From an optimization exercise on the open Yosys and OpenROAD flow, aimed at small area; shortcuts taken in it are not production practice. At most, simulation tests tie the RTL to the original design; equivalence was not proved. Some runs may be left out. An edit can pass the tests and still lose a function that they never use. The RTL of runs 2 and 9 was laid out without a check of its function. No activity file was given, so power comes from the tool's default toggle rates.

**Run 1: logic cells by family**

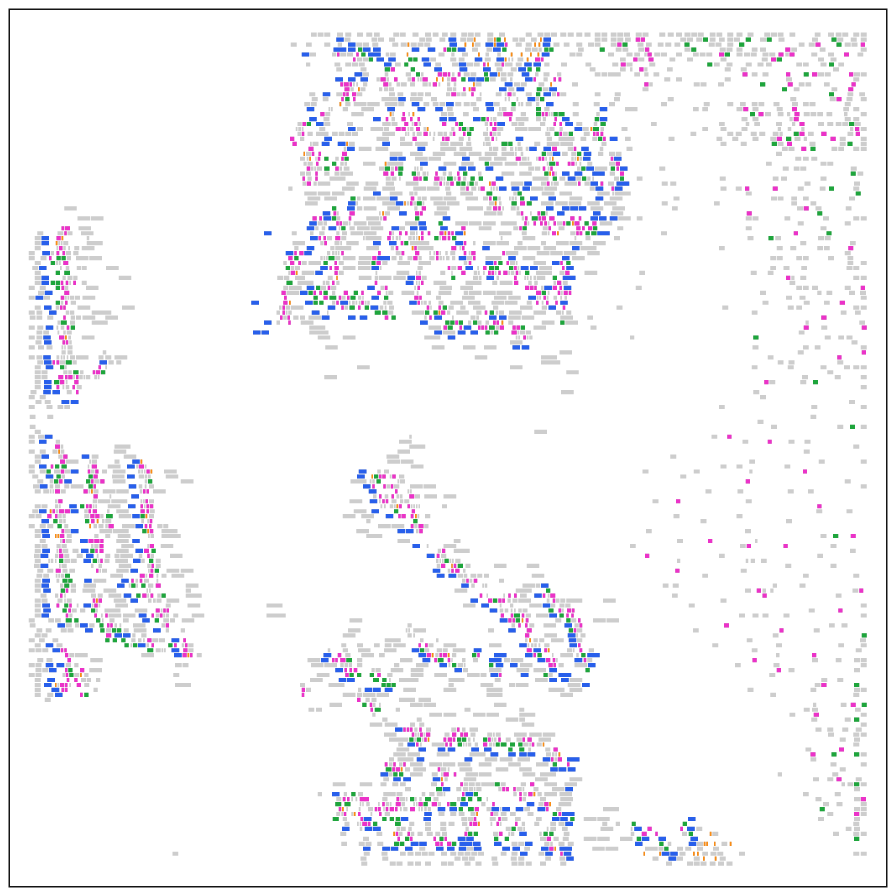
**Run 1: M3 wires**

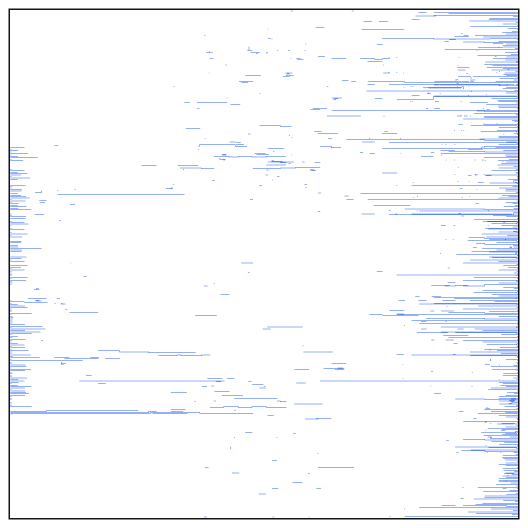
**Run 1: signal wires by layer**

Scale bar: 100 um.
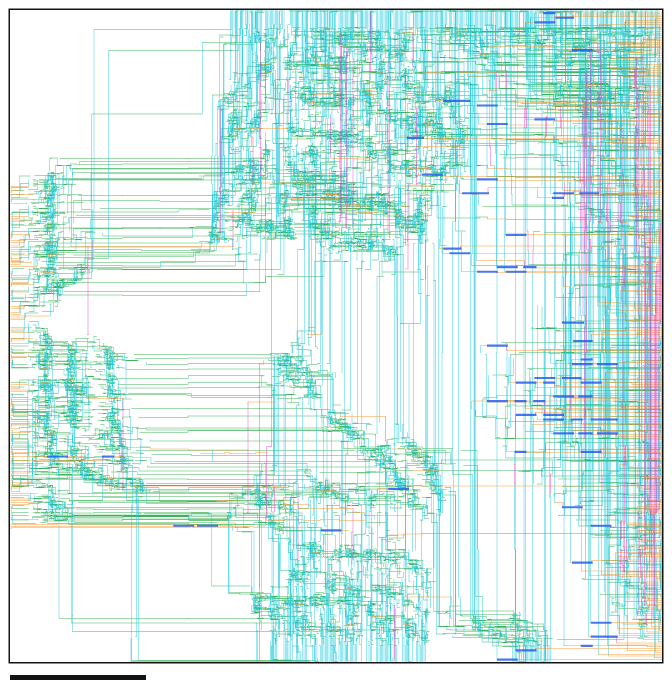
==> flow/design.v <==
module SERDESDECODE_1(
    input [64*NSLOT-1:0] DATA,
    output [24:0] WFMSUM,
    output ANYNOTPED,
    output [3:0] MAXID,
    output [20:0] MAXWAVEFORM,
    output [7:0] TDCSUM,
    output [4:0] TDCNUM,
    output [15:0] TDCHIT,
    output [3*16-1:0] TDCVAL,
    output [15:0] DISCRSTATE
    );
    parameter SLOT=0;
    parameter NSLOT=1;
    assign WFMSUM = DATA[64*SLOT+:25];
    assign ANYNOTPED = DATA[64*SLOT+63];
    assign MAXID = DATA[64*SLOT+25+:4];
    assign MAXWAVEFORM = DATA[64*SLOT+29+:21];
    assign TDCSUM = DATA[64*SLOT+50+:8];    
    assign TDCNUM = DATA[64*SLOT+58+:5];    
    assign TDCHIT = DATA[64*SLOT+:16];    
    assign TDCVAL = DATA[64*SLOT+16+:3*16];
    assign DISCRSTATE = DATA[64*SLOT+29+:16];
endmodule
module LYCALOBLOCK(
    input CLK,
    input [1023:0] DATA,
    input signed [31:0] LYCALOTHR,
    input [255:0] LYCALOMASK,
    output reg LYCALOTRG,
    output reg LYCALOORTRG,
    output reg signed [(25+4)-1:0] LYCALOQSUM
    );
    wire [25*16-1:0] WFSUM_BOARD;
    wire [255:0] DISCR_BOARD;
    genvar iSlot;
    generate
    for (iSlot = 0; iSlot < 16; iSlot = iSlot + 1) begin
        SERDESDECODE_1 #(
            .SLOT(iSlot),
            .NSLOT(16)
        ) slot_decode (
            .DATA(DATA),
            .WFMSUM(WFSUM_BOARD[iSlot*25+:25]),
            .ANYNOTPED(),
            .MAXID(),
            .MAXWAVEFORM(),
            .TDCSUM(),
            .TDCNUM(),
            .TDCHIT(),
            .TDCVAL(),
            .DISCRSTATE(DISCR_BOARD[iSlot*16+:16])
        );
    end
    endgenerate
    reg [(25+1)*8-1:0] SUM_1;
    reg [(25+2)*4-1:0] SUM_2;
    reg [(25+3)*2-1:0] SUM_3;
    integer i;
    always @ (posedge CLK) begin
        for (i=0; i<8; i=i+1) begin
            SUM_1[i*(25+1)+:25+1] <= $signed(WFSUM_BOARD[i*(25)+:25]) + $signed(WFSUM_BOARD[(i+8)*(25)+:25]);
        end
        for (i=0; i<4; i=i+1) begin
            SUM_2[i*(25+2)+:25+2] <= $signed(SUM_1[i*(25+1)+:25+1]) + $signed(SUM_1[(i+4)*(25+1)+:25+1]);
        end
        for (i=0; i<2; i=i+1) begin
            SUM_3[i*(25+3)+:25+3] <= $signed(SUM_2[i*(25+2)+:25+2]) + $signed(SUM_2[(i+2)*(25+2)+:25+2]);
        end
        LYCALOQSUM <= $signed(SUM_3[0+:25+3]) + $signed(SUM_3[25+3+:25+3]);      
        LYCALOTRG <= (LYCALOQSUM > LYCALOTHR) ? 1 : 0;
        LYCALOORTRG <= |(DISCR_BOARD[255:0]&LYCALOMASK[255:0]);
    end
endmodule 
==> flow/run.sh <==
#!/bin/bash
# synth_recipe.tcl (not shown) runs the flow's synth.tcl, then flattens the netlist and writes it again
# the make line also repeats each setting of config.mk as NAME=value (left out here)
make -C /OpenROAD-flow-scripts/flow DESIGN_CONFIG=/design/flow/config.mk WORK_HOME=/design/flow/orfs CLKGATE_MAP_FILE= SYNTH_SCRIPT=/design/flow/synth_recipe.tcl finish
==> flow/config.mk <==
export PLATFORM = sky130hd
export DESIGN_NAME = LYCALOBLOCK
export DESIGN_NICKNAME = LYCALOBLOCK
export VERILOG_FILES = /design/flow/design.v
export SDC_FILE = /design/flow/constraint.sdc
export NUM_CORES = 4
export LEC_CHECK = 0
export CAP_MARGIN = 20
export CORE_AREA = 10 10 470 470
export DIE_AREA = 0 0 480 480
export SLEW_MARGIN = 20
==> flow/constraint.sdc <==
create_clock -name core_clock -period 4.5 [get_ports {CLK}]
set_input_delay 0.9000 -clock core_clock [delete_from_list [all_inputs] [get_ports {CLK}]]
set_output_delay 0.9000 -clock core_clock [all_outputs]
set_load 0.01 [all_outputs]
==> implementation parameters, run 1 <==
Parameter                              Value

Status
  Result of the run ... no timing/DRC/antenna violations

Floorplan
  Core area ... 210000 um2
  Tap Count ... ~2800
  Starting utilization of the core area ... 13.09%
  Height of the die ... about 480 um
  Floorplan die width ... about 480 um
  I/O pin count ... 1344

Synthesis
  Syn Std Cell Area ... between 20000 and 30000 um2
  Count of different cell masters after synthesis ... between 60 and 70
  Share of flip-flops with an asynchronous set or reset after synthesis ... 0%
  Area share of the leading cell type in the synthesized netlist ... between 20% and 30%
  Ys Warns ... 1
  Synthesized area per cell ... 9.115 um2
  Register area share after synthesis ... approximately 30%
  Share of synthesized cell area in and, or, nand and nor gates ... 12.51%
  Ys flop type ... dfxtp_1
  Post-synthesis adder-cell area fraction ... 20.12%
  Count of flip-flops with a built-in enable after synthesis ... 0

Final layout
  Number of clock buffers in the layout ... 60
  Share of final-layout standard cells stronger than drive strength 1 ... 3.933%
  Clock-cell share ... 4.057%
  Multi-input combinational cell count ... ~2500
  Multi-input combinational cell area ... between 15000 and 20000 um2
  # fillers ... 23100
  Non-clock buffer count in the final layout ... roughly 1000
  Inverters ... approximately 100
  Post-layout util ... between 20% and 30%
  Layout Cell Area excl Fill ... about 43000 um2
  Area overhead of the layout relative to synthesis ... 56.45%
  Count of flip-flops and latches ... roughly 400

Placement
  Quantity of I/O buffers inserted on ports ... slightly below 1000
  Routability-driven placement congestion ratio ... around 0.94
  Area post-placement ... approximately 41000 um2
  Pre-CTS worst setup slack ... between 0.05 and 0.06 ns
  Placed cells ... 6834

Routing
  Antenna-violating nets left ... 0
  Routed via count divided by cell count ... between 3 and 4
  Number of design-rule violations left by the first detailed-router iteration ... approximately 1300
  WL/cell ... 25.19 um
  Met2 wire length ... around 91 mm
  First-pass detailed-route iteration total ... 5
  Number of remaining DRC errors ... 0

Global route
  Global-route wire length before repair ... between 200 and 250 mm
  Met2 track utilization from global routing ... between 20% and 30%
  Maximum number of pins on one net before global-route repair ... 16
  Overall Global Routing Usage ... around 14%
  Grt peak-use layer ... met2
  Via count of the first global-routing pass ... roughly 28000
  Met1 usage ... roughly 14%

Timing
  Max Transition Viols Final ... 0
  Final WS setup ... approximately 0.7 ns
  Setup TNS ... 0 ns
  Minimum period implied by the final worst setup slack ... 3.799 ns
  Final count of negative-setup-slack endpoints ... 0
  Final worst-path cycle share ... ~84%
  Relative max-transition margin ... 29.60%

Clocking
  Clock net sink count ... between 400 and 500
  Clock root cell ... clkbuf_16
  Count of cells resized by post-cts repair ... 0
  Clock latency on the worst-skew pair ... roughly 0.63 ns
  Post-CTS setup buffer count ... 0
  H-tree levels ... 2
  Maximum root-to-sink buffer count ... 3
  Cts-stage hold buffer count ... 0

Run
  Max-Cap Viols ... 0

Worst setup path
  Peak fanout along the critical path ... 3
  Data required time of the critical path ... slightly above 5 ns
  Series of cell instances along the critical path ... clkdlybuf4s50_1, ha_1, fa_1, buf_4, a211oi_1, buf_4, o211ai_1, and2_1, a221o_1, a41oi_1, a21oi_1, a41o_1, o41ai_1, buf_4, xnor2_1
  Critical path capture point type ... flip-flop
  Worst flop-to-flop path endpoint ... LYCALOQSUM[27]
  Worst-case reg-to-reg path depth ... 10
  Cell occurring most often along the worst timing path ... buf_4
  Maximum cell stage delay along the critical path ... a little over 0.4 ns
  Start of the worst register-to-register path ... SUM_3[28]
  Flop-to-flop setup slack ... ~0.9 ns
  Buf+Inv Stages, Crit Path ... 4

Power
  Clk. pwr ... 4270 uW
  Total Power ... about 23000 uW
  Total power density per cell area ... about 530 nW/um2
  Cell-internal power ... roughly 13000 uW
  Biggest consumer ... combinational logic
  Share of power burned in combinational logic ... 54.6%
  Clock power share ... between 10% and 20%
  Leakage dissipation ... between 0.015 and 0.02 uW

Min path
  Type of the most critical hold path ... reg2reg
  Number of stages on the worst hold path ... 1
About 'logic cells by family':
inv cells: shown in orange, cells 104, where spread over the die. fa/ha/maj cells: shown in blue, cells 433. non-inverting ao/oa cells: shown in green, cells 340, where spread over the die. aoi and oai cells: shown in magenta, cells 717, where spread over the die.

About 'M3 wires':
The wires run mostly horizontal. The layer carries 14500 um of wire. The longest straight run is 187 um.
vias: 27790
met3 GRT Util: 4.996%
wire length after detailed routing: 175.8 mm

About 'signal wires by layer':
M2: shown in cyan, wire length 90.6 mm. M5: shown in blue, wire length 787 um. M4: shown in magenta, wire length 8950 um. M1: shown in green, wire length 61.0 mm. M3: shown in orange, wire length 14500 um.

[run 1: worst max-delay path by stage]
stage / depth (start not counted) / end / startpoint / slack, ns
CTS: 14 / SUM_1[150] / DATA[320] / 0.74
finish: 15 / SUM_1[48] / DATA[64] / 0.70
global route: 15 / SUM_1[150] / DATA[320] / 0.54
global placement: 14 / SUM_1[150] / DATA[320] / 0.05
floorplan: 11 / SUM_1[48] / DATA[64] / 0.99
detailed placement: 14 / SUM_1[150] / DATA[320] / 0.05
[run 1: layout by cell type (no fill, tap or decap), types with 61 or more instances in the layout]
cell | netlist | routed
o21ai_0 | 144 | 144
dfxtp_1 | 403 | 403
inv_1 | 104 | 104
a21oi_1 | 251 | 251
nand2_1 | 125 | 125
nor3_1 | 61 | 61
xnor2_1 | 218 | 218
ha_1 | 418 | 418
a21o_1 | 177 | 177
clkdlybuf4s50_1 | 0 | 975
xor2_1 | 98 | 98
nor2_1 | 179 | 179
[run 1: sequential cells by signal (all words and copies together) (netlist names)]
name,count
LYCALOORTRG,1
LYCALOQSUM,29
SUM_2,108
LYCALOTRG,1
SUM_3,56
SUM_1,208
## Run 2: files that changed since run 1, shown whole
removed: flow/run.sh
==> flow/design.v <==
module SERDESDECODE_1(
    input [64*NSLOT-1:0] DATA,
    output [24:0] WFMSUM,
    output ANYNOTPED,
    output [3:0] MAXID,
    output [20:0] MAXWAVEFORM,
    output [7:0] TDCSUM,
    output [4:0] TDCNUM,
    output [15:0] TDCHIT,
    output [3*16-1:0] TDCVAL,
    output [15:0] DISCRSTATE
    );
    parameter SLOT=0;
    parameter NSLOT=1;
    assign WFMSUM = DATA[64*SLOT+:25];
    assign ANYNOTPED = DATA[64*SLOT+63];
    assign MAXID = DATA[64*SLOT+25+:4];
    assign MAXWAVEFORM = DATA[64*SLOT+29+:21];
    assign TDCSUM = DATA[64*SLOT+50+:8];    
    assign TDCNUM = DATA[64*SLOT+58+:5];    
    assign TDCHIT = DATA[64*SLOT+:16];    
    assign TDCVAL = DATA[64*SLOT+16+:3*16];
    assign DISCRSTATE = DATA[64*SLOT+29+:16];
endmodule
module LYCALOBLOCK(
    input CLK,
    input [1023:0] DATA,
    input signed [31:0] LYCALOTHR,
    input [255:0] LYCALOMASK,
    output reg LYCALOTRG,
    output reg LYCALOORTRG,
    output reg signed [(25+4)-1:0] LYCALOQSUM
    );
  reg r1_0_0;
  reg r1_0_1;
  reg r1_1_0;
  reg r1_2_0;
  reg r1_3_0;
  reg r1_4_0;
  reg r1_4_1;
  reg r1_5_0;
  reg r1_5_1;
  reg r1_6_0;
  reg r1_6_1;
  reg r1_7_0;
  reg r1_7_1;
  reg r1_8_0;
  reg r1_8_1;
  reg r1_9_0;
  reg r1_9_1;
  reg r1_10_0;
  reg r1_10_1;
  reg r1_11_0;
  reg r1_11_1;
  reg r1_12_0;
  reg r1_12_1;
  reg r1_13_0;
  reg r1_13_1;
  reg r1_14_0;
  reg r1_14_1;
  reg r1_15_0;
  reg r1_15_1;
  reg r1_16_0;
  reg r1_16_1;
  reg r1_17_0;
  reg r1_17_1;
  reg r1_18_0;
  reg r1_18_1;
  reg r1_19_0;
  reg r1_19_1;
  reg r1_20_0;
  reg r1_20_1;
  reg r1_21_0;
  reg r1_21_1;
  reg r1_22_0;
  reg r1_22_1;
  reg r1_23_0;
  reg r1_23_1;
  reg r1_24_0;
  reg r1_24_1;
  reg r1_25_0;
  reg r1_25_1;
  reg r1_26_0;
  reg r1_26_1;
  reg r1_27_0;
  reg r1_27_1;
  reg r2_0_0;
  reg r2_1_0;
  reg r2_2_0;
  reg r2_3_0;
  reg r2_4_0;
  reg r2_5_0;
  reg r2_6_0;
  reg r2_7_0;
  reg r2_8_0;
  reg r2_9_0;
  reg r2_10_0;
  reg r2_10_1;
  reg r2_11_0;
  reg r2_12_0;
  reg r2_13_0;
  reg r2_14_0;
  reg r2_15_0;
  reg r2_16_0;
  reg r2_17_0;
  reg r2_18_0;
  reg r2_19_0;
  reg r2_19_1;
  reg r2_20_0;
  reg r2_21_0;
  reg r2_22_0;
  reg r2_23_0;
  reg r2_24_0;
  reg r2_25_0;
  reg r2_26_0;
  reg r2_27_0;
  reg r2_28_0;
  reg r3_0_0;
  reg r3_1_0;
  reg r3_2_0;
  reg r3_3_0;
  reg r3_4_0;
  reg r3_5_0;
  reg r3_6_0;
  reg r3_7_0;
  reg r3_8_0;
  reg r3_9_0;
  reg r3_10_0;
  reg r3_11_0;
  reg r3_12_0;
  reg r3_13_0;
  reg r3_14_0;
  reg r3_15_0;
  reg r3_16_0;
  reg r3_17_0;
  reg r3_18_0;
  reg r3_19_0;
  reg r3_20_0;
  reg r3_21_0;
  reg r3_21_1;
  reg r3_22_0;
  reg r3_23_0;
  reg r3_24_0;
  reg r3_25_0;
  reg r3_26_0;
  reg r3_27_0;
  reg r3_28_0;
  wire s1, c2;
  LYFA us1 (.a(DATA[0]), .b(DATA[64]), .c(DATA[128]), .s(s1), .co(c2));
  wire s3, c4;
  LYFA us3 (.a(DATA[192]), .b(DATA[256]), .c(DATA[320]), .s(s3), .co(c4));
  wire s5, c6;
  LYFA us5 (.a(DATA[384]), .b(DATA[448]), .c(DATA[512]), .s(s5), .co(c6));
  wire s7, c8;
  LYFA us7 (.a(DATA[576]), .b(DATA[640]), .c(DATA[704]), .s(s7), .co(c8));
  wire s9, c10;
  LYFA us9 (.a(DATA[768]), .b(DATA[832]), .c(DATA[896]), .s(s9), .co(c10));
  wire s11, c12;
  LYFA us11 (.a(DATA[960]), .b(s1), .c(s3), .s(s11), .co(c12));
  wire s13, c14;
  LYFA us13 (.a(s5), .b(s7), .c(s9), .s(s13), .co(c14));
  wire s15, c16;
  LYFA us15 (.a(DATA[1]), .b(DATA[65]), .c(DATA[129]), .s(s15), .co(c16));
  wire s17, c18;
  LYFA us17 (.a(DATA[193]), .b(DATA[257]), .c(DATA[321]), .s(s17), .co(c18));
  wire s19, c20;
  LYFA us19 (.a(DATA[385]), .b(DATA[449]), .c(DATA[513]), .s(s19), .co(c20));
  wire s21, c22;
  LYFA us21 (.a(DATA[577]), .b(DATA[641]), .c(DATA[705]), .s(s21), .co(c22));
  wire s23, c24;
  LYFA us23 (.a(DATA[769]), .b(DATA[833]), .c(DATA[897]), .s(s23), .co(c24));
  wire s25, c26;
  LYFA us25 (.a(DATA[961]), .b(c2), .c(c4), .s(s25), .co(c26));
  wire s27, c28;
  LYFA us27 (.a(c6), .b(c8), .c(c10), .s(s27), .co(c28));
  wire s29, c30;
  LYFA us29 (.a(s15), .b(s17), .c(s19), .s(s29), .co(c30));
  wire s31, c32;
  LYFA us31 (.a(s21), .b(s23), .c(c12), .s(s31), .co(c32));
  wire s33, c34;
  LYFA us33 (.a(s25), .b(c14), .c(s27), .s(s33), .co(c34));
  wire s35, c36;
  LYFA us35 (.a(s29), .b(s31), .c(s33), .s(s35), .co(c36));
  wire s37, c38;
  LYFA us37 (.a(DATA[2]), .b(DATA[66]), .c(DATA[130]), .s(s37), .co(c38));
  wire s39, c40;
  LYFA us39 (.a(DATA[194]), .b(DATA[258]), .c(DATA[322]), .s(s39), .co(c40));
  wire s41, c42;
  LYFA us41 (.a(DATA[386]), .b(DATA[450]), .c(DATA[514]), .s(s41), .co(c42));
  wire s43, c44;
  LYFA us43 (.a(DATA[578]), .b(DATA[642]), .c(DATA[706]), .s(s43), .co(c44));
  wire s45, c46;
  LYFA us45 (.a(DATA[770]), .b(DATA[834]), .c(DATA[898]), .s(s45), .co(c46));
  wire s47, c48;
  LYFA us47 (.a(DATA[962]), .b(c16), .c(c18), .s(s47), .co(c48));
  wire s49, c50;
  LYFA us49 (.a(c20), .b(c22), .c(c24), .s(s49), .co(c50));
  wire s51, c52;
  LYFA us51 (.a(s37), .b(s39), .c(s41), .s(s51), .co(c52));
  wire s53, c54;
  LYFA us53 (.a(s43), .b(s45), .c(c26), .s(s53), .co(c54));
  wire s55, c56;
  LYFA us55 (.a(c28), .b(s47), .c(c30), .s(s55), .co(c56));
  wire s57, c58;
  LYFA us57 (.a(s49), .b(s51), .c(c32), .s(s57), .co(c58));
  wire s59, c60;
  LYFA us59 (.a(s53), .b(c34), .c(s55), .s(s59), .co(c60));
  wire s61, c62;
  LYFA us61 (.a(s57), .b(c36), .c(s59), .s(s61), .co(c62));
  wire s63, c64;
  LYFA us63 (.a(DATA[3]), .b(DATA[67]), .c(DATA[131]), .s(s63), .co(c64));
  wire s65, c66;
  LYFA us65 (.a(DATA[195]), .b(DATA[259]), .c(DATA[323]), .s(s65), .co(c66));
  wire s67, c68;
  LYFA us67 (.a(DATA[387]), .b(DATA[451]), .c(DATA[515]), .s(s67), .co(c68));
  wire s69, c70;
  LYFA us69 (.a(DATA[579]), .b(DATA[643]), .c(DATA[707]), .s(s69), .co(c70));
  wire s71, c72;
  LYFA us71 (.a(DATA[771]), .b(DATA[835]), .c(DATA[899]), .s(s71), .co(c72));
  wire s73, c74;
  LYFA us73 (.a(DATA[963]), .b(c38), .c(c40), .s(s73), .co(c74));
  wire s75, c76;
  LYFA us75 (.a(c42), .b(c44), .c(c46), .s(s75), .co(c76));
  wire s77, c78;
  LYFA us77 (.a(s63), .b(s65), .c(s67), .s(s77), .co(c78));
  wire s79, c80;
  LYFA us79 (.a(s69), .b(s71), .c(c48), .s(s79), .co(c80));
  wire s81, c82;
  LYFA us81 (.a(c50), .b(s73), .c(c52), .s(s81), .co(c82));
  wire s83, c84;
  LYFA us83 (.a(s75), .b(s77), .c(c54), .s(s83), .co(c84));
  wire s85, c86;
  LYFA us85 (.a(s79), .b(c56), .c(s81), .s(s85), .co(c86));
  wire s87, c88;
  LYFA us87 (.a(c58), .b(s83), .c(c60), .s(s87), .co(c88));
  wire s89, c90;
  LYFA us89 (.a(s85), .b(c62), .c(s87), .s(s89), .co(c90));
  wire s91, c92;
  LYFA us91 (.a(DATA[4]), .b(DATA[68]), .c(DATA[132]), .s(s91), .co(c92));
  wire s93, c94;
  LYFA us93 (.a(DATA[196]), .b(DATA[260]), .c(DATA[324]), .s(s93), .co(c94));
  wire s95, c96;
  LYFA us95 (.a(DATA[388]), .b(DATA[452]), .c(DATA[516]), .s(s95), .co(c96));
  wire s97, c98;
  LYFA us97 (.a(DATA[580]), .b(DATA[644]), .c(DATA[708]), .s(s97), .co(c98));
  wire s99, c100;
  LYFA us99 (.a(DATA[772]), .b(DATA[836]), .c(DATA[900]), .s(s99), .co(c100));
  wire s101, c102;
  LYFA us101 (.a(DATA[964]), .b(c64), .c(c66), .s(s101), .co(c102));
  wire s103, c104;
  LYFA us103 (.a(c68), .b(c70), .c(c72), .s(s103), .co(c104));
  wire s105, c106;
  LYFA us105 (.a(s91), .b(s93), .c(s95), .s(s105), .co(c106));
  wire s107, c108;
  LYFA us107 (.a(s97), .b(s99), .c(c74), .s(s107), .co(c108));
  wire s109, c110;
  LYFA us109 (.a(c76), .b(s101), .c(c78), .s(s109), .co(c110));
  wire s111, c112;
  LYFA us111 (.a(s103), .b(s105), .c(c80), .s(s111), .co(c112));
  wire s113, c114;
  LYFA us113 (.a(s107), .b(c82), .c(s109), .s(s113), .co(c114));
  wire s115, c116;
  LYFA us115 (.a(c84), .b(s111), .c(c86), .s(s115), .co(c116));
  wire s117, c118;
  LYFA us117 (.a(s113), .b(c88), .c(s115), .s(s117), .co(c118));
  wire s119, c120;
  LYFA us119 (.a(DATA[5]), .b(DATA[69]), .c(DATA[133]), .s(s119), .co(c120));
  wire s121, c122;
  LYFA us121 (.a(DATA[197]), .b(DATA[261]), .c(DATA[325]), .s(s121), .co(c122));
  wire s123, c124;
  LYFA us123 (.a(DATA[389]), .b(DATA[453]), .c(DATA[517]), .s(s123), .co(c124));
  wire s125, c126;
  LYFA us125 (.a(DATA[581]), .b(DATA[645]), .c(DATA[709]), .s(s125), .co(c126));
  wire s127, c128;
  LYFA us127 (.a(DATA[773]), .b(DATA[837]), .c(DATA[901]), .s(s127), .co(c128));
  wire s129, c130;
  LYFA us129 (.a(DATA[965]), .b(c92), .c(c94), .s(s129), .co(c130));
  wire s131, c132;
  LYFA us131 (.a(c96), .b(c98), .c(c100), .s(s131), .co(c132));
  wire s133, c134;
  LYFA us133 (.a(s119), .b(s121), .c(s123), .s(s133), .co(c134));
  wire s135, c136;
  LYFA us135 (.a(s125), .b(s127), .c(c102), .s(s135), .co(c136));
  wire s137, c138;
  LYFA us137 (.a(c104), .b(s129), .c(c106), .s(s137), .co(c138));
  wire s139, c140;
  LYFA us139 (.a(s131), .b(s133), .c(c108), .s(s139), .co(c140));
  wire s141, c142;
  LYFA us141 (.a(s135), .b(c110), .c(s137), .s(s141), .co(c142));
  wire s143, c144;
  LYFA us143 (.a(c112), .b(s139), .c(c114), .s(s143), .co(c144));
  wire s145, c146;
  LYFA us145 (.a(s141), .b(c116), .c(s143), .s(s145), .co(c146));
  wire s147, c148;
  LYFA us147 (.a(DATA[6]), .b(DATA[70]), .c(DATA[134]), .s(s147), .co(c148));
  wire s149, c150;
  LYFA us149 (.a(DATA[198]), .b(DATA[262]), .c(DATA[326]), .s(s149), .co(c150));
  wire s151, c152;
  LYFA us151 (.a(DATA[390]), .b(DATA[454]), .c(DATA[518]), .s(s151), .co(c152));
  wire s153, c154;
  LYFA us153 (.a(DATA[582]), .b(DATA[646]), .c(DATA[710]), .s(s153), .co(c154));
  wire s155, c156;
  LYFA us155 (.a(DATA[774]), .b(DATA[838]), .c(DATA[902]), .s(s155), .co(c156));
  wire s157, c158;
  LYFA us157 (.a(DATA[966]), .b(c120), .c(c122), .s(s157), .co(c158));
  wire s159, c160;
  LYFA us159 (.a(c124), .b(c126), .c(c128), .s(s159), .co(c160));
  wire s161, c162;
  LYFA us161 (.a(s147), .b(s149), .c(s151), .s(s161), .co(c162));
  wire s163, c164;
  LYFA us163 (.a(s153), .b(s155), .c(c130), .s(s163), .co(c164));
  wire s165, c166;
  LYFA us165 (.a(c132), .b(s157), .c(c134), .s(s165), .co(c166));
  wire s167, c168;
  LYFA us167 (.a(s159), .b(s161), .c(c136), .s(s167), .co(c168));
  wire s169, c170;
  LYFA us169 (.a(s163), .b(c138), .c(s165), .s(s169), .co(c170));
  wire s171, c172;
  LYFA us171 (.a(c140), .b(s167), .c(c142), .s(s171), .co(c172));
  wire s173, c174;
  LYFA us173 (.a(s169), .b(c144), .c(s171), .s(s173), .co(c174));
  wire s175, c176;
  LYFA us175 (.a(DATA[7]), .b(DATA[71]), .c(DATA[135]), .s(s175), .co(c176));
  wire s177, c178;
  LYFA us177 (.a(DATA[199]), .b(DATA[263]), .c(DATA[327]), .s(s177), .co(c178));
  wire s179, c180;
  LYFA us179 (.a(DATA[391]), .b(DATA[455]), .c(DATA[519]), .s(s179), .co(c180));
  wire s181, c182;
  LYFA us181 (.a(DATA[583]), .b(DATA[647]), .c(DATA[711]), .s(s181), .co(c182));
  wire s183, c184;
  LYFA us183 (.a(DATA[775]), .b(DATA[839]), .c(DATA[903]), .s(s183), .co(c184));
  wire s185, c186;
  LYFA us185 (.a(DATA[967]), .b(c148), .c(c150), .s(s185), .co(c186));
  wire s187, c188;
  LYFA us187 (.a(c152), .b(c154), .c(c156), .s(s187), .co(c188));
  wire s189, c190;
  LYFA us189 (.a(s175), .b(s177), .c(s179), .s(s189), .co(c190));
  wire s191, c192;
  LYFA us191 (.a(s181), .b(s183), .c(c158), .s(s191), .co(c192));
  wire s193, c194;
  LYFA us193 (.a(c160), .b(s185), .c(c162), .s(s193), .co(c194));
  wire s195, c196;
  LYFA us195 (.a(s187), .b(s189), .c(c164), .s(s195), .co(c196));
  wire s197, c198;
  LYFA us197 (.a(s191), .b(c166), .c(s193), .s(s197), .co(c198));
  wire s199, c200;
  LYFA us199 (.a(c168), .b(s195), .c(c170), .s(s199), .co(c200));
  wire s201, c202;
  LYFA us201 (.a(s197), .b(c172), .c(s199), .s(s201), .co(c202));
  wire s203, c204;
  LYFA us203 (.a(DATA[8]), .b(DATA[72]), .c(DATA[136]), .s(s203), .co(c204));
  wire s205, c206;
  LYFA us205 (.a(DATA[200]), .b(DATA[264]), .c(DATA[328]), .s(s205), .co(c206));
  wire s207, c208;
  LYFA us207 (.a(DATA[392]), .b(DATA[456]), .c(DATA[520]), .s(s207), .co(c208));
  wire s209, c210;
  LYFA us209 (.a(DATA[584]), .b(DATA[648]), .c(DATA[712]), .s(s209), .co(c210));
  wire s211, c212;
  LYFA us211 (.a(DATA[776]), .b(DATA[840]), .c(DATA[904]), .s(s211), .co(c212));
  wire s213, c214;
  LYFA us213 (.a(DATA[968]), .b(c176), .c(c178), .s(s213), .co(c214));
  wire s215, c216;
  LYFA us215 (.a(c180), .b(c182), .c(c184), .s(s215), .co(c216));
  wire s217, c218;
  LYFA us217 (.a(s203), .b(s205), .c(s207), .s(s217), .co(c218));
  wire s219, c220;
  LYFA us219 (.a(s209), .b(s211), .c(c186), .s(s219), .co(c220));
  wire s221, c222;
  LYFA us221 (.a(c188), .b(s213), .c(c190), .s(s221), .co(c222));
  wire s223, c224;
  LYFA us223 (.a(s215), .b(s217), .c(c192), .s(s223), .co(c224));
  wire s225, c226;
  LYFA us225 (.a(s219), .b(c194), .c(s221), .s(s225), .co(c226));
  wire s227, c228;
  LYFA us227 (.a(c196), .b(s223), .c(c198), .s(s227), .co(c228));
  wire s229, c230;
  LYFA us229 (.a(s225), .b(c200), .c(s227), .s(s229), .co(c230));
  wire s231, c232;
  LYFA us231 (.a(DATA[9]), .b(DATA[73]), .c(DATA[137]), .s(s231), .co(c232));
  wire s233, c234;
  LYFA us233 (.a(DATA[201]), .b(DATA[265]), .c(DATA[329]), .s(s233), .co(c234));
  wire s235, c236;
  LYFA us235 (.a(DATA[393]), .b(DATA[457]), .c(DATA[521]), .s(s235), .co(c236));
  wire s237, c238;
  LYFA us237 (.a(DATA[585]), .b(DATA[649]), .c(DATA[713]), .s(s237), .co(c238));
  wire s239, c240;
  LYFA us239 (.a(DATA[777]), .b(DATA[841]), .c(DATA[905]), .s(s239), .co(c240));
  wire s241, c242;
  LYFA us241 (.a(DATA[969]), .b(c204), .c(c206), .s(s241), .co(c242));
  wire s243, c244;
  LYFA us243 (.a(c208), .b(c210), .c(c212), .s(s243), .co(c244));
  wire s245, c246;
  LYFA us245 (.a(s231), .b(s233), .c(s235), .s(s245), .co(c246));
  wire s247, c248;
  LYFA us247 (.a(s237), .b(s239), .c(c214), .s(s247), .co(c248));
  wire s249, c250;
  LYFA us249 (.a(c216), .b(s241), .c(c218), .s(s249), .co(c250));
  wire s251, c252;
  LYFA us251 (.a(s243), .b(s245), .c(c220), .s(s251), .co(c252));
  wire s253, c254;
  LYFA us253 (.a(s247), .b(c222), .c(s249), .s(s253), .co(c254));
  wire s255, c256;
  LYFA us255 (.a(c224), .b(s251), .c(c226), .s(s255), .co(c256));
  wire s257, c258;
  LYFA us257 (.a(s253), .b(c228), .c(s255), .s(s257), .co(c258));
  wire s259, c260;
  LYFA us259 (.a(DATA[10]), .b(DATA[74]), .c(DATA[138]), .s(s259), .co(c260));
  wire s261, c262;
  LYFA us261 (.a(DATA[202]), .b(DATA[266]), .c(DATA[330]), .s(s261), .co(c262));
  wire s263, c264;
  LYFA us263 (.a(DATA[394]), .b(DATA[458]), .c(DATA[522]), .s(s263), .co(c264));
  wire s265, c266;
  LYFA us265 (.a(DATA[586]), .b(DATA[650]), .c(DATA[714]), .s(s265), .co(c266));
  wire s267, c268;
  LYFA us267 (.a(DATA[778]), .b(DATA[842]), .c(DATA[906]), .s(s267), .co(c268));
  wire s269, c270;
  LYFA us269 (.a(DATA[970]), .b(c232), .c(c234), .s(s269), .co(c270));
  wire s271, c272;
  LYFA us271 (.a(c236), .b(c238), .c(c240), .s(s271), .co(c272));
  wire s273, c274;
  LYFA us273 (.a(s259), .b(s261), .c(s263), .s(s273), .co(c274));
  wire s275, c276;
  LYFA us275 (.a(s265), .b(s267), .c(c242), .s(s275), .co(c276));
  wire s277, c278;
  LYFA us277 (.a(c244), .b(s269), .c(c246), .s(s277), .co(c278));
  wire s279, c280;
  LYFA us279 (.a(s271), .b(s273), .c(c248), .s(s279), .co(c280));
  wire s281, c282;
  LYFA us281 (.a(s275), .b(c250), .c(s277), .s(s281), .co(c282));
  wire s283, c284;
  LYFA us283 (.a(c252), .b(s279), .c(c254), .s(s283), .co(c284));
  wire s285, c286;
  LYFA us285 (.a(s281), .b(c256), .c(s283), .s(s285), .co(c286));
  wire s287, c288;
  LYFA us287 (.a(DATA[11]), .b(DATA[75]), .c(DATA[139]), .s(s287), .co(c288));
  wire s289, c290;
  LYFA us289 (.a(DATA[203]), .b(DATA[267]), .c(DATA[331]), .s(s289), .co(c290));
  wire s291, c292;
  LYFA us291 (.a(DATA[395]), .b(DATA[459]), .c(DATA[523]), .s(s291), .co(c292));
  wire s293, c294;
  LYFA us293 (.a(DATA[587]), .b(DATA[651]), .c(DATA[715]), .s(s293), .co(c294));
  wire s295, c296;
  LYFA us295 (.a(DATA[779]), .b(DATA[843]), .c(DATA[907]), .s(s295), .co(c296));
  wire s297, c298;
  LYFA us297 (.a(DATA[971]), .b(c260), .c(c262), .s(s297), .co(c298));
  wire s299, c300;
  LYFA us299 (.a(c264), .b(c266), .c(c268), .s(s299), .co(c300));
  wire s301, c302;
  LYFA us301 (.a(s287), .b(s289), .c(s291), .s(s301), .co(c302));
  wire s303, c304;
  LYFA us303 (.a(s293), .b(s295), .c(c270), .s(s303), .co(c304));
  wire s305, c306;
  LYFA us305 (.a(c272), .b(s297), .c(c274), .s(s305), .co(c306));
  wire s307, c308;
  LYFA us307 (.a(s299), .b(s301), .c(c276), .s(s307), .co(c308));
  wire s309, c310;
  LYFA us309 (.a(s303), .b(c278), .c(s305), .s(s309), .co(c310));
  wire s311, c312;
  LYFA us311 (.a(c280), .b(s307), .c(c282), .s(s311), .co(c312));
  wire s313, c314;
  LYFA us313 (.a(s309), .b(c284), .c(s311), .s(s313), .co(c314));
  wire s315, c316;
  LYFA us315 (.a(DATA[12]), .b(DATA[76]), .c(DATA[140]), .s(s315), .co(c316));
  wire s317, c318;
  LYFA us317 (.a(DATA[204]), .b(DATA[268]), .c(DATA[332]), .s(s317), .co(c318));
  wire s319, c320;
  LYFA us319 (.a(DATA[396]), .b(DATA[460]), .c(DATA[524]), .s(s319), .co(c320));
  wire s321, c322;
  LYFA us321 (.a(DATA[588]), .b(DATA[652]), .c(DATA[716]), .s(s321), .co(c322));
  wire s323, c324;
  LYFA us323 (.a(DATA[780]), .b(DATA[844]), .c(DATA[908]), .s(s323), .co(c324));
  wire s325, c326;
  LYFA us325 (.a(DATA[972]), .b(c288), .c(c290), .s(s325), .co(c326));
  wire s327, c328;
  LYFA us327 (.a(c292), .b(c294), .c(c296), .s(s327), .co(c328));
  wire s329, c330;
  LYFA us329 (.a(s315), .b(s317), .c(s319), .s(s329), .co(c330));
  wire s331, c332;
  LYFA us331 (.a(s321), .b(s323), .c(c298), .s(s331), .co(c332));
  wire s333, c334;
  LYFA us333 (.a(c300), .b(s325), .c(c302), .s(s333), .co(c334));
  wire s335, c336;
  LYFA us335 (.a(s327), .b(s329), .c(c304), .s(s335), .co(c336));
  wire s337, c338;
  LYFA us337 (.a(s331), .b(c306), .c(s333), .s(s337), .co(c338));
  wire s339, c340;
  LYFA us339 (.a(c308), .b(s335), .c(c310), .s(s339), .co(c340));
  wire s341, c342;
  LYFA us341 (.a(s337), .b(c312), .c(s339), .s(s341), .co(c342));
  wire s343, c344;
  LYFA us343 (.a(DATA[13]), .b(DATA[77]), .c(DATA[141]), .s(s343), .co(c344));
  wire s345, c346;
  LYFA us345 (.a(DATA[205]), .b(DATA[269]), .c(DATA[333]), .s(s345), .co(c346));
  wire s347, c348;
  LYFA us347 (.a(DATA[397]), .b(DATA[461]), .c(DATA[525]), .s(s347), .co(c348));
  wire s349, c350;
  LYFA us349 (.a(DATA[589]), .b(DATA[653]), .c(DATA[717]), .s(s349), .co(c350));
  wire s351, c352;
  LYFA us351 (.a(DATA[781]), .b(DATA[845]), .c(DATA[909]), .s(s351), .co(c352));
  wire s353, c354;
  LYFA us353 (.a(DATA[973]), .b(c316), .c(c318), .s(s353), .co(c354));
  wire s355, c356;
  LYFA us355 (.a(c320), .b(c322), .c(c324), .s(s355), .co(c356));
  wire s357, c358;
  LYFA us357 (.a(s343), .b(s345), .c(s347), .s(s357), .co(c358));
  wire s359, c360;
  LYFA us359 (.a(s349), .b(s351), .c(c326), .s(s359), .co(c360));
  wire s361, c362;
  LYFA us361 (.a(c328), .b(s353), .c(c330), .s(s361), .co(c362));
  wire s363, c364;
  LYFA us363 (.a(s355), .b(s357), .c(c332), .s(s363), .co(c364));
  wire s365, c366;
  LYFA us365 (.a(s359), .b(c334), .c(s361), .s(s365), .co(c366));
  wire s367, c368;
  LYFA us367 (.a(c336), .b(s363), .c(c338), .s(s367), .co(c368));
  wire s369, c370;
  LYFA us369 (.a(s365), .b(c340), .c(s367), .s(s369), .co(c370));
  wire s371, c372;
  LYFA us371 (.a(DATA[14]), .b(DATA[78]), .c(DATA[142]), .s(s371), .co(c372));
  wire s373, c374;
  LYFA us373 (.a(DATA[206]), .b(DATA[270]), .c(DATA[334]), .s(s373), .co(c374));
  wire s375, c376;
  LYFA us375 (.a(DATA[398]), .b(DATA[462]), .c(DATA[526]), .s(s375), .co(c376));
  wire s377, c378;
  LYFA us377 (.a(DATA[590]), .b(DATA[654]), .c(DATA[718]), .s(s377), .co(c378));
  wire s379, c380;
  LYFA us379 (.a(DATA[782]), .b(DATA[846]), .c(DATA[910]), .s(s379), .co(c380));
  wire s381, c382;
  LYFA us381 (.a(DATA[974]), .b(c344), .c(c346), .s(s381), .co(c382));
  wire s383, c384;
  LYFA us383 (.a(c348), .b(c350), .c(c352), .s(s383), .co(c384));
  wire s385, c386;
  LYFA us385 (.a(s371), .b(s373), .c(s375), .s(s385), .co(c386));
  wire s387, c388;
  LYFA us387 (.a(s377), .b(s379), .c(c354), .s(s387), .co(c388));
  wire s389, c390;
  LYFA us389 (.a(c356), .b(s381), .c(c358), .s(s389), .co(c390));
  wire s391, c392;
  LYFA us391 (.a(s383), .b(s385), .c(c360), .s(s391), .co(c392));
  wire s393, c394;
  LYFA us393 (.a(s387), .b(c362), .c(s389), .s(s393), .co(c394));
  wire s395, c396;
  LYFA us395 (.a(c364), .b(s391), .c(c366), .s(s395), .co(c396));
  wire s397, c398;
  LYFA us397 (.a(s393), .b(c368), .c(s395), .s(s397), .co(c398));
  wire s399, c400;
  LYFA us399 (.a(DATA[15]), .b(DATA[79]), .c(DATA[143]), .s(s399), .co(c400));
  wire s401, c402;
  LYFA us401 (.a(DATA[207]), .b(DATA[271]), .c(DATA[335]), .s(s401), .co(c402));
  wire s403, c404;
  LYFA us403 (.a(DATA[399]), .b(DATA[463]), .c(DATA[527]), .s(s403), .co(c404));
  wire s405, c406;
  LYFA us405 (.a(DATA[591]), .b(DATA[655]), .c(DATA[719]), .s(s405), .co(c406));
  wire s407, c408;
  LYFA us407 (.a(DATA[783]), .b(DATA[847]), .c(DATA[911]), .s(s407), .co(c408));
  wire s409, c410;
  LYFA us409 (.a(DATA[975]), .b(c372), .c(c374), .s(s409), .co(c410));
  wire s411, c412;
  LYFA us411 (.a(c376), .b(c378), .c(c380), .s(s411), .co(c412));
  wire s413, c414;
  LYFA us413 (.a(s399), .b(s401), .c(s403), .s(s413), .co(c414));
  wire s415, c416;
  LYFA us415 (.a(s405), .b(s407), .c(c382), .s(s415), .co(c416));
  wire s417, c418;
  LYFA us417 (.a(c384), .b(s409), .c(c386), .s(s417), .co(c418));
  wire s419, c420;
  LYFA us419 (.a(s411), .b(s413), .c(c388), .s(s419), .co(c420));
  wire s421, c422;
  LYFA us421 (.a(s415), .b(c390), .c(s417), .s(s421), .co(c422));
  wire s423, c424;
  LYFA us423 (.a(c392), .b(s419), .c(c394), .s(s423), .co(c424));
  wire s425, c426;
  LYFA us425 (.a(s421), .b(c396), .c(s423), .s(s425), .co(c426));
  wire s427, c428;
  LYFA us427 (.a(DATA[16]), .b(DATA[80]), .c(DATA[144]), .s(s427), .co(c428));
  wire s429, c430;
  LYFA us429 (.a(DATA[208]), .b(DATA[272]), .c(DATA[336]), .s(s429), .co(c430));
  wire s431, c432;
  LYFA us431 (.a(DATA[400]), .b(DATA[464]), .c(DATA[528]), .s(s431), .co(c432));
  wire s433, c434;
  LYFA us433 (.a(DATA[592]), .b(DATA[656]), .c(DATA[720]), .s(s433), .co(c434));
  wire s435, c436;
  LYFA us435 (.a(DATA[784]), .b(DATA[848]), .c(DATA[912]), .s(s435), .co(c436));
  wire s437, c438;
  LYFA us437 (.a(DATA[976]), .b(c400), .c(c402), .s(s437), .co(c438));
  wire s439, c440;
  LYFA us439 (.a(c404), .b(c406), .c(c408), .s(s439), .co(c440));
  wire s441, c442;
  LYFA us441 (.a(s427), .b(s429), .c(s431), .s(s441), .co(c442));
  wire s443, c444;
  LYFA us443 (.a(s433), .b(s435), .c(c410), .s(s443), .co(c444));
  wire s445, c446;
  LYFA us445 (.a(c412), .b(s437), .c(c414), .s(s445), .co(c446));
  wire s447, c448;
  LYFA us447 (.a(s439), .b(s441), .c(c416), .s(s447), .co(c448));
  wire s449, c450;
  LYFA us449 (.a(s443), .b(c418), .c(s445), .s(s449), .co(c450));
  wire s451, c452;
  LYFA us451 (.a(c420), .b(s447), .c(c422), .s(s451), .co(c452));
  wire s453, c454;
  LYFA us453 (.a(s449), .b(c424), .c(s451), .s(s453), .co(c454));
  wire s455, c456;
  LYFA us455 (.a(DATA[17]), .b(DATA[81]), .c(DATA[145]), .s(s455), .co(c456));
  wire s457, c458;
  LYFA us457 (.a(DATA[209]), .b(DATA[273]), .c(DATA[337]), .s(s457), .co(c458));
  wire s459, c460;
  LYFA us459 (.a(DATA[401]), .b(DATA[465]), .c(DATA[529]), .s(s459), .co(c460));
  wire s461, c462;
  LYFA us461 (.a(DATA[593]), .b(DATA[657]), .c(DATA[721]), .s(s461), .co(c462));
  wire s463, c464;
  LYFA us463 (.a(DATA[785]), .b(DATA[849]), .c(DATA[913]), .s(s463), .co(c464));
  wire s465, c466;
  LYFA us465 (.a(DATA[977]), .b(c428), .c(c430), .s(s465), .co(c466));
  wire s467, c468;
  LYFA us467 (.a(c432), .b(c434), .c(c436), .s(s467), .co(c468));
  wire s469, c470;
  LYFA us469 (.a(s455), .b(s457), .c(s459), .s(s469), .co(c470));
  wire s471, c472;
  LYFA us471 (.a(s461), .b(s463), .c(c438), .s(s471), .co(c472));
  wire s473, c474;
  LYFA us473 (.a(c440), .b(s465), .c(c442), .s(s473), .co(c474));
  wire s475, c476;
  LYFA us475 (.a(s467), .b(s469), .c(c444), .s(s475), .co(c476));
  wire s477, c478;
  LYFA us477 (.a(s471), .b(c446), .c(s473), .s(s477), .co(c478));
  wire s479, c480;
  LYFA us479 (.a(c448), .b(s475), .c(c450), .s(s479), .co(c480));
  wire s481, c482;
  LYFA us481 (.a(s477), .b(c452), .c(s479), .s(s481), .co(c482));
  wire s483, c484;
  LYFA us483 (.a(DATA[18]), .b(DATA[82]), .c(DATA[146]), .s(s483), .co(c484));
  wire s485, c486;
  LYFA us485 (.a(DATA[210]), .b(DATA[274]), .c(DATA[338]), .s(s485), .co(c486));
  wire s487, c488;
  LYFA us487 (.a(DATA[402]), .b(DATA[466]), .c(DATA[530]), .s(s487), .co(c488));
  wire s489, c490;
  LYFA us489 (.a(DATA[594]), .b(DATA[658]), .c(DATA[722]), .s(s489), .co(c490));
  wire s491, c492;
  LYFA us491 (.a(DATA[786]), .b(DATA[850]), .c(DATA[914]), .s(s491), .co(c492));
  wire s493, c494;
  LYFA us493 (.a(DATA[978]), .b(c456), .c(c458), .s(s493), .co(c494));
  wire s495, c496;
  LYFA us495 (.a(c460), .b(c462), .c(c464), .s(s495), .co(c496));
  wire s497, c498;
  LYFA us497 (.a(s483), .b(s485), .c(s487), .s(s497), .co(c498));
  wire s499, c500;
  LYFA us499 (.a(s489), .b(s491), .c(c466), .s(s499), .co(c500));
  wire s501, c502;
  LYFA us501 (.a(c468), .b(s493), .c(c470), .s(s501), .co(c502));
  wire s503, c504;
  LYFA us503 (.a(s495), .b(s497), .c(c472), .s(s503), .co(c504));
  wire s505, c506;
  LYFA us505 (.a(s499), .b(c474), .c(s501), .s(s505), .co(c506));
  wire s507, c508;
  LYFA us507 (.a(c476), .b(s503), .c(c478), .s(s507), .co(c508));
  wire s509, c510;
  LYFA us509 (.a(s505), .b(c480), .c(s507), .s(s509), .co(c510));
  wire s511, c512;
  LYFA us511 (.a(DATA[19]), .b(DATA[83]), .c(DATA[147]), .s(s511), .co(c512));
  wire s513, c514;
  LYFA us513 (.a(DATA[211]), .b(DATA[275]), .c(DATA[339]), .s(s513), .co(c514));
  wire s515, c516;
  LYFA us515 (.a(DATA[403]), .b(DATA[467]), .c(DATA[531]), .s(s515), .co(c516));
  wire s517, c518;
  LYFA us517 (.a(DATA[595]), .b(DATA[659]), .c(DATA[723]), .s(s517), .co(c518));
  wire s519, c520;
  LYFA us519 (.a(DATA[787]), .b(DATA[851]), .c(DATA[915]), .s(s519), .co(c520));
  wire s521, c522;
  LYFA us521 (.a(DATA[979]), .b(c484), .c(c486), .s(s521), .co(c522));
  wire s523, c524;
  LYFA us523 (.a(c488), .b(c490), .c(c492), .s(s523), .co(c524));
  wire s525, c526;
  LYFA us525 (.a(s511), .b(s513), .c(s515), .s(s525), .co(c526));
  wire s527, c528;
  LYFA us527 (.a(s517), .b(s519), .c(c494), .s(s527), .co(c528));
  wire s529, c530;
  LYFA us529 (.a(c496), .b(s521), .c(c498), .s(s529), .co(c530));
  wire s531, c532;
  LYFA us531 (.a(s523), .b(s525), .c(c500), .s(s531), .co(c532));
  wire s533, c534;
  LYFA us533 (.a(s527), .b(c502), .c(s529), .s(s533), .co(c534));
  wire s535, c536;
  LYFA us535 (.a(c504), .b(s531), .c(c506), .s(s535), .co(c536));
  wire s537, c538;
  LYFA us537 (.a(s533), .b(c508), .c(s535), .s(s537), .co(c538));
  wire s539, c540;
  LYFA us539 (.a(DATA[20]), .b(DATA[84]), .c(DATA[148]), .s(s539), .co(c540));
  wire s541, c542;
  LYFA us541 (.a(DATA[212]), .b(DATA[276]), .c(DATA[340]), .s(s541), .co(c542));
  wire s543, c544;
  LYFA us543 (.a(DATA[404]), .b(DATA[468]), .c(DATA[532]), .s(s543), .co(c544));
  wire s545, c546;
  LYFA us545 (.a(DATA[596]), .b(DATA[660]), .c(DATA[724]), .s(s545), .co(c546));
  wire s547, c548;
  LYFA us547 (.a(DATA[788]), .b(DATA[852]), .c(DATA[916]), .s(s547), .co(c548));
  wire s549, c550;
  LYFA us549 (.a(DATA[980]), .b(c512), .c(c514), .s(s549), .co(c550));
  wire s551, c552;
  LYFA us551 (.a(c516), .b(c518), .c(c520), .s(s551), .co(c552));
  wire s553, c554;
  LYFA us553 (.a(s539), .b(s541), .c(s543), .s(s553), .co(c554));
  wire s555, c556;
  LYFA us555 (.a(s545), .b(s547), .c(c522), .s(s555), .co(c556));
  wire s557, c558;
  LYFA us557 (.a(c524), .b(s549), .c(c526), .s(s557), .co(c558));
  wire s559, c560;
  LYFA us559 (.a(s551), .b(s553), .c(c528), .s(s559), .co(c560));
  wire s561, c562;
  LYFA us561 (.a(s555), .b(c530), .c(s557), .s(s561), .co(c562));
  wire s563, c564;
  LYFA us563 (.a(c532), .b(s559), .c(c534), .s(s563), .co(c564));
  wire s565, c566;
  LYFA us565 (.a(s561), .b(c536), .c(s563), .s(s565), .co(c566));
  wire s567, c568;
  LYFA us567 (.a(DATA[21]), .b(DATA[85]), .c(DATA[149]), .s(s567), .co(c568));
  wire s569, c570;
  LYFA us569 (.a(DATA[213]), .b(DATA[277]), .c(DATA[341]), .s(s569), .co(c570));
  wire s571, c572;
  LYFA us571 (.a(DATA[405]), .b(DATA[469]), .c(DATA[533]), .s(s571), .co(c572));
  wire s573, c574;
  LYFA us573 (.a(DATA[597]), .b(DATA[661]), .c(DATA[725]), .s(s573), .co(c574));
  wire s575, c576;
  LYFA us575 (.a(DATA[789]), .b(DATA[853]), .c(DATA[917]), .s(s575), .co(c576));
  wire s577, c578;
  LYFA us577 (.a(DATA[981]), .b(c540), .c(c542), .s(s577), .co(c578));
  wire s579, c580;
  LYFA us579 (.a(c544), .b(c546), .c(c548), .s(s579), .co(c580));
  wire s581, c582;
  LYFA us581 (.a(s567), .b(s569), .c(s571), .s(s581), .co(c582));
  wire s583, c584;
  LYFA us583 (.a(s573), .b(s575), .c(c550), .s(s583), .co(c584));
  wire s585, c586;
  LYFA us585 (.a(c552), .b(s577), .c(c554), .s(s585), .co(c586));
  wire s587, c588;
  LYFA us587 (.a(s579), .b(s581), .c(c556), .s(s587), .co(c588));
  wire s589, c590;
  LYFA us589 (.a(s583), .b(c558), .c(s585), .s(s589), .co(c590));
  wire s591, c592;
  LYFA us591 (.a(c560), .b(s587), .c(c562), .s(s591), .co(c592));
  wire s593, c594;
  LYFA us593 (.a(s589), .b(c564), .c(s591), .s(s593), .co(c594));
  wire s595, c596;
  LYFA us595 (.a(DATA[22]), .b(DATA[86]), .c(DATA[150]), .s(s595), .co(c596));
  wire s597, c598;
  LYFA us597 (.a(DATA[214]), .b(DATA[278]), .c(DATA[342]), .s(s597), .co(c598));
  wire s599, c600;
  LYFA us599 (.a(DATA[406]), .b(DATA[470]), .c(DATA[534]), .s(s599), .co(c600));
  wire s601, c602;
  LYFA us601 (.a(DATA[598]), .b(DATA[662]), .c(DATA[726]), .s(s601), .co(c602));
  wire s603, c604;
  LYFA us603 (.a(DATA[790]), .b(DATA[854]), .c(DATA[918]), .s(s603), .co(c604));
  wire s605, c606;
  LYFA us605 (.a(DATA[982]), .b(c568), .c(c570), .s(s605), .co(c606));
  wire s607, c608;
  LYFA us607 (.a(c572), .b(c574), .c(c576), .s(s607), .co(c608));
  wire s609, c610;
  LYFA us609 (.a(s595), .b(s597), .c(s599), .s(s609), .co(c610));
  wire s611, c612;
  LYFA us611 (.a(s601), .b(s603), .c(c578), .s(s611), .co(c612));
  wire s613, c614;
  LYFA us613 (.a(c580), .b(s605), .c(c582), .s(s613), .co(c614));
  wire s615, c616;
  LYFA us615 (.a(s607), .b(s609), .c(c584), .s(s615), .co(c616));
  wire s617, c618;
  LYFA us617 (.a(s611), .b(c586), .c(s613), .s(s617), .co(c618));
  wire s619, c620;
  LYFA us619 (.a(c588), .b(s615), .c(c590), .s(s619), .co(c620));
  wire s621, c622;
  LYFA us621 (.a(s617), .b(c592), .c(s619), .s(s621), .co(c622));
  wire s623, c624;
  LYFA us623 (.a(DATA[23]), .b(DATA[87]), .c(DATA[151]), .s(s623), .co(c624));
  wire s625, c626;
  LYFA us625 (.a(DATA[215]), .b(DATA[279]), .c(DATA[343]), .s(s625), .co(c626));
  wire s627, c628;
  LYFA us627 (.a(DATA[407]), .b(DATA[471]), .c(DATA[535]), .s(s627), .co(c628));
  wire s629, c630;
  LYFA us629 (.a(DATA[599]), .b(DATA[663]), .c(DATA[727]), .s(s629), .co(c630));
  wire s631, c632;
  LYFA us631 (.a(DATA[791]), .b(DATA[855]), .c(DATA[919]), .s(s631), .co(c632));
  wire s633, c634;
  LYFA us633 (.a(DATA[983]), .b(c596), .c(c598), .s(s633), .co(c634));
  wire s635, c636;
  LYFA us635 (.a(c600), .b(c602), .c(c604), .s(s635), .co(c636));
  wire s637, c638;
  LYFA us637 (.a(s623), .b(s625), .c(s627), .s(s637), .co(c638));
  wire s639, c640;
  LYFA us639 (.a(s629), .b(s631), .c(c606), .s(s639), .co(c640));
  wire s641, c642;
  LYFA us641 (.a(c608), .b(s633), .c(c610), .s(s641), .co(c642));
  wire s643, c644;
  LYFA us643 (.a(s635), .b(s637), .c(c612), .s(s643), .co(c644));
  wire s645, c646;
  LYFA us645 (.a(s639), .b(c614), .c(s641), .s(s645), .co(c646));
  wire s647, c648;
  LYFA us647 (.a(c616), .b(s643), .c(c618), .s(s647), .co(c648));
  wire s649, c650;
  LYFA us649 (.a(s645), .b(c620), .c(s647), .s(s649), .co(c650));
  wire s651, c652;
  LYFA us651 (.a(~DATA[24]), .b(~DATA[88]), .c(~DATA[152]), .s(s651), .co(c652));
  wire s653, c654;
  LYFA us653 (.a(~DATA[216]), .b(~DATA[280]), .c(~DATA[344]), .s(s653), .co(c654));
  wire s655, c656;
  LYFA us655 (.a(~DATA[408]), .b(~DATA[472]), .c(~DATA[536]), .s(s655), .co(c656));
  wire s657, c658;
  LYFA us657 (.a(~DATA[600]), .b(~DATA[664]), .c(~DATA[728]), .s(s657), .co(c658));
  wire s659, c660;
  LYFA us659 (.a(~DATA[792]), .b(~DATA[856]), .c(~DATA[920]), .s(s659), .co(c660));
  wire s661, c662;
  LYFA us661 (.a(~DATA[984]), .b(c624), .c(c626), .s(s661), .co(c662));
  wire s663, c664;
  LYFA us663 (.a(c628), .b(c630), .c(c632), .s(s663), .co(c664));
  wire s665, c666;
  LYFA us665 (.a(s651), .b(s653), .c(s655), .s(s665), .co(c666));
  wire s667, c668;
  LYFA us667 (.a(s657), .b(s659), .c(c634), .s(s667), .co(c668));
  wire s669, c670;
  LYFA us669 (.a(c636), .b(s661), .c(c638), .s(s669), .co(c670));
  wire s671, c672;
  LYFA us671 (.a(s663), .b(s665), .c(c640), .s(s671), .co(c672));
  wire s673, c674;
  LYFA us673 (.a(s667), .b(c642), .c(s669), .s(s673), .co(c674));
  wire s675, c676;
  LYFA us675 (.a(c644), .b(s671), .c(c646), .s(s675), .co(c676));
  wire s677, c678;
  LYFA us677 (.a(s673), .b(c648), .c(s675), .s(s677), .co(c678));
  wire s679, c680;
  LYFA us679 (.a(c652), .b(c654), .c(c656), .s(s679), .co(c680));
  wire s681, c682;
  LYFA us681 (.a(c658), .b(c660), .c(c662), .s(s681), .co(c682));
  wire s683, c684;
  LYFA us683 (.a(c664), .b(c666), .c(s679), .s(s683), .co(c684));
  wire s685, c686;
  LYFA us685 (.a(c668), .b(s681), .c(c670), .s(s685), .co(c686));
  wire s687, c688;
  LYFA us687 (.a(s683), .b(c672), .c(c674), .s(s687), .co(c688));
  wire s689, c690;
  LYFA us689 (.a(s685), .b(c676), .c(s687), .s(s689), .co(c690));
  wire s691, c692;
  LYFA us691 (.a(c680), .b(c682), .c(c684), .s(s691), .co(c692));
  wire s693, c694;
  LYFA us693 (.a(c686), .b(s691), .c(c688), .s(s693), .co(c694));
  wire s695, c696;
  LYHA us695 (.a(r1_0_0), .b(r1_0_1), .s(s695), .co(c696));
  wire s697, c698;
  LYHA us697 (.a(r1_1_0), .b(c696), .s(s697), .co(c698));
  wire s699, c700;
  LYHA us699 (.a(r1_2_0), .b(c698), .s(s699), .co(c700));
  wire s701, c702;
  LYHA us701 (.a(r1_3_0), .b(c700), .s(s701), .co(c702));
  wire s703, c704;
  LYFA us703 (.a(r1_4_0), .b(r1_4_1), .c(c702), .s(s703), .co(c704));
  wire s705, c706;
  LYFA us705 (.a(r1_5_0), .b(r1_5_1), .c(c704), .s(s705), .co(c706));
  wire s707, c708;
  LYFA us707 (.a(r1_6_0), .b(r1_6_1), .c(c706), .s(s707), .co(c708));
  wire s709, c710;
  LYFA us709 (.a(r1_7_0), .b(r1_7_1), .c(c708), .s(s709), .co(c710));
  wire s711, c712;
  LYFA us711 (.a(r1_8_0), .b(r1_8_1), .c(c710), .s(s711), .co(c712));
  wire s713, c714;
  LYFA us713 (.a(r1_9_0), .b(r1_9_1), .c(c712), .s(s713), .co(c714));
  wire s715, c716;
  LYHA us715 (.a(r1_10_0), .b(r1_10_1), .s(s715), .co(c716));
  wire s717, c718;
  LYFA us717 (.a(r1_11_0), .b(r1_11_1), .c(c716), .s(s717), .co(c718));
  wire s719, c720;
  LYFA us719 (.a(r1_12_0), .b(r1_12_1), .c(c718), .s(s719), .co(c720));
  wire s721, c722;
  LYFA us721 (.a(r1_13_0), .b(r1_13_1), .c(c720), .s(s721), .co(c722));
  wire s723, c724;
  LYFA us723 (.a(r1_14_0), .b(r1_14_1), .c(c722), .s(s723), .co(c724));
  wire s725, c726;
  LYFA us725 (.a(r1_15_0), .b(r1_15_1), .c(c724), .s(s725), .co(c726));
  wire s727, c728;
  LYFA us727 (.a(r1_16_0), .b(r1_16_1), .c(c726), .s(s727), .co(c728));
  wire s729, c730;
  LYFA us729 (.a(r1_17_0), .b(r1_17_1), .c(c728), .s(s729), .co(c730));
  wire s731, c732;
  LYFA us731 (.a(r1_18_0), .b(r1_18_1), .c(c730), .s(s731), .co(c732));
  wire s733, c734;
  LYHA us733 (.a(r1_19_0), .b(r1_19_1), .s(s733), .co(c734));
  wire s735, c736;
  LYFA us735 (.a(r1_20_0), .b(r1_20_1), .c(c734), .s(s735), .co(c736));
  wire s737, c738;
  LYFA us737 (.a(r1_21_0), .b(r1_21_1), .c(c736), .s(s737), .co(c738));
  wire s739, c740;
  LYFA us739 (.a(r1_22_0), .b(r1_22_1), .c(c738), .s(s739), .co(c740));
  wire s741, c742;
  LYFA us741 (.a(r1_23_0), .b(r1_23_1), .c(c740), .s(s741), .co(c742));
  wire s743, c744;
  LYFA us743 (.a(r1_24_0), .b(r1_24_1), .c(c742), .s(s743), .co(c744));
  wire s745, c746;
  LYFA us745 (.a(r1_25_0), .b(r1_25_1), .c(c744), .s(s745), .co(c746));
  wire s747, c748;
  LYFA us747 (.a(r1_26_0), .b(r1_26_1), .c(c746), .s(s747), .co(c748));
  wire s749, c750;
  LYFA us749 (.a(r1_27_0), .b(r1_27_1), .c(c748), .s(s749), .co(c750));
  wire s751, c752;
  LYHA us751 (.a(r2_10_0), .b(r2_10_1), .s(s751), .co(c752));
  wire s753, c754;
  LYHA us753 (.a(r2_11_0), .b(c752), .s(s753), .co(c754));
  wire s755, c756;
  LYHA us755 (.a(r2_12_0), .b(c754), .s(s755), .co(c756));
  wire s757, c758;
  LYHA us757 (.a(r2_13_0), .b(c756), .s(s757), .co(c758));
  wire s759, c760;
  LYHA us759 (.a(r2_14_0), .b(c758), .s(s759), .co(c760));
  wire s761, c762;
  LYHA us761 (.a(r2_15_0), .b(c760), .s(s761), .co(c762));
  wire s763, c764;
  LYHA us763 (.a(r2_16_0), .b(c762), .s(s763), .co(c764));
  wire s765, c766;
  LYHA us765 (.a(r2_17_0), .b(c764), .s(s765), .co(c766));
  wire s767, c768;
  LYHA us767 (.a(r2_18_0), .b(c766), .s(s767), .co(c768));
  wire s769, c770;
  LYFA us769 (.a(r2_19_0), .b(r2_19_1), .c(c768), .s(s769), .co(c770));
  wire s771, c772;
  LYHA us771 (.a(r2_20_0), .b(c770), .s(s771), .co(c772));
  wire s773, c774;
  LYHA us773 (.a(r3_21_0), .b(r3_21_1), .s(s773), .co(c774));
  wire s775, c776;
  LYHA us775 (.a(r3_22_0), .b(c774), .s(s775), .co(c776));
  wire s777, c778;
  LYHA us777 (.a(r3_23_0), .b(c776), .s(s777), .co(c778));
  wire s779, c780;
  LYHA us779 (.a(r3_24_0), .b(c778), .s(s779), .co(c780));
  wire s781, c782;
  LYHA us781 (.a(r3_25_0), .b(c780), .s(s781), .co(c782));
  wire s783, c784;
  LYHA us783 (.a(r3_26_0), .b(c782), .s(s783), .co(c784));
  wire s785, c786;
  LYHA us785 (.a(r3_27_0), .b(c784), .s(s785), .co(c786));
  wire x787;
  assign x787 = r3_28_0 ^ c786;
  wire [255:0] DISCR;
  genvar g;
  generate
    for (g = 0; g < 16; g = g + 1) begin : discr
      assign DISCR[16*g +: 16] = DATA[64*g+29 +: 16];
    end
  endgenerate
  wire [31:0] CA = {~LYCALOQSUM[28], {3{LYCALOQSUM[28]}}, LYCALOQSUM[27:0]};
  wire [31:0] CB = ~{~LYCALOTHR[31], LYCALOTHR[30:0]};
  wire [32:0] CC;
  assign CC[0] = 1'b0;
  generate
    for (g = 0; g < 32; g = g + 1) begin : cmp
      assign CC[g+1] = (CA[g] & CB[g]) | (CA[g] & CC[g]) | (CB[g] & CC[g]);
    end
  endgenerate
  always @(posedge CLK) begin
    r1_0_0 <= s11;
    r1_0_1 <= s13;
    r1_1_0 <= s35;
    r1_2_0 <= s61;
    r1_3_0 <= s89;
    r1_4_0 <= c90;
    r1_4_1 <= s117;
    r1_5_0 <= c118;
    r1_5_1 <= s145;
    r1_6_0 <= c146;
    r1_6_1 <= s173;
    r1_7_0 <= c174;
    r1_7_1 <= s201;
    r1_8_0 <= c202;
    r1_8_1 <= s229;
    r1_9_0 <= c230;
    r1_9_1 <= s257;
    r1_10_0 <= c258;
    r1_10_1 <= s285;
    r1_11_0 <= c286;
    r1_11_1 <= s313;
    r1_12_0 <= c314;
    r1_12_1 <= s341;
    r1_13_0 <= c342;
    r1_13_1 <= s369;
    r1_14_0 <= c370;
    r1_14_1 <= s397;
    r1_15_0 <= c398;
    r1_15_1 <= s425;
    r1_16_0 <= c426;
    r1_16_1 <= s453;
    r1_17_0 <= c454;
    r1_17_1 <= s481;
    r1_18_0 <= c482;
    r1_18_1 <= s509;
    r1_19_0 <= c510;
    r1_19_1 <= s537;
    r1_20_0 <= c538;
    r1_20_1 <= s565;
    r1_21_0 <= c566;
    r1_21_1 <= s593;
    r1_22_0 <= c594;
    r1_22_1 <= s621;
    r1_23_0 <= c622;
    r1_23_1 <= s649;
    r1_24_0 <= c650;
    r1_24_1 <= s677;
    r1_25_0 <= c678;
    r1_25_1 <= s689;
    r1_26_0 <= c690;
    r1_26_1 <= s693;
    r1_27_0 <= c692;
    r1_27_1 <= c694;
    r2_0_0 <= s695;
    r2_1_0 <= s697;
    r2_2_0 <= s699;
    r2_3_0 <= s701;
    r2_4_0 <= s703;
    r2_5_0 <= s705;
    r2_6_0 <= s707;
    r2_7_0 <= s709;
    r2_8_0 <= s711;
    r2_9_0 <= s713;
    r2_10_0 <= s715;
    r2_10_1 <= c714;
    r2_11_0 <= s717;
    r2_12_0 <= s719;
    r2_13_0 <= s721;
    r2_14_0 <= s723;
    r2_15_0 <= s725;
    r2_16_0 <= s727;
    r2_17_0 <= s729;
    r2_18_0 <= s731;
    r2_19_0 <= s733;
    r2_19_1 <= c732;
    r2_20_0 <= s735;
    r2_21_0 <= s737;
    r2_22_0 <= s739;
    r2_23_0 <= s741;
    r2_24_0 <= s743;
    r2_25_0 <= s745;
    r2_26_0 <= s747;
    r2_27_0 <= s749;
    r2_28_0 <= c750;
    r3_0_0 <= r2_0_0;
    r3_1_0 <= r2_1_0;
    r3_2_0 <= r2_2_0;
    r3_3_0 <= r2_3_0;
    r3_4_0 <= r2_4_0;
    r3_5_0 <= r2_5_0;
    r3_6_0 <= r2_6_0;
    r3_7_0 <= r2_7_0;
    r3_8_0 <= r2_8_0;
    r3_9_0 <= r2_9_0;
    r3_10_0 <= s751;
    r3_11_0 <= s753;
    r3_12_0 <= s755;
    r3_13_0 <= s757;
    r3_14_0 <= s759;
    r3_15_0 <= s761;
    r3_16_0 <= s763;
    r3_17_0 <= s765;
    r3_18_0 <= s767;
    r3_19_0 <= s769;
    r3_20_0 <= s771;
    r3_21_0 <= r2_21_0;
    r3_21_1 <= c772;
    r3_22_0 <= r2_22_0;
    r3_23_0 <= r2_23_0;
    r3_24_0 <= r2_24_0;
    r3_25_0 <= r2_25_0;
    r3_26_0 <= r2_26_0;
    r3_27_0 <= r2_27_0;
    r3_28_0 <= r2_28_0;
    LYCALOQSUM[0] <= r3_0_0;
    LYCALOQSUM[1] <= r3_1_0;
    LYCALOQSUM[2] <= r3_2_0;
    LYCALOQSUM[3] <= r3_3_0;
    LYCALOQSUM[4] <= r3_4_0;
    LYCALOQSUM[5] <= r3_5_0;
    LYCALOQSUM[6] <= r3_6_0;
    LYCALOQSUM[7] <= r3_7_0;
    LYCALOQSUM[8] <= r3_8_0;
    LYCALOQSUM[9] <= r3_9_0;
    LYCALOQSUM[10] <= r3_10_0;
    LYCALOQSUM[11] <= r3_11_0;
    LYCALOQSUM[12] <= r3_12_0;
    LYCALOQSUM[13] <= r3_13_0;
    LYCALOQSUM[14] <= r3_14_0;
    LYCALOQSUM[15] <= r3_15_0;
    LYCALOQSUM[16] <= r3_16_0;
    LYCALOQSUM[17] <= r3_17_0;
    LYCALOQSUM[18] <= r3_18_0;
    LYCALOQSUM[19] <= r3_19_0;
    LYCALOQSUM[20] <= r3_20_0;
    LYCALOQSUM[21] <= s773;
    LYCALOQSUM[22] <= s775;
    LYCALOQSUM[23] <= s777;
    LYCALOQSUM[24] <= s779;
    LYCALOQSUM[25] <= s781;
    LYCALOQSUM[26] <= s783;
    LYCALOQSUM[27] <= s785;
    LYCALOQSUM[28] <= ~x787;
    LYCALOTRG <= CC[32];
    LYCALOORTRG <= |(DISCR & LYCALOMASK);
  end
endmodule
module LYFA(input a, input b, input c, output s, output co);
  assign s = a ^ b ^ c;
  assign co = (a & b) | (a & c) | (b & c);
endmodule
module LYHA(input a, input b, output s, output co);
  assign s = a ^ b;
  assign co = a & b;
endmodule
==> flow/flow/run.sh <==
#!/bin/bash
# Standard ORFS layout, with single-strength port buffers and pins one track apart.
set -o pipefail
bash standard.sh \
  "BUFFER_PORTS_ARGS=-buffer_cell sky130_fd_sc_hd__buf_1" \
  "PLACE_PINS_ARGS=-min_distance 1 -min_distance_in_tracks" \
  finish > standard.log 2>&1
==> flow/standard.sh <==
#!/bin/bash
# synth_recipe.tcl (not shown) runs the flow's synth.tcl, then flattens the netlist and writes it again
# the make line also repeats each setting of config.mk as NAME=value (left out here)
make -C /OpenROAD-flow-scripts/flow DESIGN_CONFIG=/design/flow/config.mk WORK_HOME=/design/flow/orfs CLKGATE_MAP_FILE= SYNTH_SCRIPT=/design/flow/synth_recipe.tcl "${@:-finish}"
==> flow/config.mk <==
export PLATFORM = sky130hd
export DESIGN_NAME = LYCALOBLOCK
export DESIGN_NICKNAME = LYCALOBLOCK
export VERILOG_FILES = /design/flow/design.v
export SDC_FILE = /design/flow/constraint.sdc
export NUM_CORES = 4
export LEC_CHECK = 0
export CAP_MARGIN = 20
export CORE_AREA = 2 2 278 148
export CTS_BUF_LIST = sky130_fd_sc_hd__clkbuf_4
export DIE_AREA = 0 0 280 150
export SLEW_MARGIN = 20
export SYNTH_HIERARCHICAL = 1
export SYNTH_MINIMUM_KEEP_SIZE = 0
==> run 2 against run 1 <==
  * The run now fails in 5_1_grt
  * Area after synthesis shrank 55%
  * Synthesized cell count shrank 74%
==> implementation parameters, run 2 <==
Parameter                              Value

Synthesis
  Synthesized area per cell ... 15.63 um2 (+71%)
  Post-synthesis adder-cell area fraction ... 62.01% (+42 points)
  Syn Std Cell Area ... 12470 um2 (-55%)
  Count of flip-flops with a built-in enable after synthesis ... 0 (unchanged)
  Ys Warns ... 7 (+6)
  Synth top cells by count ... 370 x fa_1, 145 x dfxtp_1, 45 x a221oi_1
  Area share of the leading cell type in the synthesized netlist ... 59.38% (+30 points)
  Fraction of synthesized area in multiplexers ... 0%
  Cell taking the most area after synthesis ... fa_1
  Total nets after synthesis ... about 2500
  Post-synthesis compound-gate area fraction ... 10.56%
  Share of synthesized cell area in and, or, nand and nor gates ... 2.929% (-9.6 points)
  Register area share after synthesis ... 23.27% (-6.1 points)
  Count of different cell masters after synthesis ... 41 (-40%)
  Largest cells by area after synthesis ... fa_1 59%, dfxtp_1 23%, a221oi_1 3.2%
  Cell count after synthesis ... 798
  Yosys reg bits ... 145
  Most common cell in the synthesized netlist ... fa_1
  Main combinational cell family by area after synthesis ... adder cells
  Share of flip-flops with an asynchronous set or reset after synthesis ... 0% (unchanged)
  Xor/xnor cell area share of the yosys netlist ... 0.07022%
  Ys flop type ... dfxtp_1

Floorplan
  Height of the die ... 150 um (-69%)
  Floorplan die width ... 280 um (-42%)
  I/O pin count ... 1344 (unchanged)
  Starting utilization of the core area ... 31.40% (+18 points)
  Number of core rows ... 53

Clocking
  Number of CTS-inserted buffers ... 17
  Clock net sink count ... 145 (-64%)
  H-tree levels ... 4 (+2)
  Cts-stage hold buffer count ... 0 (unchanged)
  Clock root cell ... clkbuf_4
  Maximum root-to-sink buffer count ... 2 (-1)
  Count of cells resized by post-cts repair ... 0 (unchanged)
  Post-CTS setup buffer count ... 0 (unchanged)

Global route
  Total congestion overflow after global routing ... 1
  Global-route wire length before repair ... 130.4 mm
  Via count of the first global-routing pass ... 14240
  Maximum number of pins on one net before global-route repair ... 17
  Overall Global Routing Usage ... between 50% and 60%

Status
  Stage where the flow stopped ... 5_1_grt
  Error that stopped the run ... [ERROR GRT-0116] Global routing finished with congestion. Check the congestion regions in the DRC Viewer.
  Result of the run ... stopped before the end

Placement
  Routability-driven placement congestion ratio ... 1.279 (+36%)
  Quantity of I/O buffers inserted on ports ... 975 (unchanged)
  Post-detail-place hpwl ... about 100 mm
  Placed cells ... 2295 (-66%)
run 2: cell types whose count changed after synthesis, sizes merged, moves of 176 or more:
cell	change
ha	-395
fa	+355
dfxtp	-258
a21oi	-249
xnor2	-217
nor2	-178
a21o	-176
run 2: stage by stage:
stage | setup slack (ns) | hold slack (ns) | util, % | total power [uW] | instance area, um2
2_1_floorplan | 0.7742 | 0.3096 | - | 5475 | 12470
3_3_place_gp | 0.3729 | 0.3098 | 42.26 | 7655 | 16790
3_5_place_dp | 0.3779 | 0.3121 | 42.26 | 7846 | 16790
4_1_cts | 0.6349 | 0.3334 | 42.96 | 8643 | 17060
run 2: per-module statistics from Yosys (local to each module, per instance):
module	cell area (um2)	flops+latches	cells
LYCALOBLOCK	4778	145	405
LYHA	12.51	0	1
LYFA	20.02	0	1
run 2: cells by family after synthesis:
logic type,after synthesis
adder cells (fa/ha/maj),397
AO/OA/AOI/OAI,159
flip-flops,145
AND/OR/NAND/NOR,58
buffers and inverters,38
XOR/XNOR,1
run 2: routing by layer:
layer	global-route usage [%]	overflow
met1	52.51	0
met2	68.08	1
met3	32.46	0
met4	45.64	0
met5	7.809	0
==> run 2 -> run 3 <==
--- a/flow/design.v
+++ b/flow/design.v
@@ -941,4 +941,12 @@
     end
   endgenerate
+  wire [85:0] ORN;
+  generate
+    for (g = 0; g < 85; g = g + 1) begin : aoi
+      LYAOI3 u (.a1(DISCR[3*g]), .a2(LYCALOMASK[3*g]), .b1(DISCR[3*g+1]), .b2(LYCALOMASK[3*g+1]),
+                .c1(DISCR[3*g+2]), .c2(LYCALOMASK[3*g+2]), .y(ORN[g]));
+    end
+  endgenerate
+  assign ORN[85] = ~(DISCR[255] & LYCALOMASK[255]);
   wire [31:0] CA = {~LYCALOQSUM[28], {3{LYCALOQSUM[28]}}, LYCALOQSUM[27:0]};
   wire [31:0] CB = ~{~LYCALOTHR[31], LYCALOTHR[30:0]};
@@ -1095,5 +1103,5 @@
     LYCALOQSUM[28] <= ~x787;
     LYCALOTRG <= CC[32];
-    LYCALOORTRG <= |(DISCR & LYCALOMASK);
+    LYCALOORTRG <= ~&ORN;
   end
 endmodule
@@ -1106,2 +1114,5 @@
   assign co = a & b;
 endmodule
+module LYAOI3(input a1, input a2, input b1, input b2, input c1, input c2, output y);
+  assign y = ~((a1 & a2) | (b1 & b2) | (c1 & c2));
+endmodule
==> flow/flow/run.sh (replaced) <==
#!/bin/bash
# Standard ORFS layout, with single-strength port buffers, pins one track apart
# and a clock tree without dummy loads.
set -o pipefail
bash standard.sh \
  "BUFFER_PORTS_ARGS=-buffer_cell sky130_fd_sc_hd__buf_1" \
  "PLACE_PINS_ARGS=-min_distance 1 -min_distance_in_tracks" \
  "CTS_ARGS=-sink_clustering_enable -repair_clock_nets -dont_use_dummy_load -buf_list sky130_fd_sc_hd__clkbuf_8" \
  finish > standard.log 2>&1
--- a/flow/config.mk
+++ b/flow/config.mk
@@ -7,7 +7,7 @@
 export LEC_CHECK = 0
 export CAP_MARGIN = 20
-export CORE_AREA = 2 2 278 148
-export CTS_BUF_LIST = sky130_fd_sc_hd__clkbuf_4
-export DIE_AREA = 0 0 280 150
+export CORE_AREA = 2 2 218 218
+export CTS_BUF_LIST = sky130_fd_sc_hd__clkbuf_8
+export DIE_AREA = 0 0 220 220
 export SLEW_MARGIN = 20
 export SYNTH_HIERARCHICAL = 1
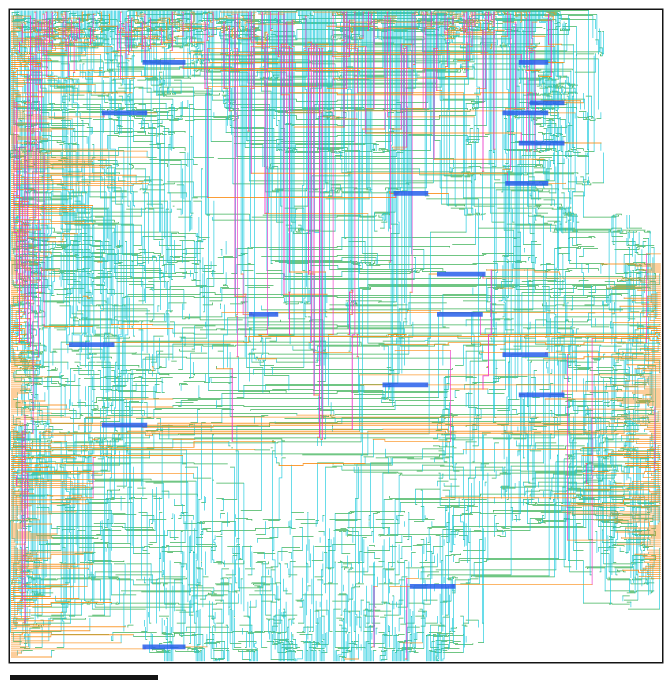
**Above:** run 3 (signal wires by layer).
Scale bar: 50 um.
M2: shown in cyan, wire length 34.2 mm. M5: shown in blue, wire length 228 um. M3: shown in orange, wire length 9060 um. M1: shown in green, wire length 24.3 mm. M4: shown in magenta, wire length 4560 um.

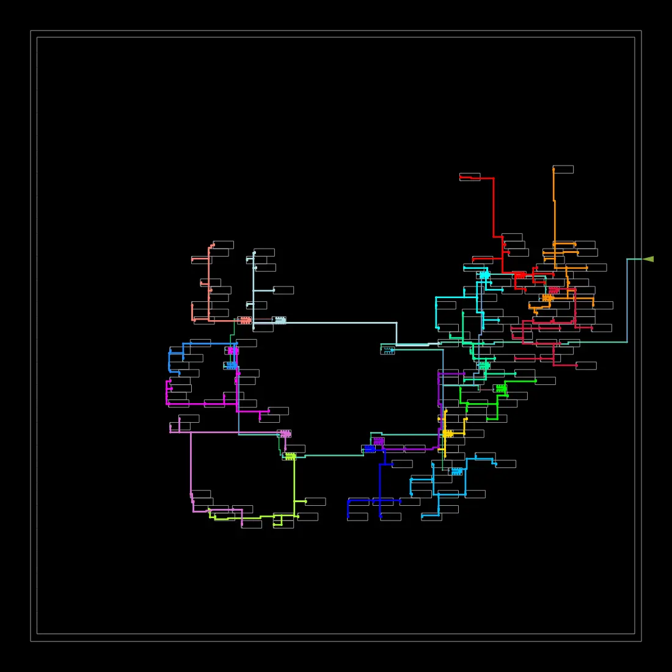
**Above:** run 3 (clock tree branches).
number of CTS-inserted buffers: 17
clock net sink count: 145
clock root cell: clkbuf_8
H-tree levels: 4

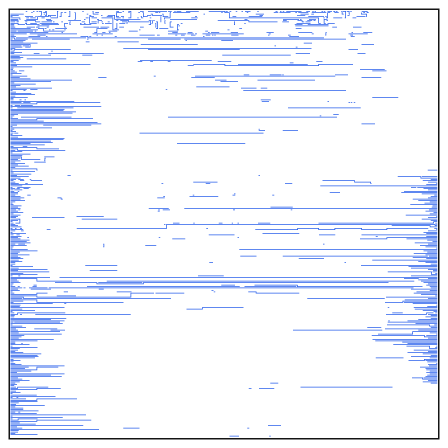
**Above:** run 3 (M3 wires).
724 nets have wire on it. The wires run mostly horizontal.
vias: 11840
met3 GRT Util: 13.39%

==> run 3 against run 2 <==
  * Now clean on timing, DRC and antenna
  * Synthesized cell count fell by 5.1%
  * Area after synthesis fell by 1.5%
==> implementation parameters, run 3 <==
Parameter                              Value

Clocking
  Cts-stage hold buffer count ... 0 (unchanged)
  Post-CTS setup buffer count ... 0 (unchanged)
  Count of cells resized by post-cts repair ... 0 (unchanged)
  Maximum root-to-sink buffer count ... 2 (unchanged)

Worst setup path
  Peak fanout along the critical path ... 1
  Worst-case reg-to-reg path depth ... 9

Synthesis
  Post-synthesis compound-gate area fraction ... 8.950% (-1.6 points)
  Total nets after synthesis ... 2463 (-1.6%)
  Share of flip-flops with an asynchronous set or reset after synthesis ... 0% (unchanged)
  Xor/xnor cell area share of the yosys netlist ... 0.07128% (+0.0011 points)
  Share of synthesized cell area in and, or, nand and nor gates ... 2.831% (-0.098 points)
  Most common cell in the synthesized netlist ... fa_1
  Count of flip-flops with a built-in enable after synthesis ... 0 (unchanged)
  Ys Warns ... 7 (unchanged)
  Cell count after synthesis ... 757 (-5.1%)
  Main combinational cell family by area after synthesis ... adder cells
  Ys flop type ... dfxtp_1
  Count of different cell masters after synthesis ... 31 (-24%)
  Post-synthesis adder-cell area fraction ... 63.27% (+1.3 points)
  Syn Std Cell Area ... 12290 um2 (-1.5%)
  Synthesized area per cell ... 16.23 um2 (+3.9%)
  Area share of the leading cell type in the synthesized netlist ... 60.28% (+0.89 points)
  Largest cells by area after synthesis ... fa_1 60%, dfxtp_1 24%, a222oi_1 6.9%
  Cell taking the most area after synthesis ... fa_1
  Synth top cells by count ... 370 x fa_1, 145 x dfxtp_1, 85 x a222oi_1
  Fraction of synthesized area in multiplexers ... 0% (unchanged)
  Yosys reg bits ... 145 (unchanged)
  Register area share after synthesis ... 23.62% (+0.35 points)

Power
  NetSw ... approximately 3400 uW
  Switching power share of the total ... 41.55%
  Cell-internal power ... 4797 uW
  Biggest consumer ... combinational logic

Floorplan
  Number of core rows ... 79 (+49%)
  Height of the die ... 220 um (+47%)
  Starting utilization of the core area ... 26.56% (-4.8 points)
  I/O pin count ... 1344 (unchanged)
  Floorplan die width ... 220 um (-21%)

Placement
  Pre-CTS worst setup slack ... 0.4012 ns (+0.02328 ns)
  Post-detail-place hpwl ... 69.12 mm (-31%)
  Placed cells ... 2340 (+2.0%)
  Quantity of I/O buffers inserted on ports ... 975 (unchanged)
  Routability-driven placement congestion ratio ... 1.154 (-9.7%)

Timing
  Setup TNS ... 0 ns
  Minimum period implied by the final worst setup slack ... 3.809 ns

Global route
  Total congestion overflow after global routing ... 0
  Met2 track utilization from global routing ... a little under half
  Overall Global Routing Usage ... between 20% and 30%
  Met1 usage ... 30.95%
  Via count of the first global-routing pass ... between 10000 and 15000
  Maximum number of pins on one net before global-route repair ... 17
  Global-route wire length before repair ... 93.12 mm
  Grt peak-use layer ... met2

Final layout
  Most common cell after layout, fill and taps aside ... buf_1
  Cell type taking the most area ... multi-input gates

Status
  Result of the run ... no timing/DRC/antenna violations
run 3: cell count changes after synthesis, sizes merged, moves of 3 or more:
| cell | previous run | this run |
|---|---|---|
| a2111oi | 0 | 3 |
| a221oi | 45 | 1 |
| a222oi | 2 | 85 |
| a22o | 44 | 2 |
| a22oi | 43 | 3 |
| inv | 36 | 41 |
| maj3 | 4 | 8 |
| o2111ai | 4 | 0 |
| o21ai | 0 | 5 |
| o221ai | 0 | 5 |
run 3: worst reg2reg max path: stages (launching register included):
cell and delay, ns:
dfxtp_1 0.31, ha_1 0.20, fa_1 0.38, fa_1 0.40
fa_1 0.40, fa_1 0.40, fa_1 0.40, fa_1 0.39
fa_1 0.40, fa_1 0.43
run 3: stage by stage:
stage	instance area, um2	hold slack (ns)
2_1_floorplan	12290	0.3096
3_3_place_gp	16710	0.3121
3_5_place_dp	16710	0.3121
4_1_cts	16950	0.3133
5_1_grt	17020	0.3126
6_report	17080	0.3083
run 3: final timing paths:
| check | endpoint |
|---|---|
| setup / recovery | r2_27_0 |
| hold / removal | r3_8_0 |
| setup reg to reg | r2_27_0 |
| hold reg to reg | r3_8_0 |
==> run 3 -> run 4 <==
==> flow/flow/run.sh (replaced) <==
#!/bin/bash
# Standard ORFS layout, with single-strength port buffers, pins one track apart
# on met2/met4 (top and bottom edges) and met3 (left and right edges), and a
# clock tree without dummy loads.
set -o pipefail
bash standard.sh \
  "BUFFER_PORTS_ARGS=-buffer_cell sky130_fd_sc_hd__buf_1" \
  "IO_PLACER_V=met2 met4" \
  "PLACE_PINS_ARGS=-min_distance 1 -min_distance_in_tracks" \
  "CTS_ARGS=-sink_clustering_enable -repair_clock_nets -dont_use_dummy_load -buf_list sky130_fd_sc_hd__clkbuf_8" \
  finish > standard.log 2>&1
--- a/flow/config.mk
+++ b/flow/config.mk
@@ -7,7 +7,6 @@
 export LEC_CHECK = 0
 export CAP_MARGIN = 20
-export CORE_AREA = 2 2 218 218
-export CTS_BUF_LIST = sky130_fd_sc_hd__clkbuf_8
-export DIE_AREA = 0 0 220 220
+export CORE_AREA = 2 2 168 168
+export DIE_AREA = 0 0 170 170
 export SLEW_MARGIN = 20
 export SYNTH_HIERARCHICAL = 1
==> run 4 against run 3 <==
  * The run now fails in 5_1_grt
  * Area after synthesis did not move
  * Synthesized cell count did not move
==> implementation parameters, run 4 <==
Parameter                              Value

Status
  Result of the run ... stopped before the end
  Error that stopped the run ... [ERROR GRT-0116] Global routing finished with congestion. Check the congestion regions in the DRC Viewer.
  Stage where the flow stopped ... 5_1_grt

Placement
  Placed cells ... 2073 (-11%)
  Post-detail-place hpwl ... 61.53 mm (-11%)
  Routability-driven placement congestion ratio ... 1.368 (+19%)
  Quantity of I/O buffers inserted on ports ... 975 (unchanged)

Global route
  Global-route wire length before repair ... ~100 mm
  Maximum number of pins on one net before global-route repair ... 17
  Total congestion overflow after global routing ... between 60 and 70
  Overall Global Routing Usage ... 51.40%
  Via count of the first global-routing pass ... 14910

Synthesis
  Fraction of synthesized area in multiplexers ... 0% (unchanged)
  Post-synthesis compound-gate area fraction ... 8.950% (unchanged)
  Cell count after synthesis ... 757 (unchanged)
  Ys Warns ... 7 (unchanged)
  Yosys reg bits ... 145 (unchanged)
  Main combinational cell family by area after synthesis ... adder cells
  Largest cells by area after synthesis ... fa_1 60%, dfxtp_1 24%, a222oi_1 6.9%
  Count of flip-flops with a built-in enable after synthesis ... 0 (unchanged)
  Synthesized area per cell ... 16.23 um2 (unchanged)
  Share of flip-flops with an asynchronous set or reset after synthesis ... 0% (unchanged)
  Cell taking the most area after synthesis ... fa_1
  Share of synthesized cell area in and, or, nand and nor gates ... 2.831% (unchanged)
  Xor/xnor cell area share of the yosys netlist ... 0.07128% (unchanged)
  Ys flop type ... dfxtp_1
  Syn Std Cell Area ... 12290 um2 (unchanged)
  Synth top cells by count ... 370 x fa_1, 145 x dfxtp_1, 85 x a222oi_1
  Area share of the leading cell type in the synthesized netlist ... 60.28% (unchanged)
  Total nets after synthesis ... 2463 (unchanged)
  Register area share after synthesis ... 23.62% (unchanged)
  Post-synthesis adder-cell area fraction ... 63.27% (unchanged)

Floorplan
  I/O pin count ... 1344 (unchanged)
  Number of core rows ... 60 (-24%)
  Starting utilization of the core area ... 45.47% (+19 points)
  Height of the die ... 170 um (-23%)

Clocking
  Number of CTS-inserted buffers ... 17 (unchanged)
  Clock root cell ... clkbuf_8
  Clock net sink count ... 145 (unchanged)
  Count of cells resized by post-cts repair ... 0 (unchanged)
  H-tree levels ... 4 (unchanged)
  Post-CTS setup buffer count ... 0 (unchanged)
run 4: cell counts after synthesis:
Identical to the previous run, type by type.
run 4: worst min path at each step:
stage,slack (ns),start,cells after the start,endpoint
4_1_cts,0.29,r2_23_0,0,r3_23_0
3_5_place_dp,0.31,r2_0_0,0,r3_0_0
3_3_place_gp,0.31,r2_27_0,0,r3_27_0
2_1_floorplan,0.31,r3_0_0,0,LYCALOQSUM[0]
run 4: modules after synthesis (local to each module, per instance):
module	flops+latches	copies in the design
LYFA	0	370
LYAOI3	0	85
LYCALOBLOCK	145	1
LYHA	0	23
run 4: power groups by stage:
stage	Sequential, uW	Combinational, uW	Clock [uW]
2_1_floorplan	2480	2980	0
3_3_place_gp	2510	4940	0
3_5_place_dp	2560	5360	0
4_1_cts	2530	5390	731
run 4: routing by layer:
layer	overflow	GRT usage, %
met5	0	1.739
met1	0	49.73
met3	0	30.16
met2	47	77.41
met4	21	45.41
run 4: stage by stage:
stage               util (%)  area (um2)
floorplan                  -       12290
global placement       60.59       16370
detailed placement     60.59       16370
CTS                    61.45       16610
==> run 4 -> run 5 <==
--- a/flow/config.mk
+++ b/flow/config.mk
@@ -7,6 +7,6 @@
 export LEC_CHECK = 0
 export CAP_MARGIN = 20
-export CORE_AREA = 2 2 168 168
-export DIE_AREA = 0 0 170 170
+export CORE_AREA = 2 2 193 193
+export DIE_AREA = 0 0 195 195
 export SLEW_MARGIN = 20
 export SYNTH_HIERARCHICAL = 1
==> run 5 against run 4 <==
  * The run again fails in 5_1_grt
  * Synthesized cell count did not move
  * Area after synthesis did not move
==> implementation parameters, run 5 <==
Parameter                              Value

Synthesis
  Most common cell in the synthesized netlist ... fa_1
  Cell taking the most area after synthesis ... fa_1
  Area share of the leading cell type in the synthesized netlist ... 60.28% (unchanged)
  Share of flip-flops with an asynchronous set or reset after synthesis ... 0% (unchanged)
  Total nets after synthesis ... 2463 (unchanged)
  Register area share after synthesis ... 23.62% (unchanged)
  Yosys reg bits ... 145 (unchanged)
  Syn Std Cell Area ... 12290 um2 (unchanged)
  Synth top cells by count ... 370 x fa_1, 145 x dfxtp_1, 85 x a222oi_1
  Ys Warns ... 7 (unchanged)
  Count of flip-flops with a built-in enable after synthesis ... 0 (unchanged)
  Cell count after synthesis ... 757 (unchanged)
  Count of different cell masters after synthesis ... 31
  Synthesized area per cell ... 16.23 um2 (unchanged)
  Ys flop type ... dfxtp_1
  Largest cells by area after synthesis ... fa_1 60%, dfxtp_1 24%, a222oi_1 6.9%

Status
  Stage where the flow stopped ... 5_1_grt
  Result of the run ... stopped before the end
  Error that stopped the run ... [ERROR GRT-0116] Global routing finished with congestion. Check the congestion regions in the DRC Viewer.

Clocking
  Cts-stage hold buffer count ... 0
  Clock net sink count ... 145 (unchanged)
  Clock root cell ... clkbuf_8
  Maximum root-to-sink buffer count ... 2
  Post-CTS setup buffer count ... 0 (unchanged)
  H-tree levels ... 4 (unchanged)
  Count of cells resized by post-cts repair ... 0 (unchanged)
  Number of CTS-inserted buffers ... 17 (unchanged)

Floorplan
  Number of core rows ... 69 (+15%)
  Starting utilization of the core area ... 34.38% (-11 points)
  Height of the die ... 195 um (+15%)
  Floorplan die width ... about 200 um
  I/O pin count ... 1344 (unchanged)

Global route
  Global-route wire length before repair ... ~86 mm
  Via count of the first global-routing pass ... 14170
  Maximum number of pins on one net before global-route repair ... 17
  Total congestion overflow after global routing ... 16
  Overall Global Routing Usage ... about 33%

Placement
  Routability-driven placement congestion ratio ... 1.264 (-7.6%)
  Post-detail-place hpwl ... 58.48 mm (-5.0%)
  Quantity of I/O buffers inserted on ports ... 975 (unchanged)
run 5: metrics by stage:
stage | std cells | utilization (%) | worst slack (ns) | cell area (um2) | hold slack [ns]
after floorplan | 757 | - | 0.7742 | 12290 | 0.3096
after global placement | 2197 | 46.32 | 0.4494 | 16550 | 0.3104
after detailed placement | 2198 | 46.33 | 0.4514 | 16560 | 0.3121
after CTS | 2215 | 46.99 | 0.6111 | 16790 | 0.3034
run 5: power groups by stage:
stage / Combinational [uW] / Sequential (uW) / Clock [uW]
floorplan: 2980 / 2480 / 0
global placement: 5230 / 2500 / 0
detailed placement: 5260 / 2510 / 0
CTS: 5280 / 2490 / 745
run 5: logic make-up after synthesis:
| group | after synthesis | share of synthesized area [%] |
|---|---|---|
| xor gates and xnor gates | 1 | 0.07129 |
| and+or+nand+nor | 57 | 2.831 |
| DFF | 145 | 23.62 |
| AOI/OAI and AO/OA | 112 | 8.950 |
| adders and majority gates | 401 | 63.27 |
| buffers and inverters | 41 | 1.252 |
run 5: metal layers:
metal,track usage [%],GRT overflow
met3,20.71,1
met2,49.50,11
met1,32.36,0
met5,3.831,0
met4,22.45,4
==> run 5 -> run 6 <==
--- a/flow/flow/run.sh
+++ b/flow/flow/run.sh
@@ -7,4 +7,5 @@
   "BUFFER_PORTS_ARGS=-buffer_cell sky130_fd_sc_hd__buf_1" \
   "IO_PLACER_V=met2 met4" \
+  "ROUTING_LAYER_ADJUSTMENT=0.10" \
   "PLACE_PINS_ARGS=-min_distance 1 -min_distance_in_tracks" \
   "CTS_ARGS=-sink_clustering_enable -repair_clock_nets -dont_use_dummy_load -buf_list sky130_fd_sc_hd__clkbuf_8" \
==> run 6 against run 5 <==
  * Area after synthesis unchanged
  * The flow again stops in 5_1_grt
  * Synthesized cell count did not move
==> implementation parameters, run 6 <==
Parameter                              Value

Status
  Result of the run ... stopped before the end
  Stage where the flow stopped ... 5_1_grt
  Error that stopped the run ... [ERROR GRT-0116] Global routing finished with congestion. Check the congestion regions in the DRC Viewer.

Synthesis
  Ys Warns ... 7 (unchanged)
  Synthesized area per cell ... 16.23 um2 (unchanged)
  Syn Std Cell Area ... 12290 um2 (unchanged)
  Largest cells by area after synthesis ... fa_1 60%, dfxtp_1 24%, a222oi_1 6.9%
  Synth top cells by count ... 370 x fa_1, 145 x dfxtp_1, 85 x a222oi_1
  Cell count after synthesis ... 757 (unchanged)
  Ys flop type ... dfxtp_1
  Count of different cell masters after synthesis ... 31 (unchanged)
  Count of flip-flops with a built-in enable after synthesis ... 0 (unchanged)
  Share of flip-flops with an asynchronous set or reset after synthesis ... 0% (unchanged)
  Cell taking the most area after synthesis ... fa_1
  Area share of the leading cell type in the synthesized netlist ... 60.28% (unchanged)
  Yosys reg bits ... 145 (unchanged)
  Total nets after synthesis ... 2463 (unchanged)
  Most common cell in the synthesized netlist ... fa_1
  Register area share after synthesis ... 23.62% (unchanged)

Placement
  Quantity of I/O buffers inserted on ports ... 975 (unchanged)
  Post-detail-place hpwl ... 58.48 mm (unchanged)
  Routability-driven placement congestion ratio ... 1.264 (unchanged)
  Pre-CTS worst setup slack ... 0.4514 ns (unchanged)

Floorplan
  Number of core rows ... 69 (unchanged)
  Starting utilization of the core area ... 34.38% (unchanged)
  Floorplan die width ... 195 um (unchanged)
  Height of the die ... 195 um (unchanged)
  I/O pin count ... 1344 (unchanged)

Clocking
  Cts-stage hold buffer count ... 0 (unchanged)
  Number of CTS-inserted buffers ... 17 (unchanged)
  Clock net sink count ... 145 (unchanged)
  Maximum root-to-sink buffer count ... 2 (unchanged)
  H-tree levels ... 4 (unchanged)
  Count of cells resized by post-cts repair ... 0 (unchanged)
  Post-CTS setup buffer count ... 0 (unchanged)
  Clock root cell ... clkbuf_8

Global route
  Total congestion overflow after global routing ... 16
  Global-route wire length before repair ... 86.24 mm
  Overall Global Routing Usage ... between 30% and 40%
  Maximum number of pins on one net before global-route repair ... 17
  Via count of the first global-routing pass ... ~14000
==> run 6: worst min-delay path by stage <==
| stage | start | to | cells past startpoint |
|---|---|---|---|
| floorplan | r3_0_0 | LYCALOQSUM[0] | 0 |
| global placement | r3_5_0 | LYCALOQSUM[5] | 0 |
| detailed placement | r2_5_0 | r3_5_0 | 0 |
| CTS | r2_0_0 | r3_0_0 | 0 |
==> run 6: layer usage <==
metal  GRT usage, %  GRT overflow
met3          20.71             1
met5          3.831             0
met4          22.45             4
met2          49.50            11
met1          32.36             0
==> run 6: logic make-up after synthesis <==
| kind of cell | count (synthesis) | synth area share, % |
|---|---|---|
| fa+ha+maj | 401 | 63.27 |
| flops | 145 | 23.62 |
| compound gates | 112 | 8.950 |
| simple gates | 57 | 2.831 |
| buf+inv | 41 | 1.252 |
| xor+xnor | 1 | 0.07129 |
==> run 6: stage by stage <==
stage | cell area (um2) | power (uW) | instances | hold WS [ns]
2_1_floorplan | 12290 | 5468 | 757 | 0.3096
4_1_cts | 16790 | 8514 | 2215 | 0.3034
3_3_place_gp | 16550 | 7730 | 2197 | 0.3104
3_5_place_dp | 16560 | 7769 | 2198 | 0.3121
==> run 6 -> run 7 <==
==> flow/flow/run.sh (replaced) <==
#!/bin/bash
# Standard ORFS layout, with single-strength port buffers, pins one track apart
# on met2/met4 (top and bottom edges) and met3 (left and right edges), global
# routing that reserves 10% of each layer instead of 20%, and a clock tree
# without dummy loads.
set -o pipefail
bash standard.sh \
  "BUFFER_PORTS_ARGS=-buffer_cell sky130_fd_sc_hd__buf_1" \
  "IO_PLACER_V=met2 met4" \
  "FASTROUTE_TCL=$PWD/flow/fastroute.tcl" \
  "PLACE_PINS_ARGS=-min_distance 1 -min_distance_in_tracks" \
  "CTS_ARGS=-sink_clustering_enable -repair_clock_nets -dont_use_dummy_load -buf_list sky130_fd_sc_hd__clkbuf_8" \
  finish > standard.log 2>&1
==> flow/flow/fastroute.tcl (new file) <==
set_global_routing_layer_adjustment $::env(MIN_ROUTING_LAYER)-$::env(MAX_ROUTING_LAYER) 0.1

set_routing_layers -clock $::env(MIN_CLK_ROUTING_LAYER)-$::env(MAX_ROUTING_LAYER)
set_routing_layers -signal $::env(MIN_ROUTING_LAYER)-$::env(MAX_ROUTING_LAYER)
==> run 7 against run 6 <==
  * The run again fails in 5_1_grt
  * Area after synthesis stayed put
  * Synthesized cell count stayed put
==> implementation parameters, run 7 <==
Parameter                              Value

Synthesis
  Ys Warns ... 7 (unchanged)
  Synth top cells by count ... 370 x fa_1, 145 x dfxtp_1, 85 x a222oi_1
  Syn Std Cell Area ... 12290 um2 (unchanged)
  Register area share after synthesis ... 23.62% (unchanged)
  Most common cell in the synthesized netlist ... fa_1
  Yosys reg bits ... 145 (unchanged)
  Count of different cell masters after synthesis ... 31 (unchanged)
  Count of flip-flops with a built-in enable after synthesis ... 0 (unchanged)
  Cell taking the most area after synthesis ... fa_1
  Area share of the leading cell type in the synthesized netlist ... 60.28% (unchanged)
  Total nets after synthesis ... 2463 (unchanged)
  Ys flop type ... dfxtp_1
  Synthesized area per cell ... 16.23 um2 (unchanged)
  Largest cells by area after synthesis ... fa_1 60%, dfxtp_1 24%, a222oi_1 6.9%
  Cell count after synthesis ... 757 (unchanged)
  Share of flip-flops with an asynchronous set or reset after synthesis ... 0% (unchanged)

Clocking
  Clock net sink count ... 145 (unchanged)
  Post-CTS setup buffer count ... 0 (unchanged)
  Clock root cell ... clkbuf_8
  Number of CTS-inserted buffers ... 17 (unchanged)
  Maximum root-to-sink buffer count ... 2 (unchanged)
  Cts-stage hold buffer count ... 0 (unchanged)
  H-tree levels ... 4 (unchanged)
  Count of cells resized by post-cts repair ... 0 (unchanged)

Floorplan
  Floorplan die width ... 195 um (unchanged)
  Number of core rows ... 69 (unchanged)
  I/O pin count ... 1344 (unchanged)
  Starting utilization of the core area ... 34.38% (unchanged)
  Height of the die ... 195 um (unchanged)

Global route
  Overall Global Routing Usage ... a little under a third
  Via count of the first global-routing pass ... roughly 14000
  Total congestion overflow after global routing ... 12
  Global-route wire length before repair ... ~89 mm
  Maximum number of pins on one net before global-route repair ... 17

Status
  Stage where the flow stopped ... 5_1_grt
  Error that stopped the run ... [ERROR GRT-0116] Global routing finished with congestion. Check the congestion regions in the DRC Viewer.
  Result of the run ... stopped before the end

Placement
  Quantity of I/O buffers inserted on ports ... 975 (unchanged)
  Post-detail-place hpwl ... 60.76 mm (+3.9%)
  Routability-driven placement congestion ratio ... 1.123 (-11%)
  Pre-CTS worst setup slack ... 0.4364 ns (-0.01503 ns)
==> run 7: worst max-delay path by stage <==
stage	start	endpoint	slack, ns	cells past startpoint
4_1_cts	r1_19_0	r2_27_0	0.60	9
3_3_place_gp	DATA[992]	LYCALOORTRG	0.37	8
2_1_floorplan	DATA[384]	r1_3_0	0.77	6
3_5_place_dp	DATA[992]	LYCALOORTRG	0.44	8
==> run 7: cells by family after synthesis <==
logic type      synth area share (%)
xor+xnor                     0.07129
buf+inv                        1.252
fa+ha+maj                      63.27
flops                          23.62
compound gates                 8.950
simple gates                   2.831
==> run 7: power by group through the flow <==
stage | Sequential, uW | Combinational, uW | Clock [uW]
CTS | 2500 | 5560 | 734
detailed placement | 2530 | 5540 | 0
global placement | 2500 | 5520 | 0
floorplan | 2480 | 2980 | 0
==> run 7: stage by stage <==
stage	std cells	cell area (um2)	hold slack, ns	total power, uW
2_1_floorplan	757	12290	0.3096	5468
3_3_place_gp	2197	16550	0.3100	8018
3_5_place_dp	2197	16550	0.3121	8068
4_1_cts	2214	16790	0.3104	8792
==> run 7: metal layers <==
layer | track usage [%] | overflow
met1 | 30.59 | 0
met2 | 50.25 | 11
met3 | 16.71 | 0
met4 | 16.59 | 1
met5 | 1.022 | 0
==> run 7 -> run 8 <==
==> flow/flow/run.sh (replaced) <==
#!/bin/bash
# Standard ORFS layout, with single-strength port buffers and pins one track apart.
set -o pipefail
bash standard.sh \
  "BUFFER_PORTS_ARGS=-buffer_cell sky130_fd_sc_hd__buf_1" \
  "PLACE_PINS_ARGS=-min_distance 1 -min_distance_in_tracks" \
  finish > standard.log 2>&1
--- a/flow/config.mk
+++ b/flow/config.mk
@@ -7,6 +7,7 @@
 export LEC_CHECK = 0
 export CAP_MARGIN = 20
-export CORE_AREA = 2 2 193 193
-export DIE_AREA = 0 0 195 195
+export CORE_AREA = 2 2 218 218
+export CTS_BUF_LIST = sky130_fd_sc_hd__clkbuf_8
+export DIE_AREA = 0 0 220 220
 export SLEW_MARGIN = 20
 export SYNTH_HIERARCHICAL = 1
removed: flow/flow/fastroute.tcl
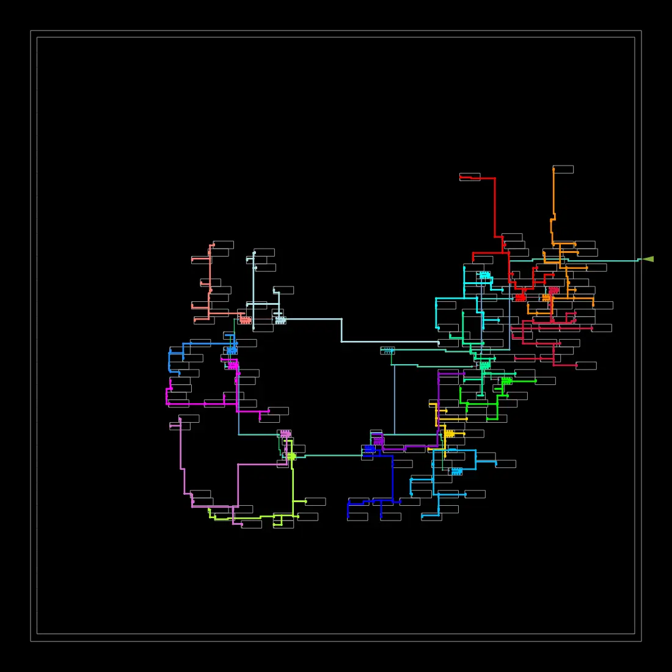
**Above:** run 8 (clock tree branches).
count of flip-flops and latches: 145

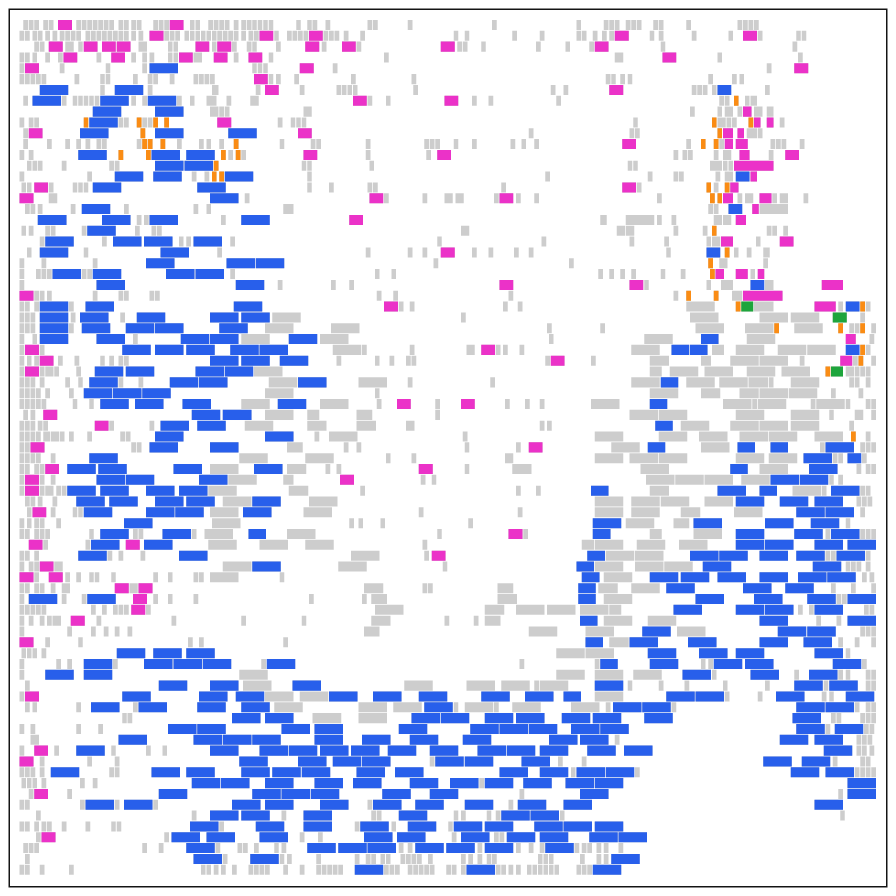
**Above:** run 8 (logic cells by family).
aoi and oai cells: shown in magenta, cells 109, where spread over the die. inv cells: shown in orange, cells 41, where a band across the top. fa/ha/maj cells: shown in blue, cells 401, where spread over the die. non-inverting ao/oa cells: shown in green, cells 3.

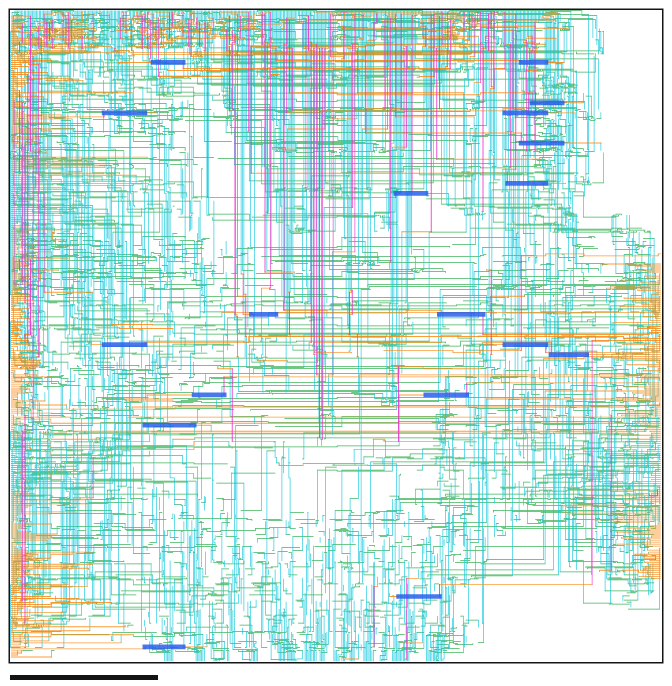
**Above:** run 8 (signal wires by layer).
Scale bar: 50 um.
M4: shown in magenta, wire length 4370 um. M2: shown in cyan, wire length 34.4 mm. M5: shown in blue, wire length 223 um. M1: shown in green, wire length 24.1 mm. M3: shown in orange, wire length 9350 um.

==> run 8 against run 7 <==
  * The run now finishes clean
  * Area after synthesis stayed put
  * Synthesized cell count did not move
==> implementation parameters, run 8 <==
Parameter                              Value

Global route
  Grt peak-use layer ... met2
  Maximum number of pins on one net before global-route repair ... 17
  Global-route wire length before repair ... approximately 93 mm
  Total congestion overflow after global routing ... 0
  Met1 usage ... a little under a third
  Overall Global Routing Usage ... 28.90%
  Via count of the first global-routing pass ... roughly 13000
  Met2 track utilization from global routing ... 47.66%
  Met3 GRT Util ... 13.29%

Placement
  Placed cells ... 2340 (+6.5%)
  Quantity of I/O buffers inserted on ports ... 975 (unchanged)
  Post-detail-place hpwl ... 69.12 mm (+14%)
  Routability-driven placement congestion ratio ... 1.154 (+2.8%)

Floorplan
  Floorplan die width ... 220 um (+13%)
  Number of core rows ... 79 (+14%)
  Height of the die ... 220 um (+13%)
  Starting utilization of the core area ... 26.56% (-7.8 points)
  I/O pin count ... 1344 (unchanged)

Timing
  Max Clk Rate ... between 200 and 300 MHz

Power
  Total power density per cell area ... between 400 and 500 nW/um2

Routing
  Number of design-rule violations left by the first detailed-router iteration ... 1204

Clocking
  Clock root cell ... clkbuf_8
  Number of CTS-inserted buffers ... 17 (unchanged)
  Clock net sink count ... 145 (unchanged)
  Count of cells resized by post-cts repair ... 0 (unchanged)
  Cts-stage hold buffer count ... 0 (unchanged)
  Post-CTS setup buffer count ... 0 (unchanged)
  H-tree levels ... 4 (unchanged)

Synthesis
  Register area share after synthesis ... 23.62% (unchanged)
  Synth top cells by count ... 370 x fa_1, 145 x dfxtp_1, 85 x a222oi_1
  Largest cells by area after synthesis ... fa_1 60%, dfxtp_1 24%, a222oi_1 6.9%
  Ys Warns ... 7 (unchanged)
  Count of flip-flops with a built-in enable after synthesis ... 0 (unchanged)
  Total nets after synthesis ... 2463 (unchanged)
  Yosys reg bits ... 145 (unchanged)
  Area share of the leading cell type in the synthesized netlist ... 60.28% (unchanged)
  Syn Std Cell Area ... 12290 um2 (unchanged)
  Most common cell in the synthesized netlist ... fa_1
  Cell taking the most area after synthesis ... fa_1
  Share of flip-flops with an asynchronous set or reset after synthesis ... 0% (unchanged)
  Cell count after synthesis ... 757 (unchanged)
  Count of different cell masters after synthesis ... 31 (unchanged)
  Synthesized area per cell ... 16.23 um2 (unchanged)
  Ys flop type ... dfxtp_1

Status
  Result of the run ... no timing/DRC/antenna violations

Worst setup path
  Data required time of the critical path ... approximately 4.8 ns
  CP Class ... reg2reg
==> run 8: worst max path at each step <==
stage                         start  endpoint  cells after the start
after CTS                   r1_10_0   r2_18_0                      9
after global placement     DATA[64]    r1_3_0                      7
after global routing        r1_10_0   r2_18_0                      9
after detailed placement   DATA[64]    r1_3_0                      7
final                       r1_10_0   r2_18_0                      9
after floorplan           DATA[384]    r1_3_0                      6
==> run 8: power breakdown <==
group	switching, uW	internal [uW]	leakage [uW]
Clock	560	410	0.000192
Sequential	445	2140	0.00122
Combinational	2560	2330	0.00464
Total	3560	4880	0.00605
==> run 8: cell type report <==
class                   count  area, um2  area share [%]
diodes                     47      117.6          0.6835
clock buffers              17      234.0           1.360
clock inverters            15      141.4          0.8216
inverters                  41      153.9          0.8944
multi-input cells         571       9231           53.65
flip-flops and latches    145       2903           16.87
well taps                 607      759.5           4.414
repair buffers            976       3667           21.31
==> run 8: cell families (layout without fill, tap and decap cells) <==
kind of cell	count (synthesis)	count (layout)	synth area share (%)
adder cells (fa/ha/maj)	401	401	63.27
flip-flops	145	145	23.62
AO/OA/AOI/OAI	112	112	8.950
AND/OR/NAND/NOR	57	57	2.831
buffers and inverters	41	1049	1.252
XOR/XNOR	1	1	0.07129
other	0	47	0
**Run 8: M2 wires**

Scale bar: 50 um.
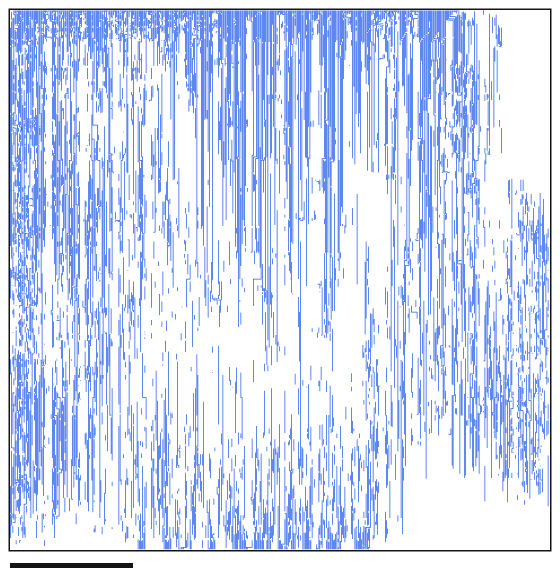

## Run 9: large edit since run 8, in outline
flow/design.v: 1118 -> 1116 lines; modules unchanged: 4
  LYCALOBLOCK: edited, 1083 -> 1077 lines
  LYHO: new, 4 lines
==> module LYHO as of run 9 <==
module LYHO(input a, input b, output s, output co);
  assign s = a ^ b;
  assign co = a | b;
endmodule
==> flow/flow/run.sh (replaced) <==
#!/bin/bash
# Standard ORFS layout, with single-strength port buffers, pins one track apart
# (the clock pin alone in the middle of the left edge), and a clock tree
# without dummy loads.
set -o pipefail
bash standard.sh \
  "BUFFER_PORTS_ARGS=-buffer_cell sky130_fd_sc_hd__buf_1" \
  "PRE_IO_PLACEMENT_TCL=$PWD/flow/pre_io.tcl" \
  "PLACE_PINS_ARGS=-min_distance 1 -min_distance_in_tracks -exclude left:104.0-116.0" \
  "CTS_ARGS=-sink_clustering_enable -repair_clock_nets -dont_use_dummy_load -buf_list sky130_fd_sc_hd__clkbuf_8" \
  finish > standard.log 2>&1
==> flow/flow/pre_io.tcl (new file) <==
# Put the clock pin in the middle of the left edge; the other pins keep clear of it.
place_pin -pin_name CLK -layer met3 -location {0 110.0} -pin_size {0.8 0.3} -force_to_die_boundary
--- a/flow/config.mk
+++ b/flow/config.mk
@@ -8,5 +8,4 @@
 export CAP_MARGIN = 20
 export CORE_AREA = 2 2 218 218
-export CTS_BUF_LIST = sky130_fd_sc_hd__clkbuf_8
 export DIE_AREA = 0 0 220 220
 export SLEW_MARGIN = 20
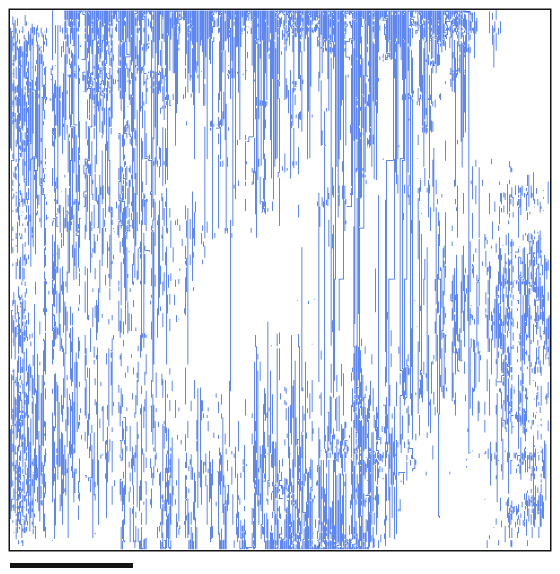
**Above:** run 9 (M2 wires).
Scale bar: 50 um.
The wires run mostly vertical. The layer carries 32.1 mm of wire. The longest straight run is 167 um.

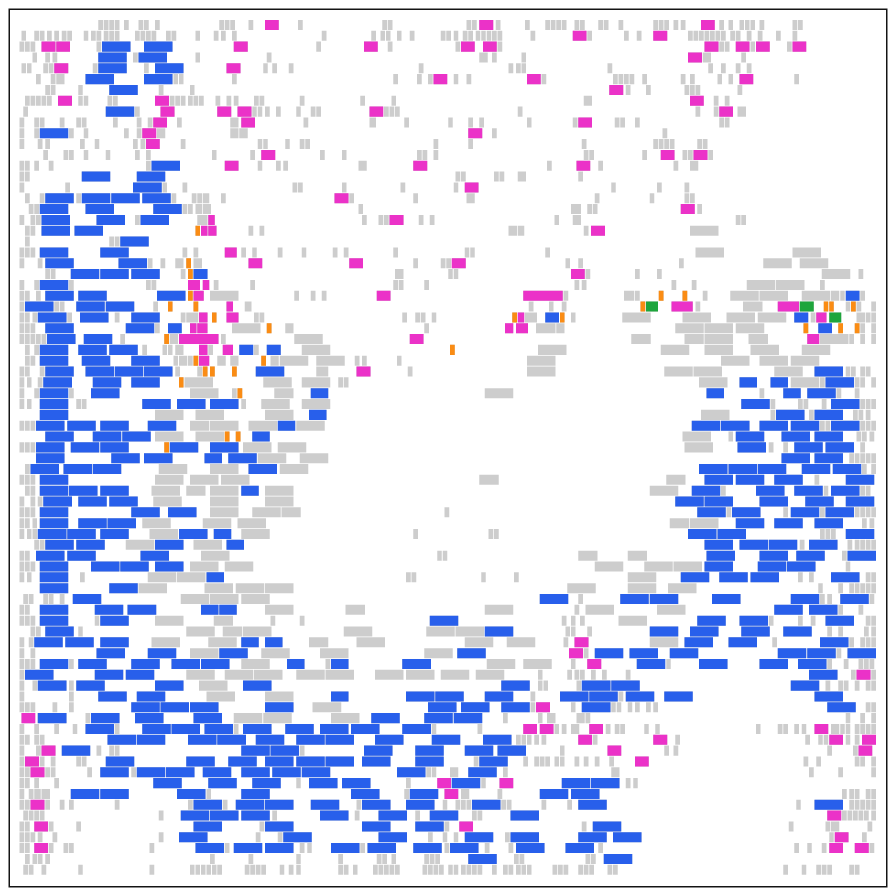
**Above:** run 9 (logic cells by family).
fa/ha/maj cells: shown in blue, cells 398. aoi and oai cells: shown in magenta, cells 109, where spread over the die. inv cells: shown in orange, cells 31. non-inverting ao/oa cells: shown in green, cells 3.

==> run 9 against run 8 <==
  * Area after synthesis is 0.61% lower
  * Largest power group unchanged
  * Register-to-register slack lost 0.41 ns
  * Worst setup slack got worse by 0.41 ns
  * Largest cell class unchanged
  * Global-route usage down 0.85 points
  * Clock power is 25% lower
  * Sequential cell count is the same
  * Still clean
==> implementation parameters, run 9 <==
Parameter                              Value

Final layout
  Reg area ... 2903 um2 (unchanged)
  Multi-input combinational cell count ... 568 (-0.53%)
  Reg with most FFs ... LYCALOQSUM
  Number of clock buffers in the layout ... 17 (unchanged)
  Inverters ... 31 (-24%)
  Sequential share of cell area ... 17.08% (+0.21 points)
  Cell type taking the most area ... multi-input gates
  Number of diodes ... 52 (+11%)
  Area overhead of the layout relative to synthesis ... 39.17%
  Non-clock buffer area fraction after layout ... 21.53% (+0.22 points)
  Clock-cell share ... 1.377% (-0.80 points)
  Non-clock buffer count in the final layout ... 975 (-0.10%)
  Count of flip-flops and latches ... 145 (unchanged)
  Final-stage net count ... between 3000 and 4000
  Multi-input gate share of total cell area ... 54.09% (+0.45 points)

Synthesis
  Ys Warns ... 7 (unchanged)
  Count of different cell masters after synthesis ... 31 (unchanged)
  Yosys reg bits ... 145 (unchanged)
  Most common cell in the synthesized netlist ... fa_1
  Ys flop type ... dfxtp_1
  Area share of the leading cell type in the synthesized netlist ... 60.65% (+0.37 points)
  Largest cells by area after synthesis ... fa_1 61%, dfxtp_1 24%, a222oi_1 7.0%
  Synthesized area per cell ... 16.42 um2 (+1.1%)
  Synth top cells by count ... 370 x fa_1, 145 x dfxtp_1, 85 x a222oi_1
  Total nets after synthesis ... 2447 (-0.65%)
  Count of flip-flops with a built-in enable after synthesis ... 0 (unchanged)
  Syn Std Cell Area ... 12210 um2 (-0.61%)

Power
  Share of power burned in combinational logic ... 60.0% (+2.1 points)
  Total power density per cell area ... 478.4 nW/um2 (-2.5%)
  Cell-internal power ... 4783 uW (-1.9%)
  NetSw ... 3348 uW (-6.1%)
  Switching power share of the total ... 41.17% (-1.0 points)
  Clock power share ... 9.0% (-2.5 points)
  Reg power frac ... 31.0% (+0.4 points)

Floorplan
  Starting utilization of the core area ... 26.40% (-0.16 points)
  Number of core rows ... 79 (unchanged)
  Die ar. ... about 48000 um2
  Tap Count ... 607 (unchanged)
  Floorplan die width ... 220 um (unchanged)
  I/O pin count ... 1343 (-0.074%)

Placement
  Post-detail-place hpwl ... 67.48 mm (-2.4%)
  Routability-driven placement congestion ratio ... 1.048 (-9.2%)
  Quantity of I/O buffers inserted on ports ... 975 (unchanged)
  Placed cells ... 2326 (-0.60%)

Global route
  Met2 track utilization from global routing ... 43.25% (-4.4 points)
  Grt peak-use layer ... met2
  Met3 GRT Util ... 15.47% (+2.2 points)
  Total congestion overflow after global routing ... 0 (unchanged)
  Met1 usage ... 30.12% (-0.97 points)
  Maximum number of pins on one net before global-route repair ... 17 (unchanged)
  Via count of the first global-routing pass ... 12610 (-2.1%)
  Global-route wire length before repair ... 90.43 mm (-3.1%)

Routing
  Number of design-rule violations left by the first detailed-router iteration ... 1577 (+31%)
  Antenna-violating nets left ... 0

Clocking
  Clock latency on the worst-skew pair ... around 0.45 ns
  H-tree levels ... 4 (unchanged)
  Clock net sink count ... 145 (unchanged)
  Count of cells resized by post-cts repair ... 0 (unchanged)
  Number of CTS-inserted buffers ... 17 (unchanged)
  Clock root cell ... clkbuf_8
  Cts-stage hold buffer count ... 0 (unchanged)
  Post-CTS setup buffer count ... 0 (unchanged)

Status
  Result of the run ... no timing/DRC/antenna violations

Min path
  Type of the most critical hold path ... reg2reg

Worst setup path
  CP Class ... reg2reg
  Critical path capture point type ... flip-flop
  Data required time of the critical path ... 4.82 ns (about the same)

Timing
  Unrepaired setup endpoints after global routing ... no
  Max Clk Rate ... 237.3 MHz (-9.6%)
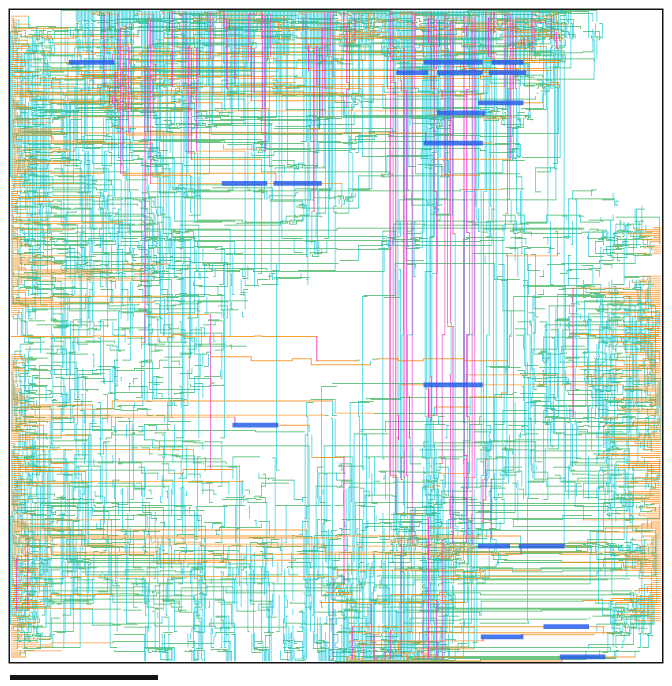
**Above:** run 9 (signal wires by layer).
Scale bar: 50 um.
M5: shown in blue, wire length 247 um. M4: shown in magenta, wire length 4570 um. M2: shown in cyan, wire length 32.1 mm. M1: shown in green, wire length 24.1 mm. M3: shown in orange, wire length 9700 um.
WL/cell: 29.54 um
wire length after detailed routing: 70.74 mm
Overall Global Routing Usage: 28.05%

[run 9: critical path: cells and delay by family, from the launching register on]
family / cells / cell delay, ns
fa+ha+maj: 10 / 3.79
flops: 1 / 0.30
[run 9: Yosys stat by module (local to each module, per instance)]
module | area (um2) | cells | times used
LYAOI3 | 10.01 | 1 | 85
LYFA | 20.02 | 1 | 370
LYHA | 12.51 | 1 | 20
LYCALOBLOCK | 3705 | 269 | 1
[run 9: cell families after synthesis]
group,share of synthesized area (%)
flip-flops,23.77
AND/OR/NAND/NOR,2.848
buffers and inverters,0.9528
AO/OA/AOI/OAI,9.005
adder cells (fa/ha/maj),63.35
XOR/XNOR,0.07173
[run 9: power by group through the flow]
stage / Combinational [uW] / Sequential, uW / Clock [uW]
floorplan: 3020 / 2470 / 0
global placement: 4860 / 2550 / 0
detailed placement: 5000 / 2570 / 0
CTS: 5050 / 2540 / 766
global route: 5680 / 2600 / 821
finish: 4880 / 2520 / 729
[run 9: path summary, 6_finish.rpt]
kind,start,end,cells after the start
setup / recovery,r1_3_0,r2_12_0,10
hold / removal,r2_5_0,r3_5_0,0
hold reg to reg,r2_5_0,r3_5_0,0
setup reg to reg,r1_3_0,r2_12_0,10

==> separate check: timing with driven ports <==
How much do the figures lean on ideal ports? The routed layouts below were timed once more, with nothing changed but the port constraints.
Step 1: set_driving_cell puts a clkbuf_16 on CLK and a buf_2 on each other input, an assumption about the parent block.
Step 2 adds t to the input delays and takes it off the output delays; t is the mean of the earliest and latest rising clock arrival at the registers after step 1. Input paths then give back, and output paths get back, about the clock's delay inside the block.
Three values: ideal ports, drivers, drivers and shift; two values: the first two.
run | t (ns) | slack for setup (ns) | worst register clock-pin slew, ns
run 1 | 0.673 | 0.701 / 0.731 / 0.058 | 0.08 / 0.08
run 3 | 0.468 | 0.691 / 0.691 / 0.457 | 0.09 / 0.09
run 8 | 0.475 | 0.692 / 0.692 / 0.406 | 0.10 / 0.10
run 9 | 0.469 | 0.285 / 0.285 / 0.139 | 0.08 / 0.08
After both steps setup and hold are still met in every run listed. The setup slack of run 1, which loses most, moves by +0.030 ns with the drivers and by -0.643 ns with both steps.
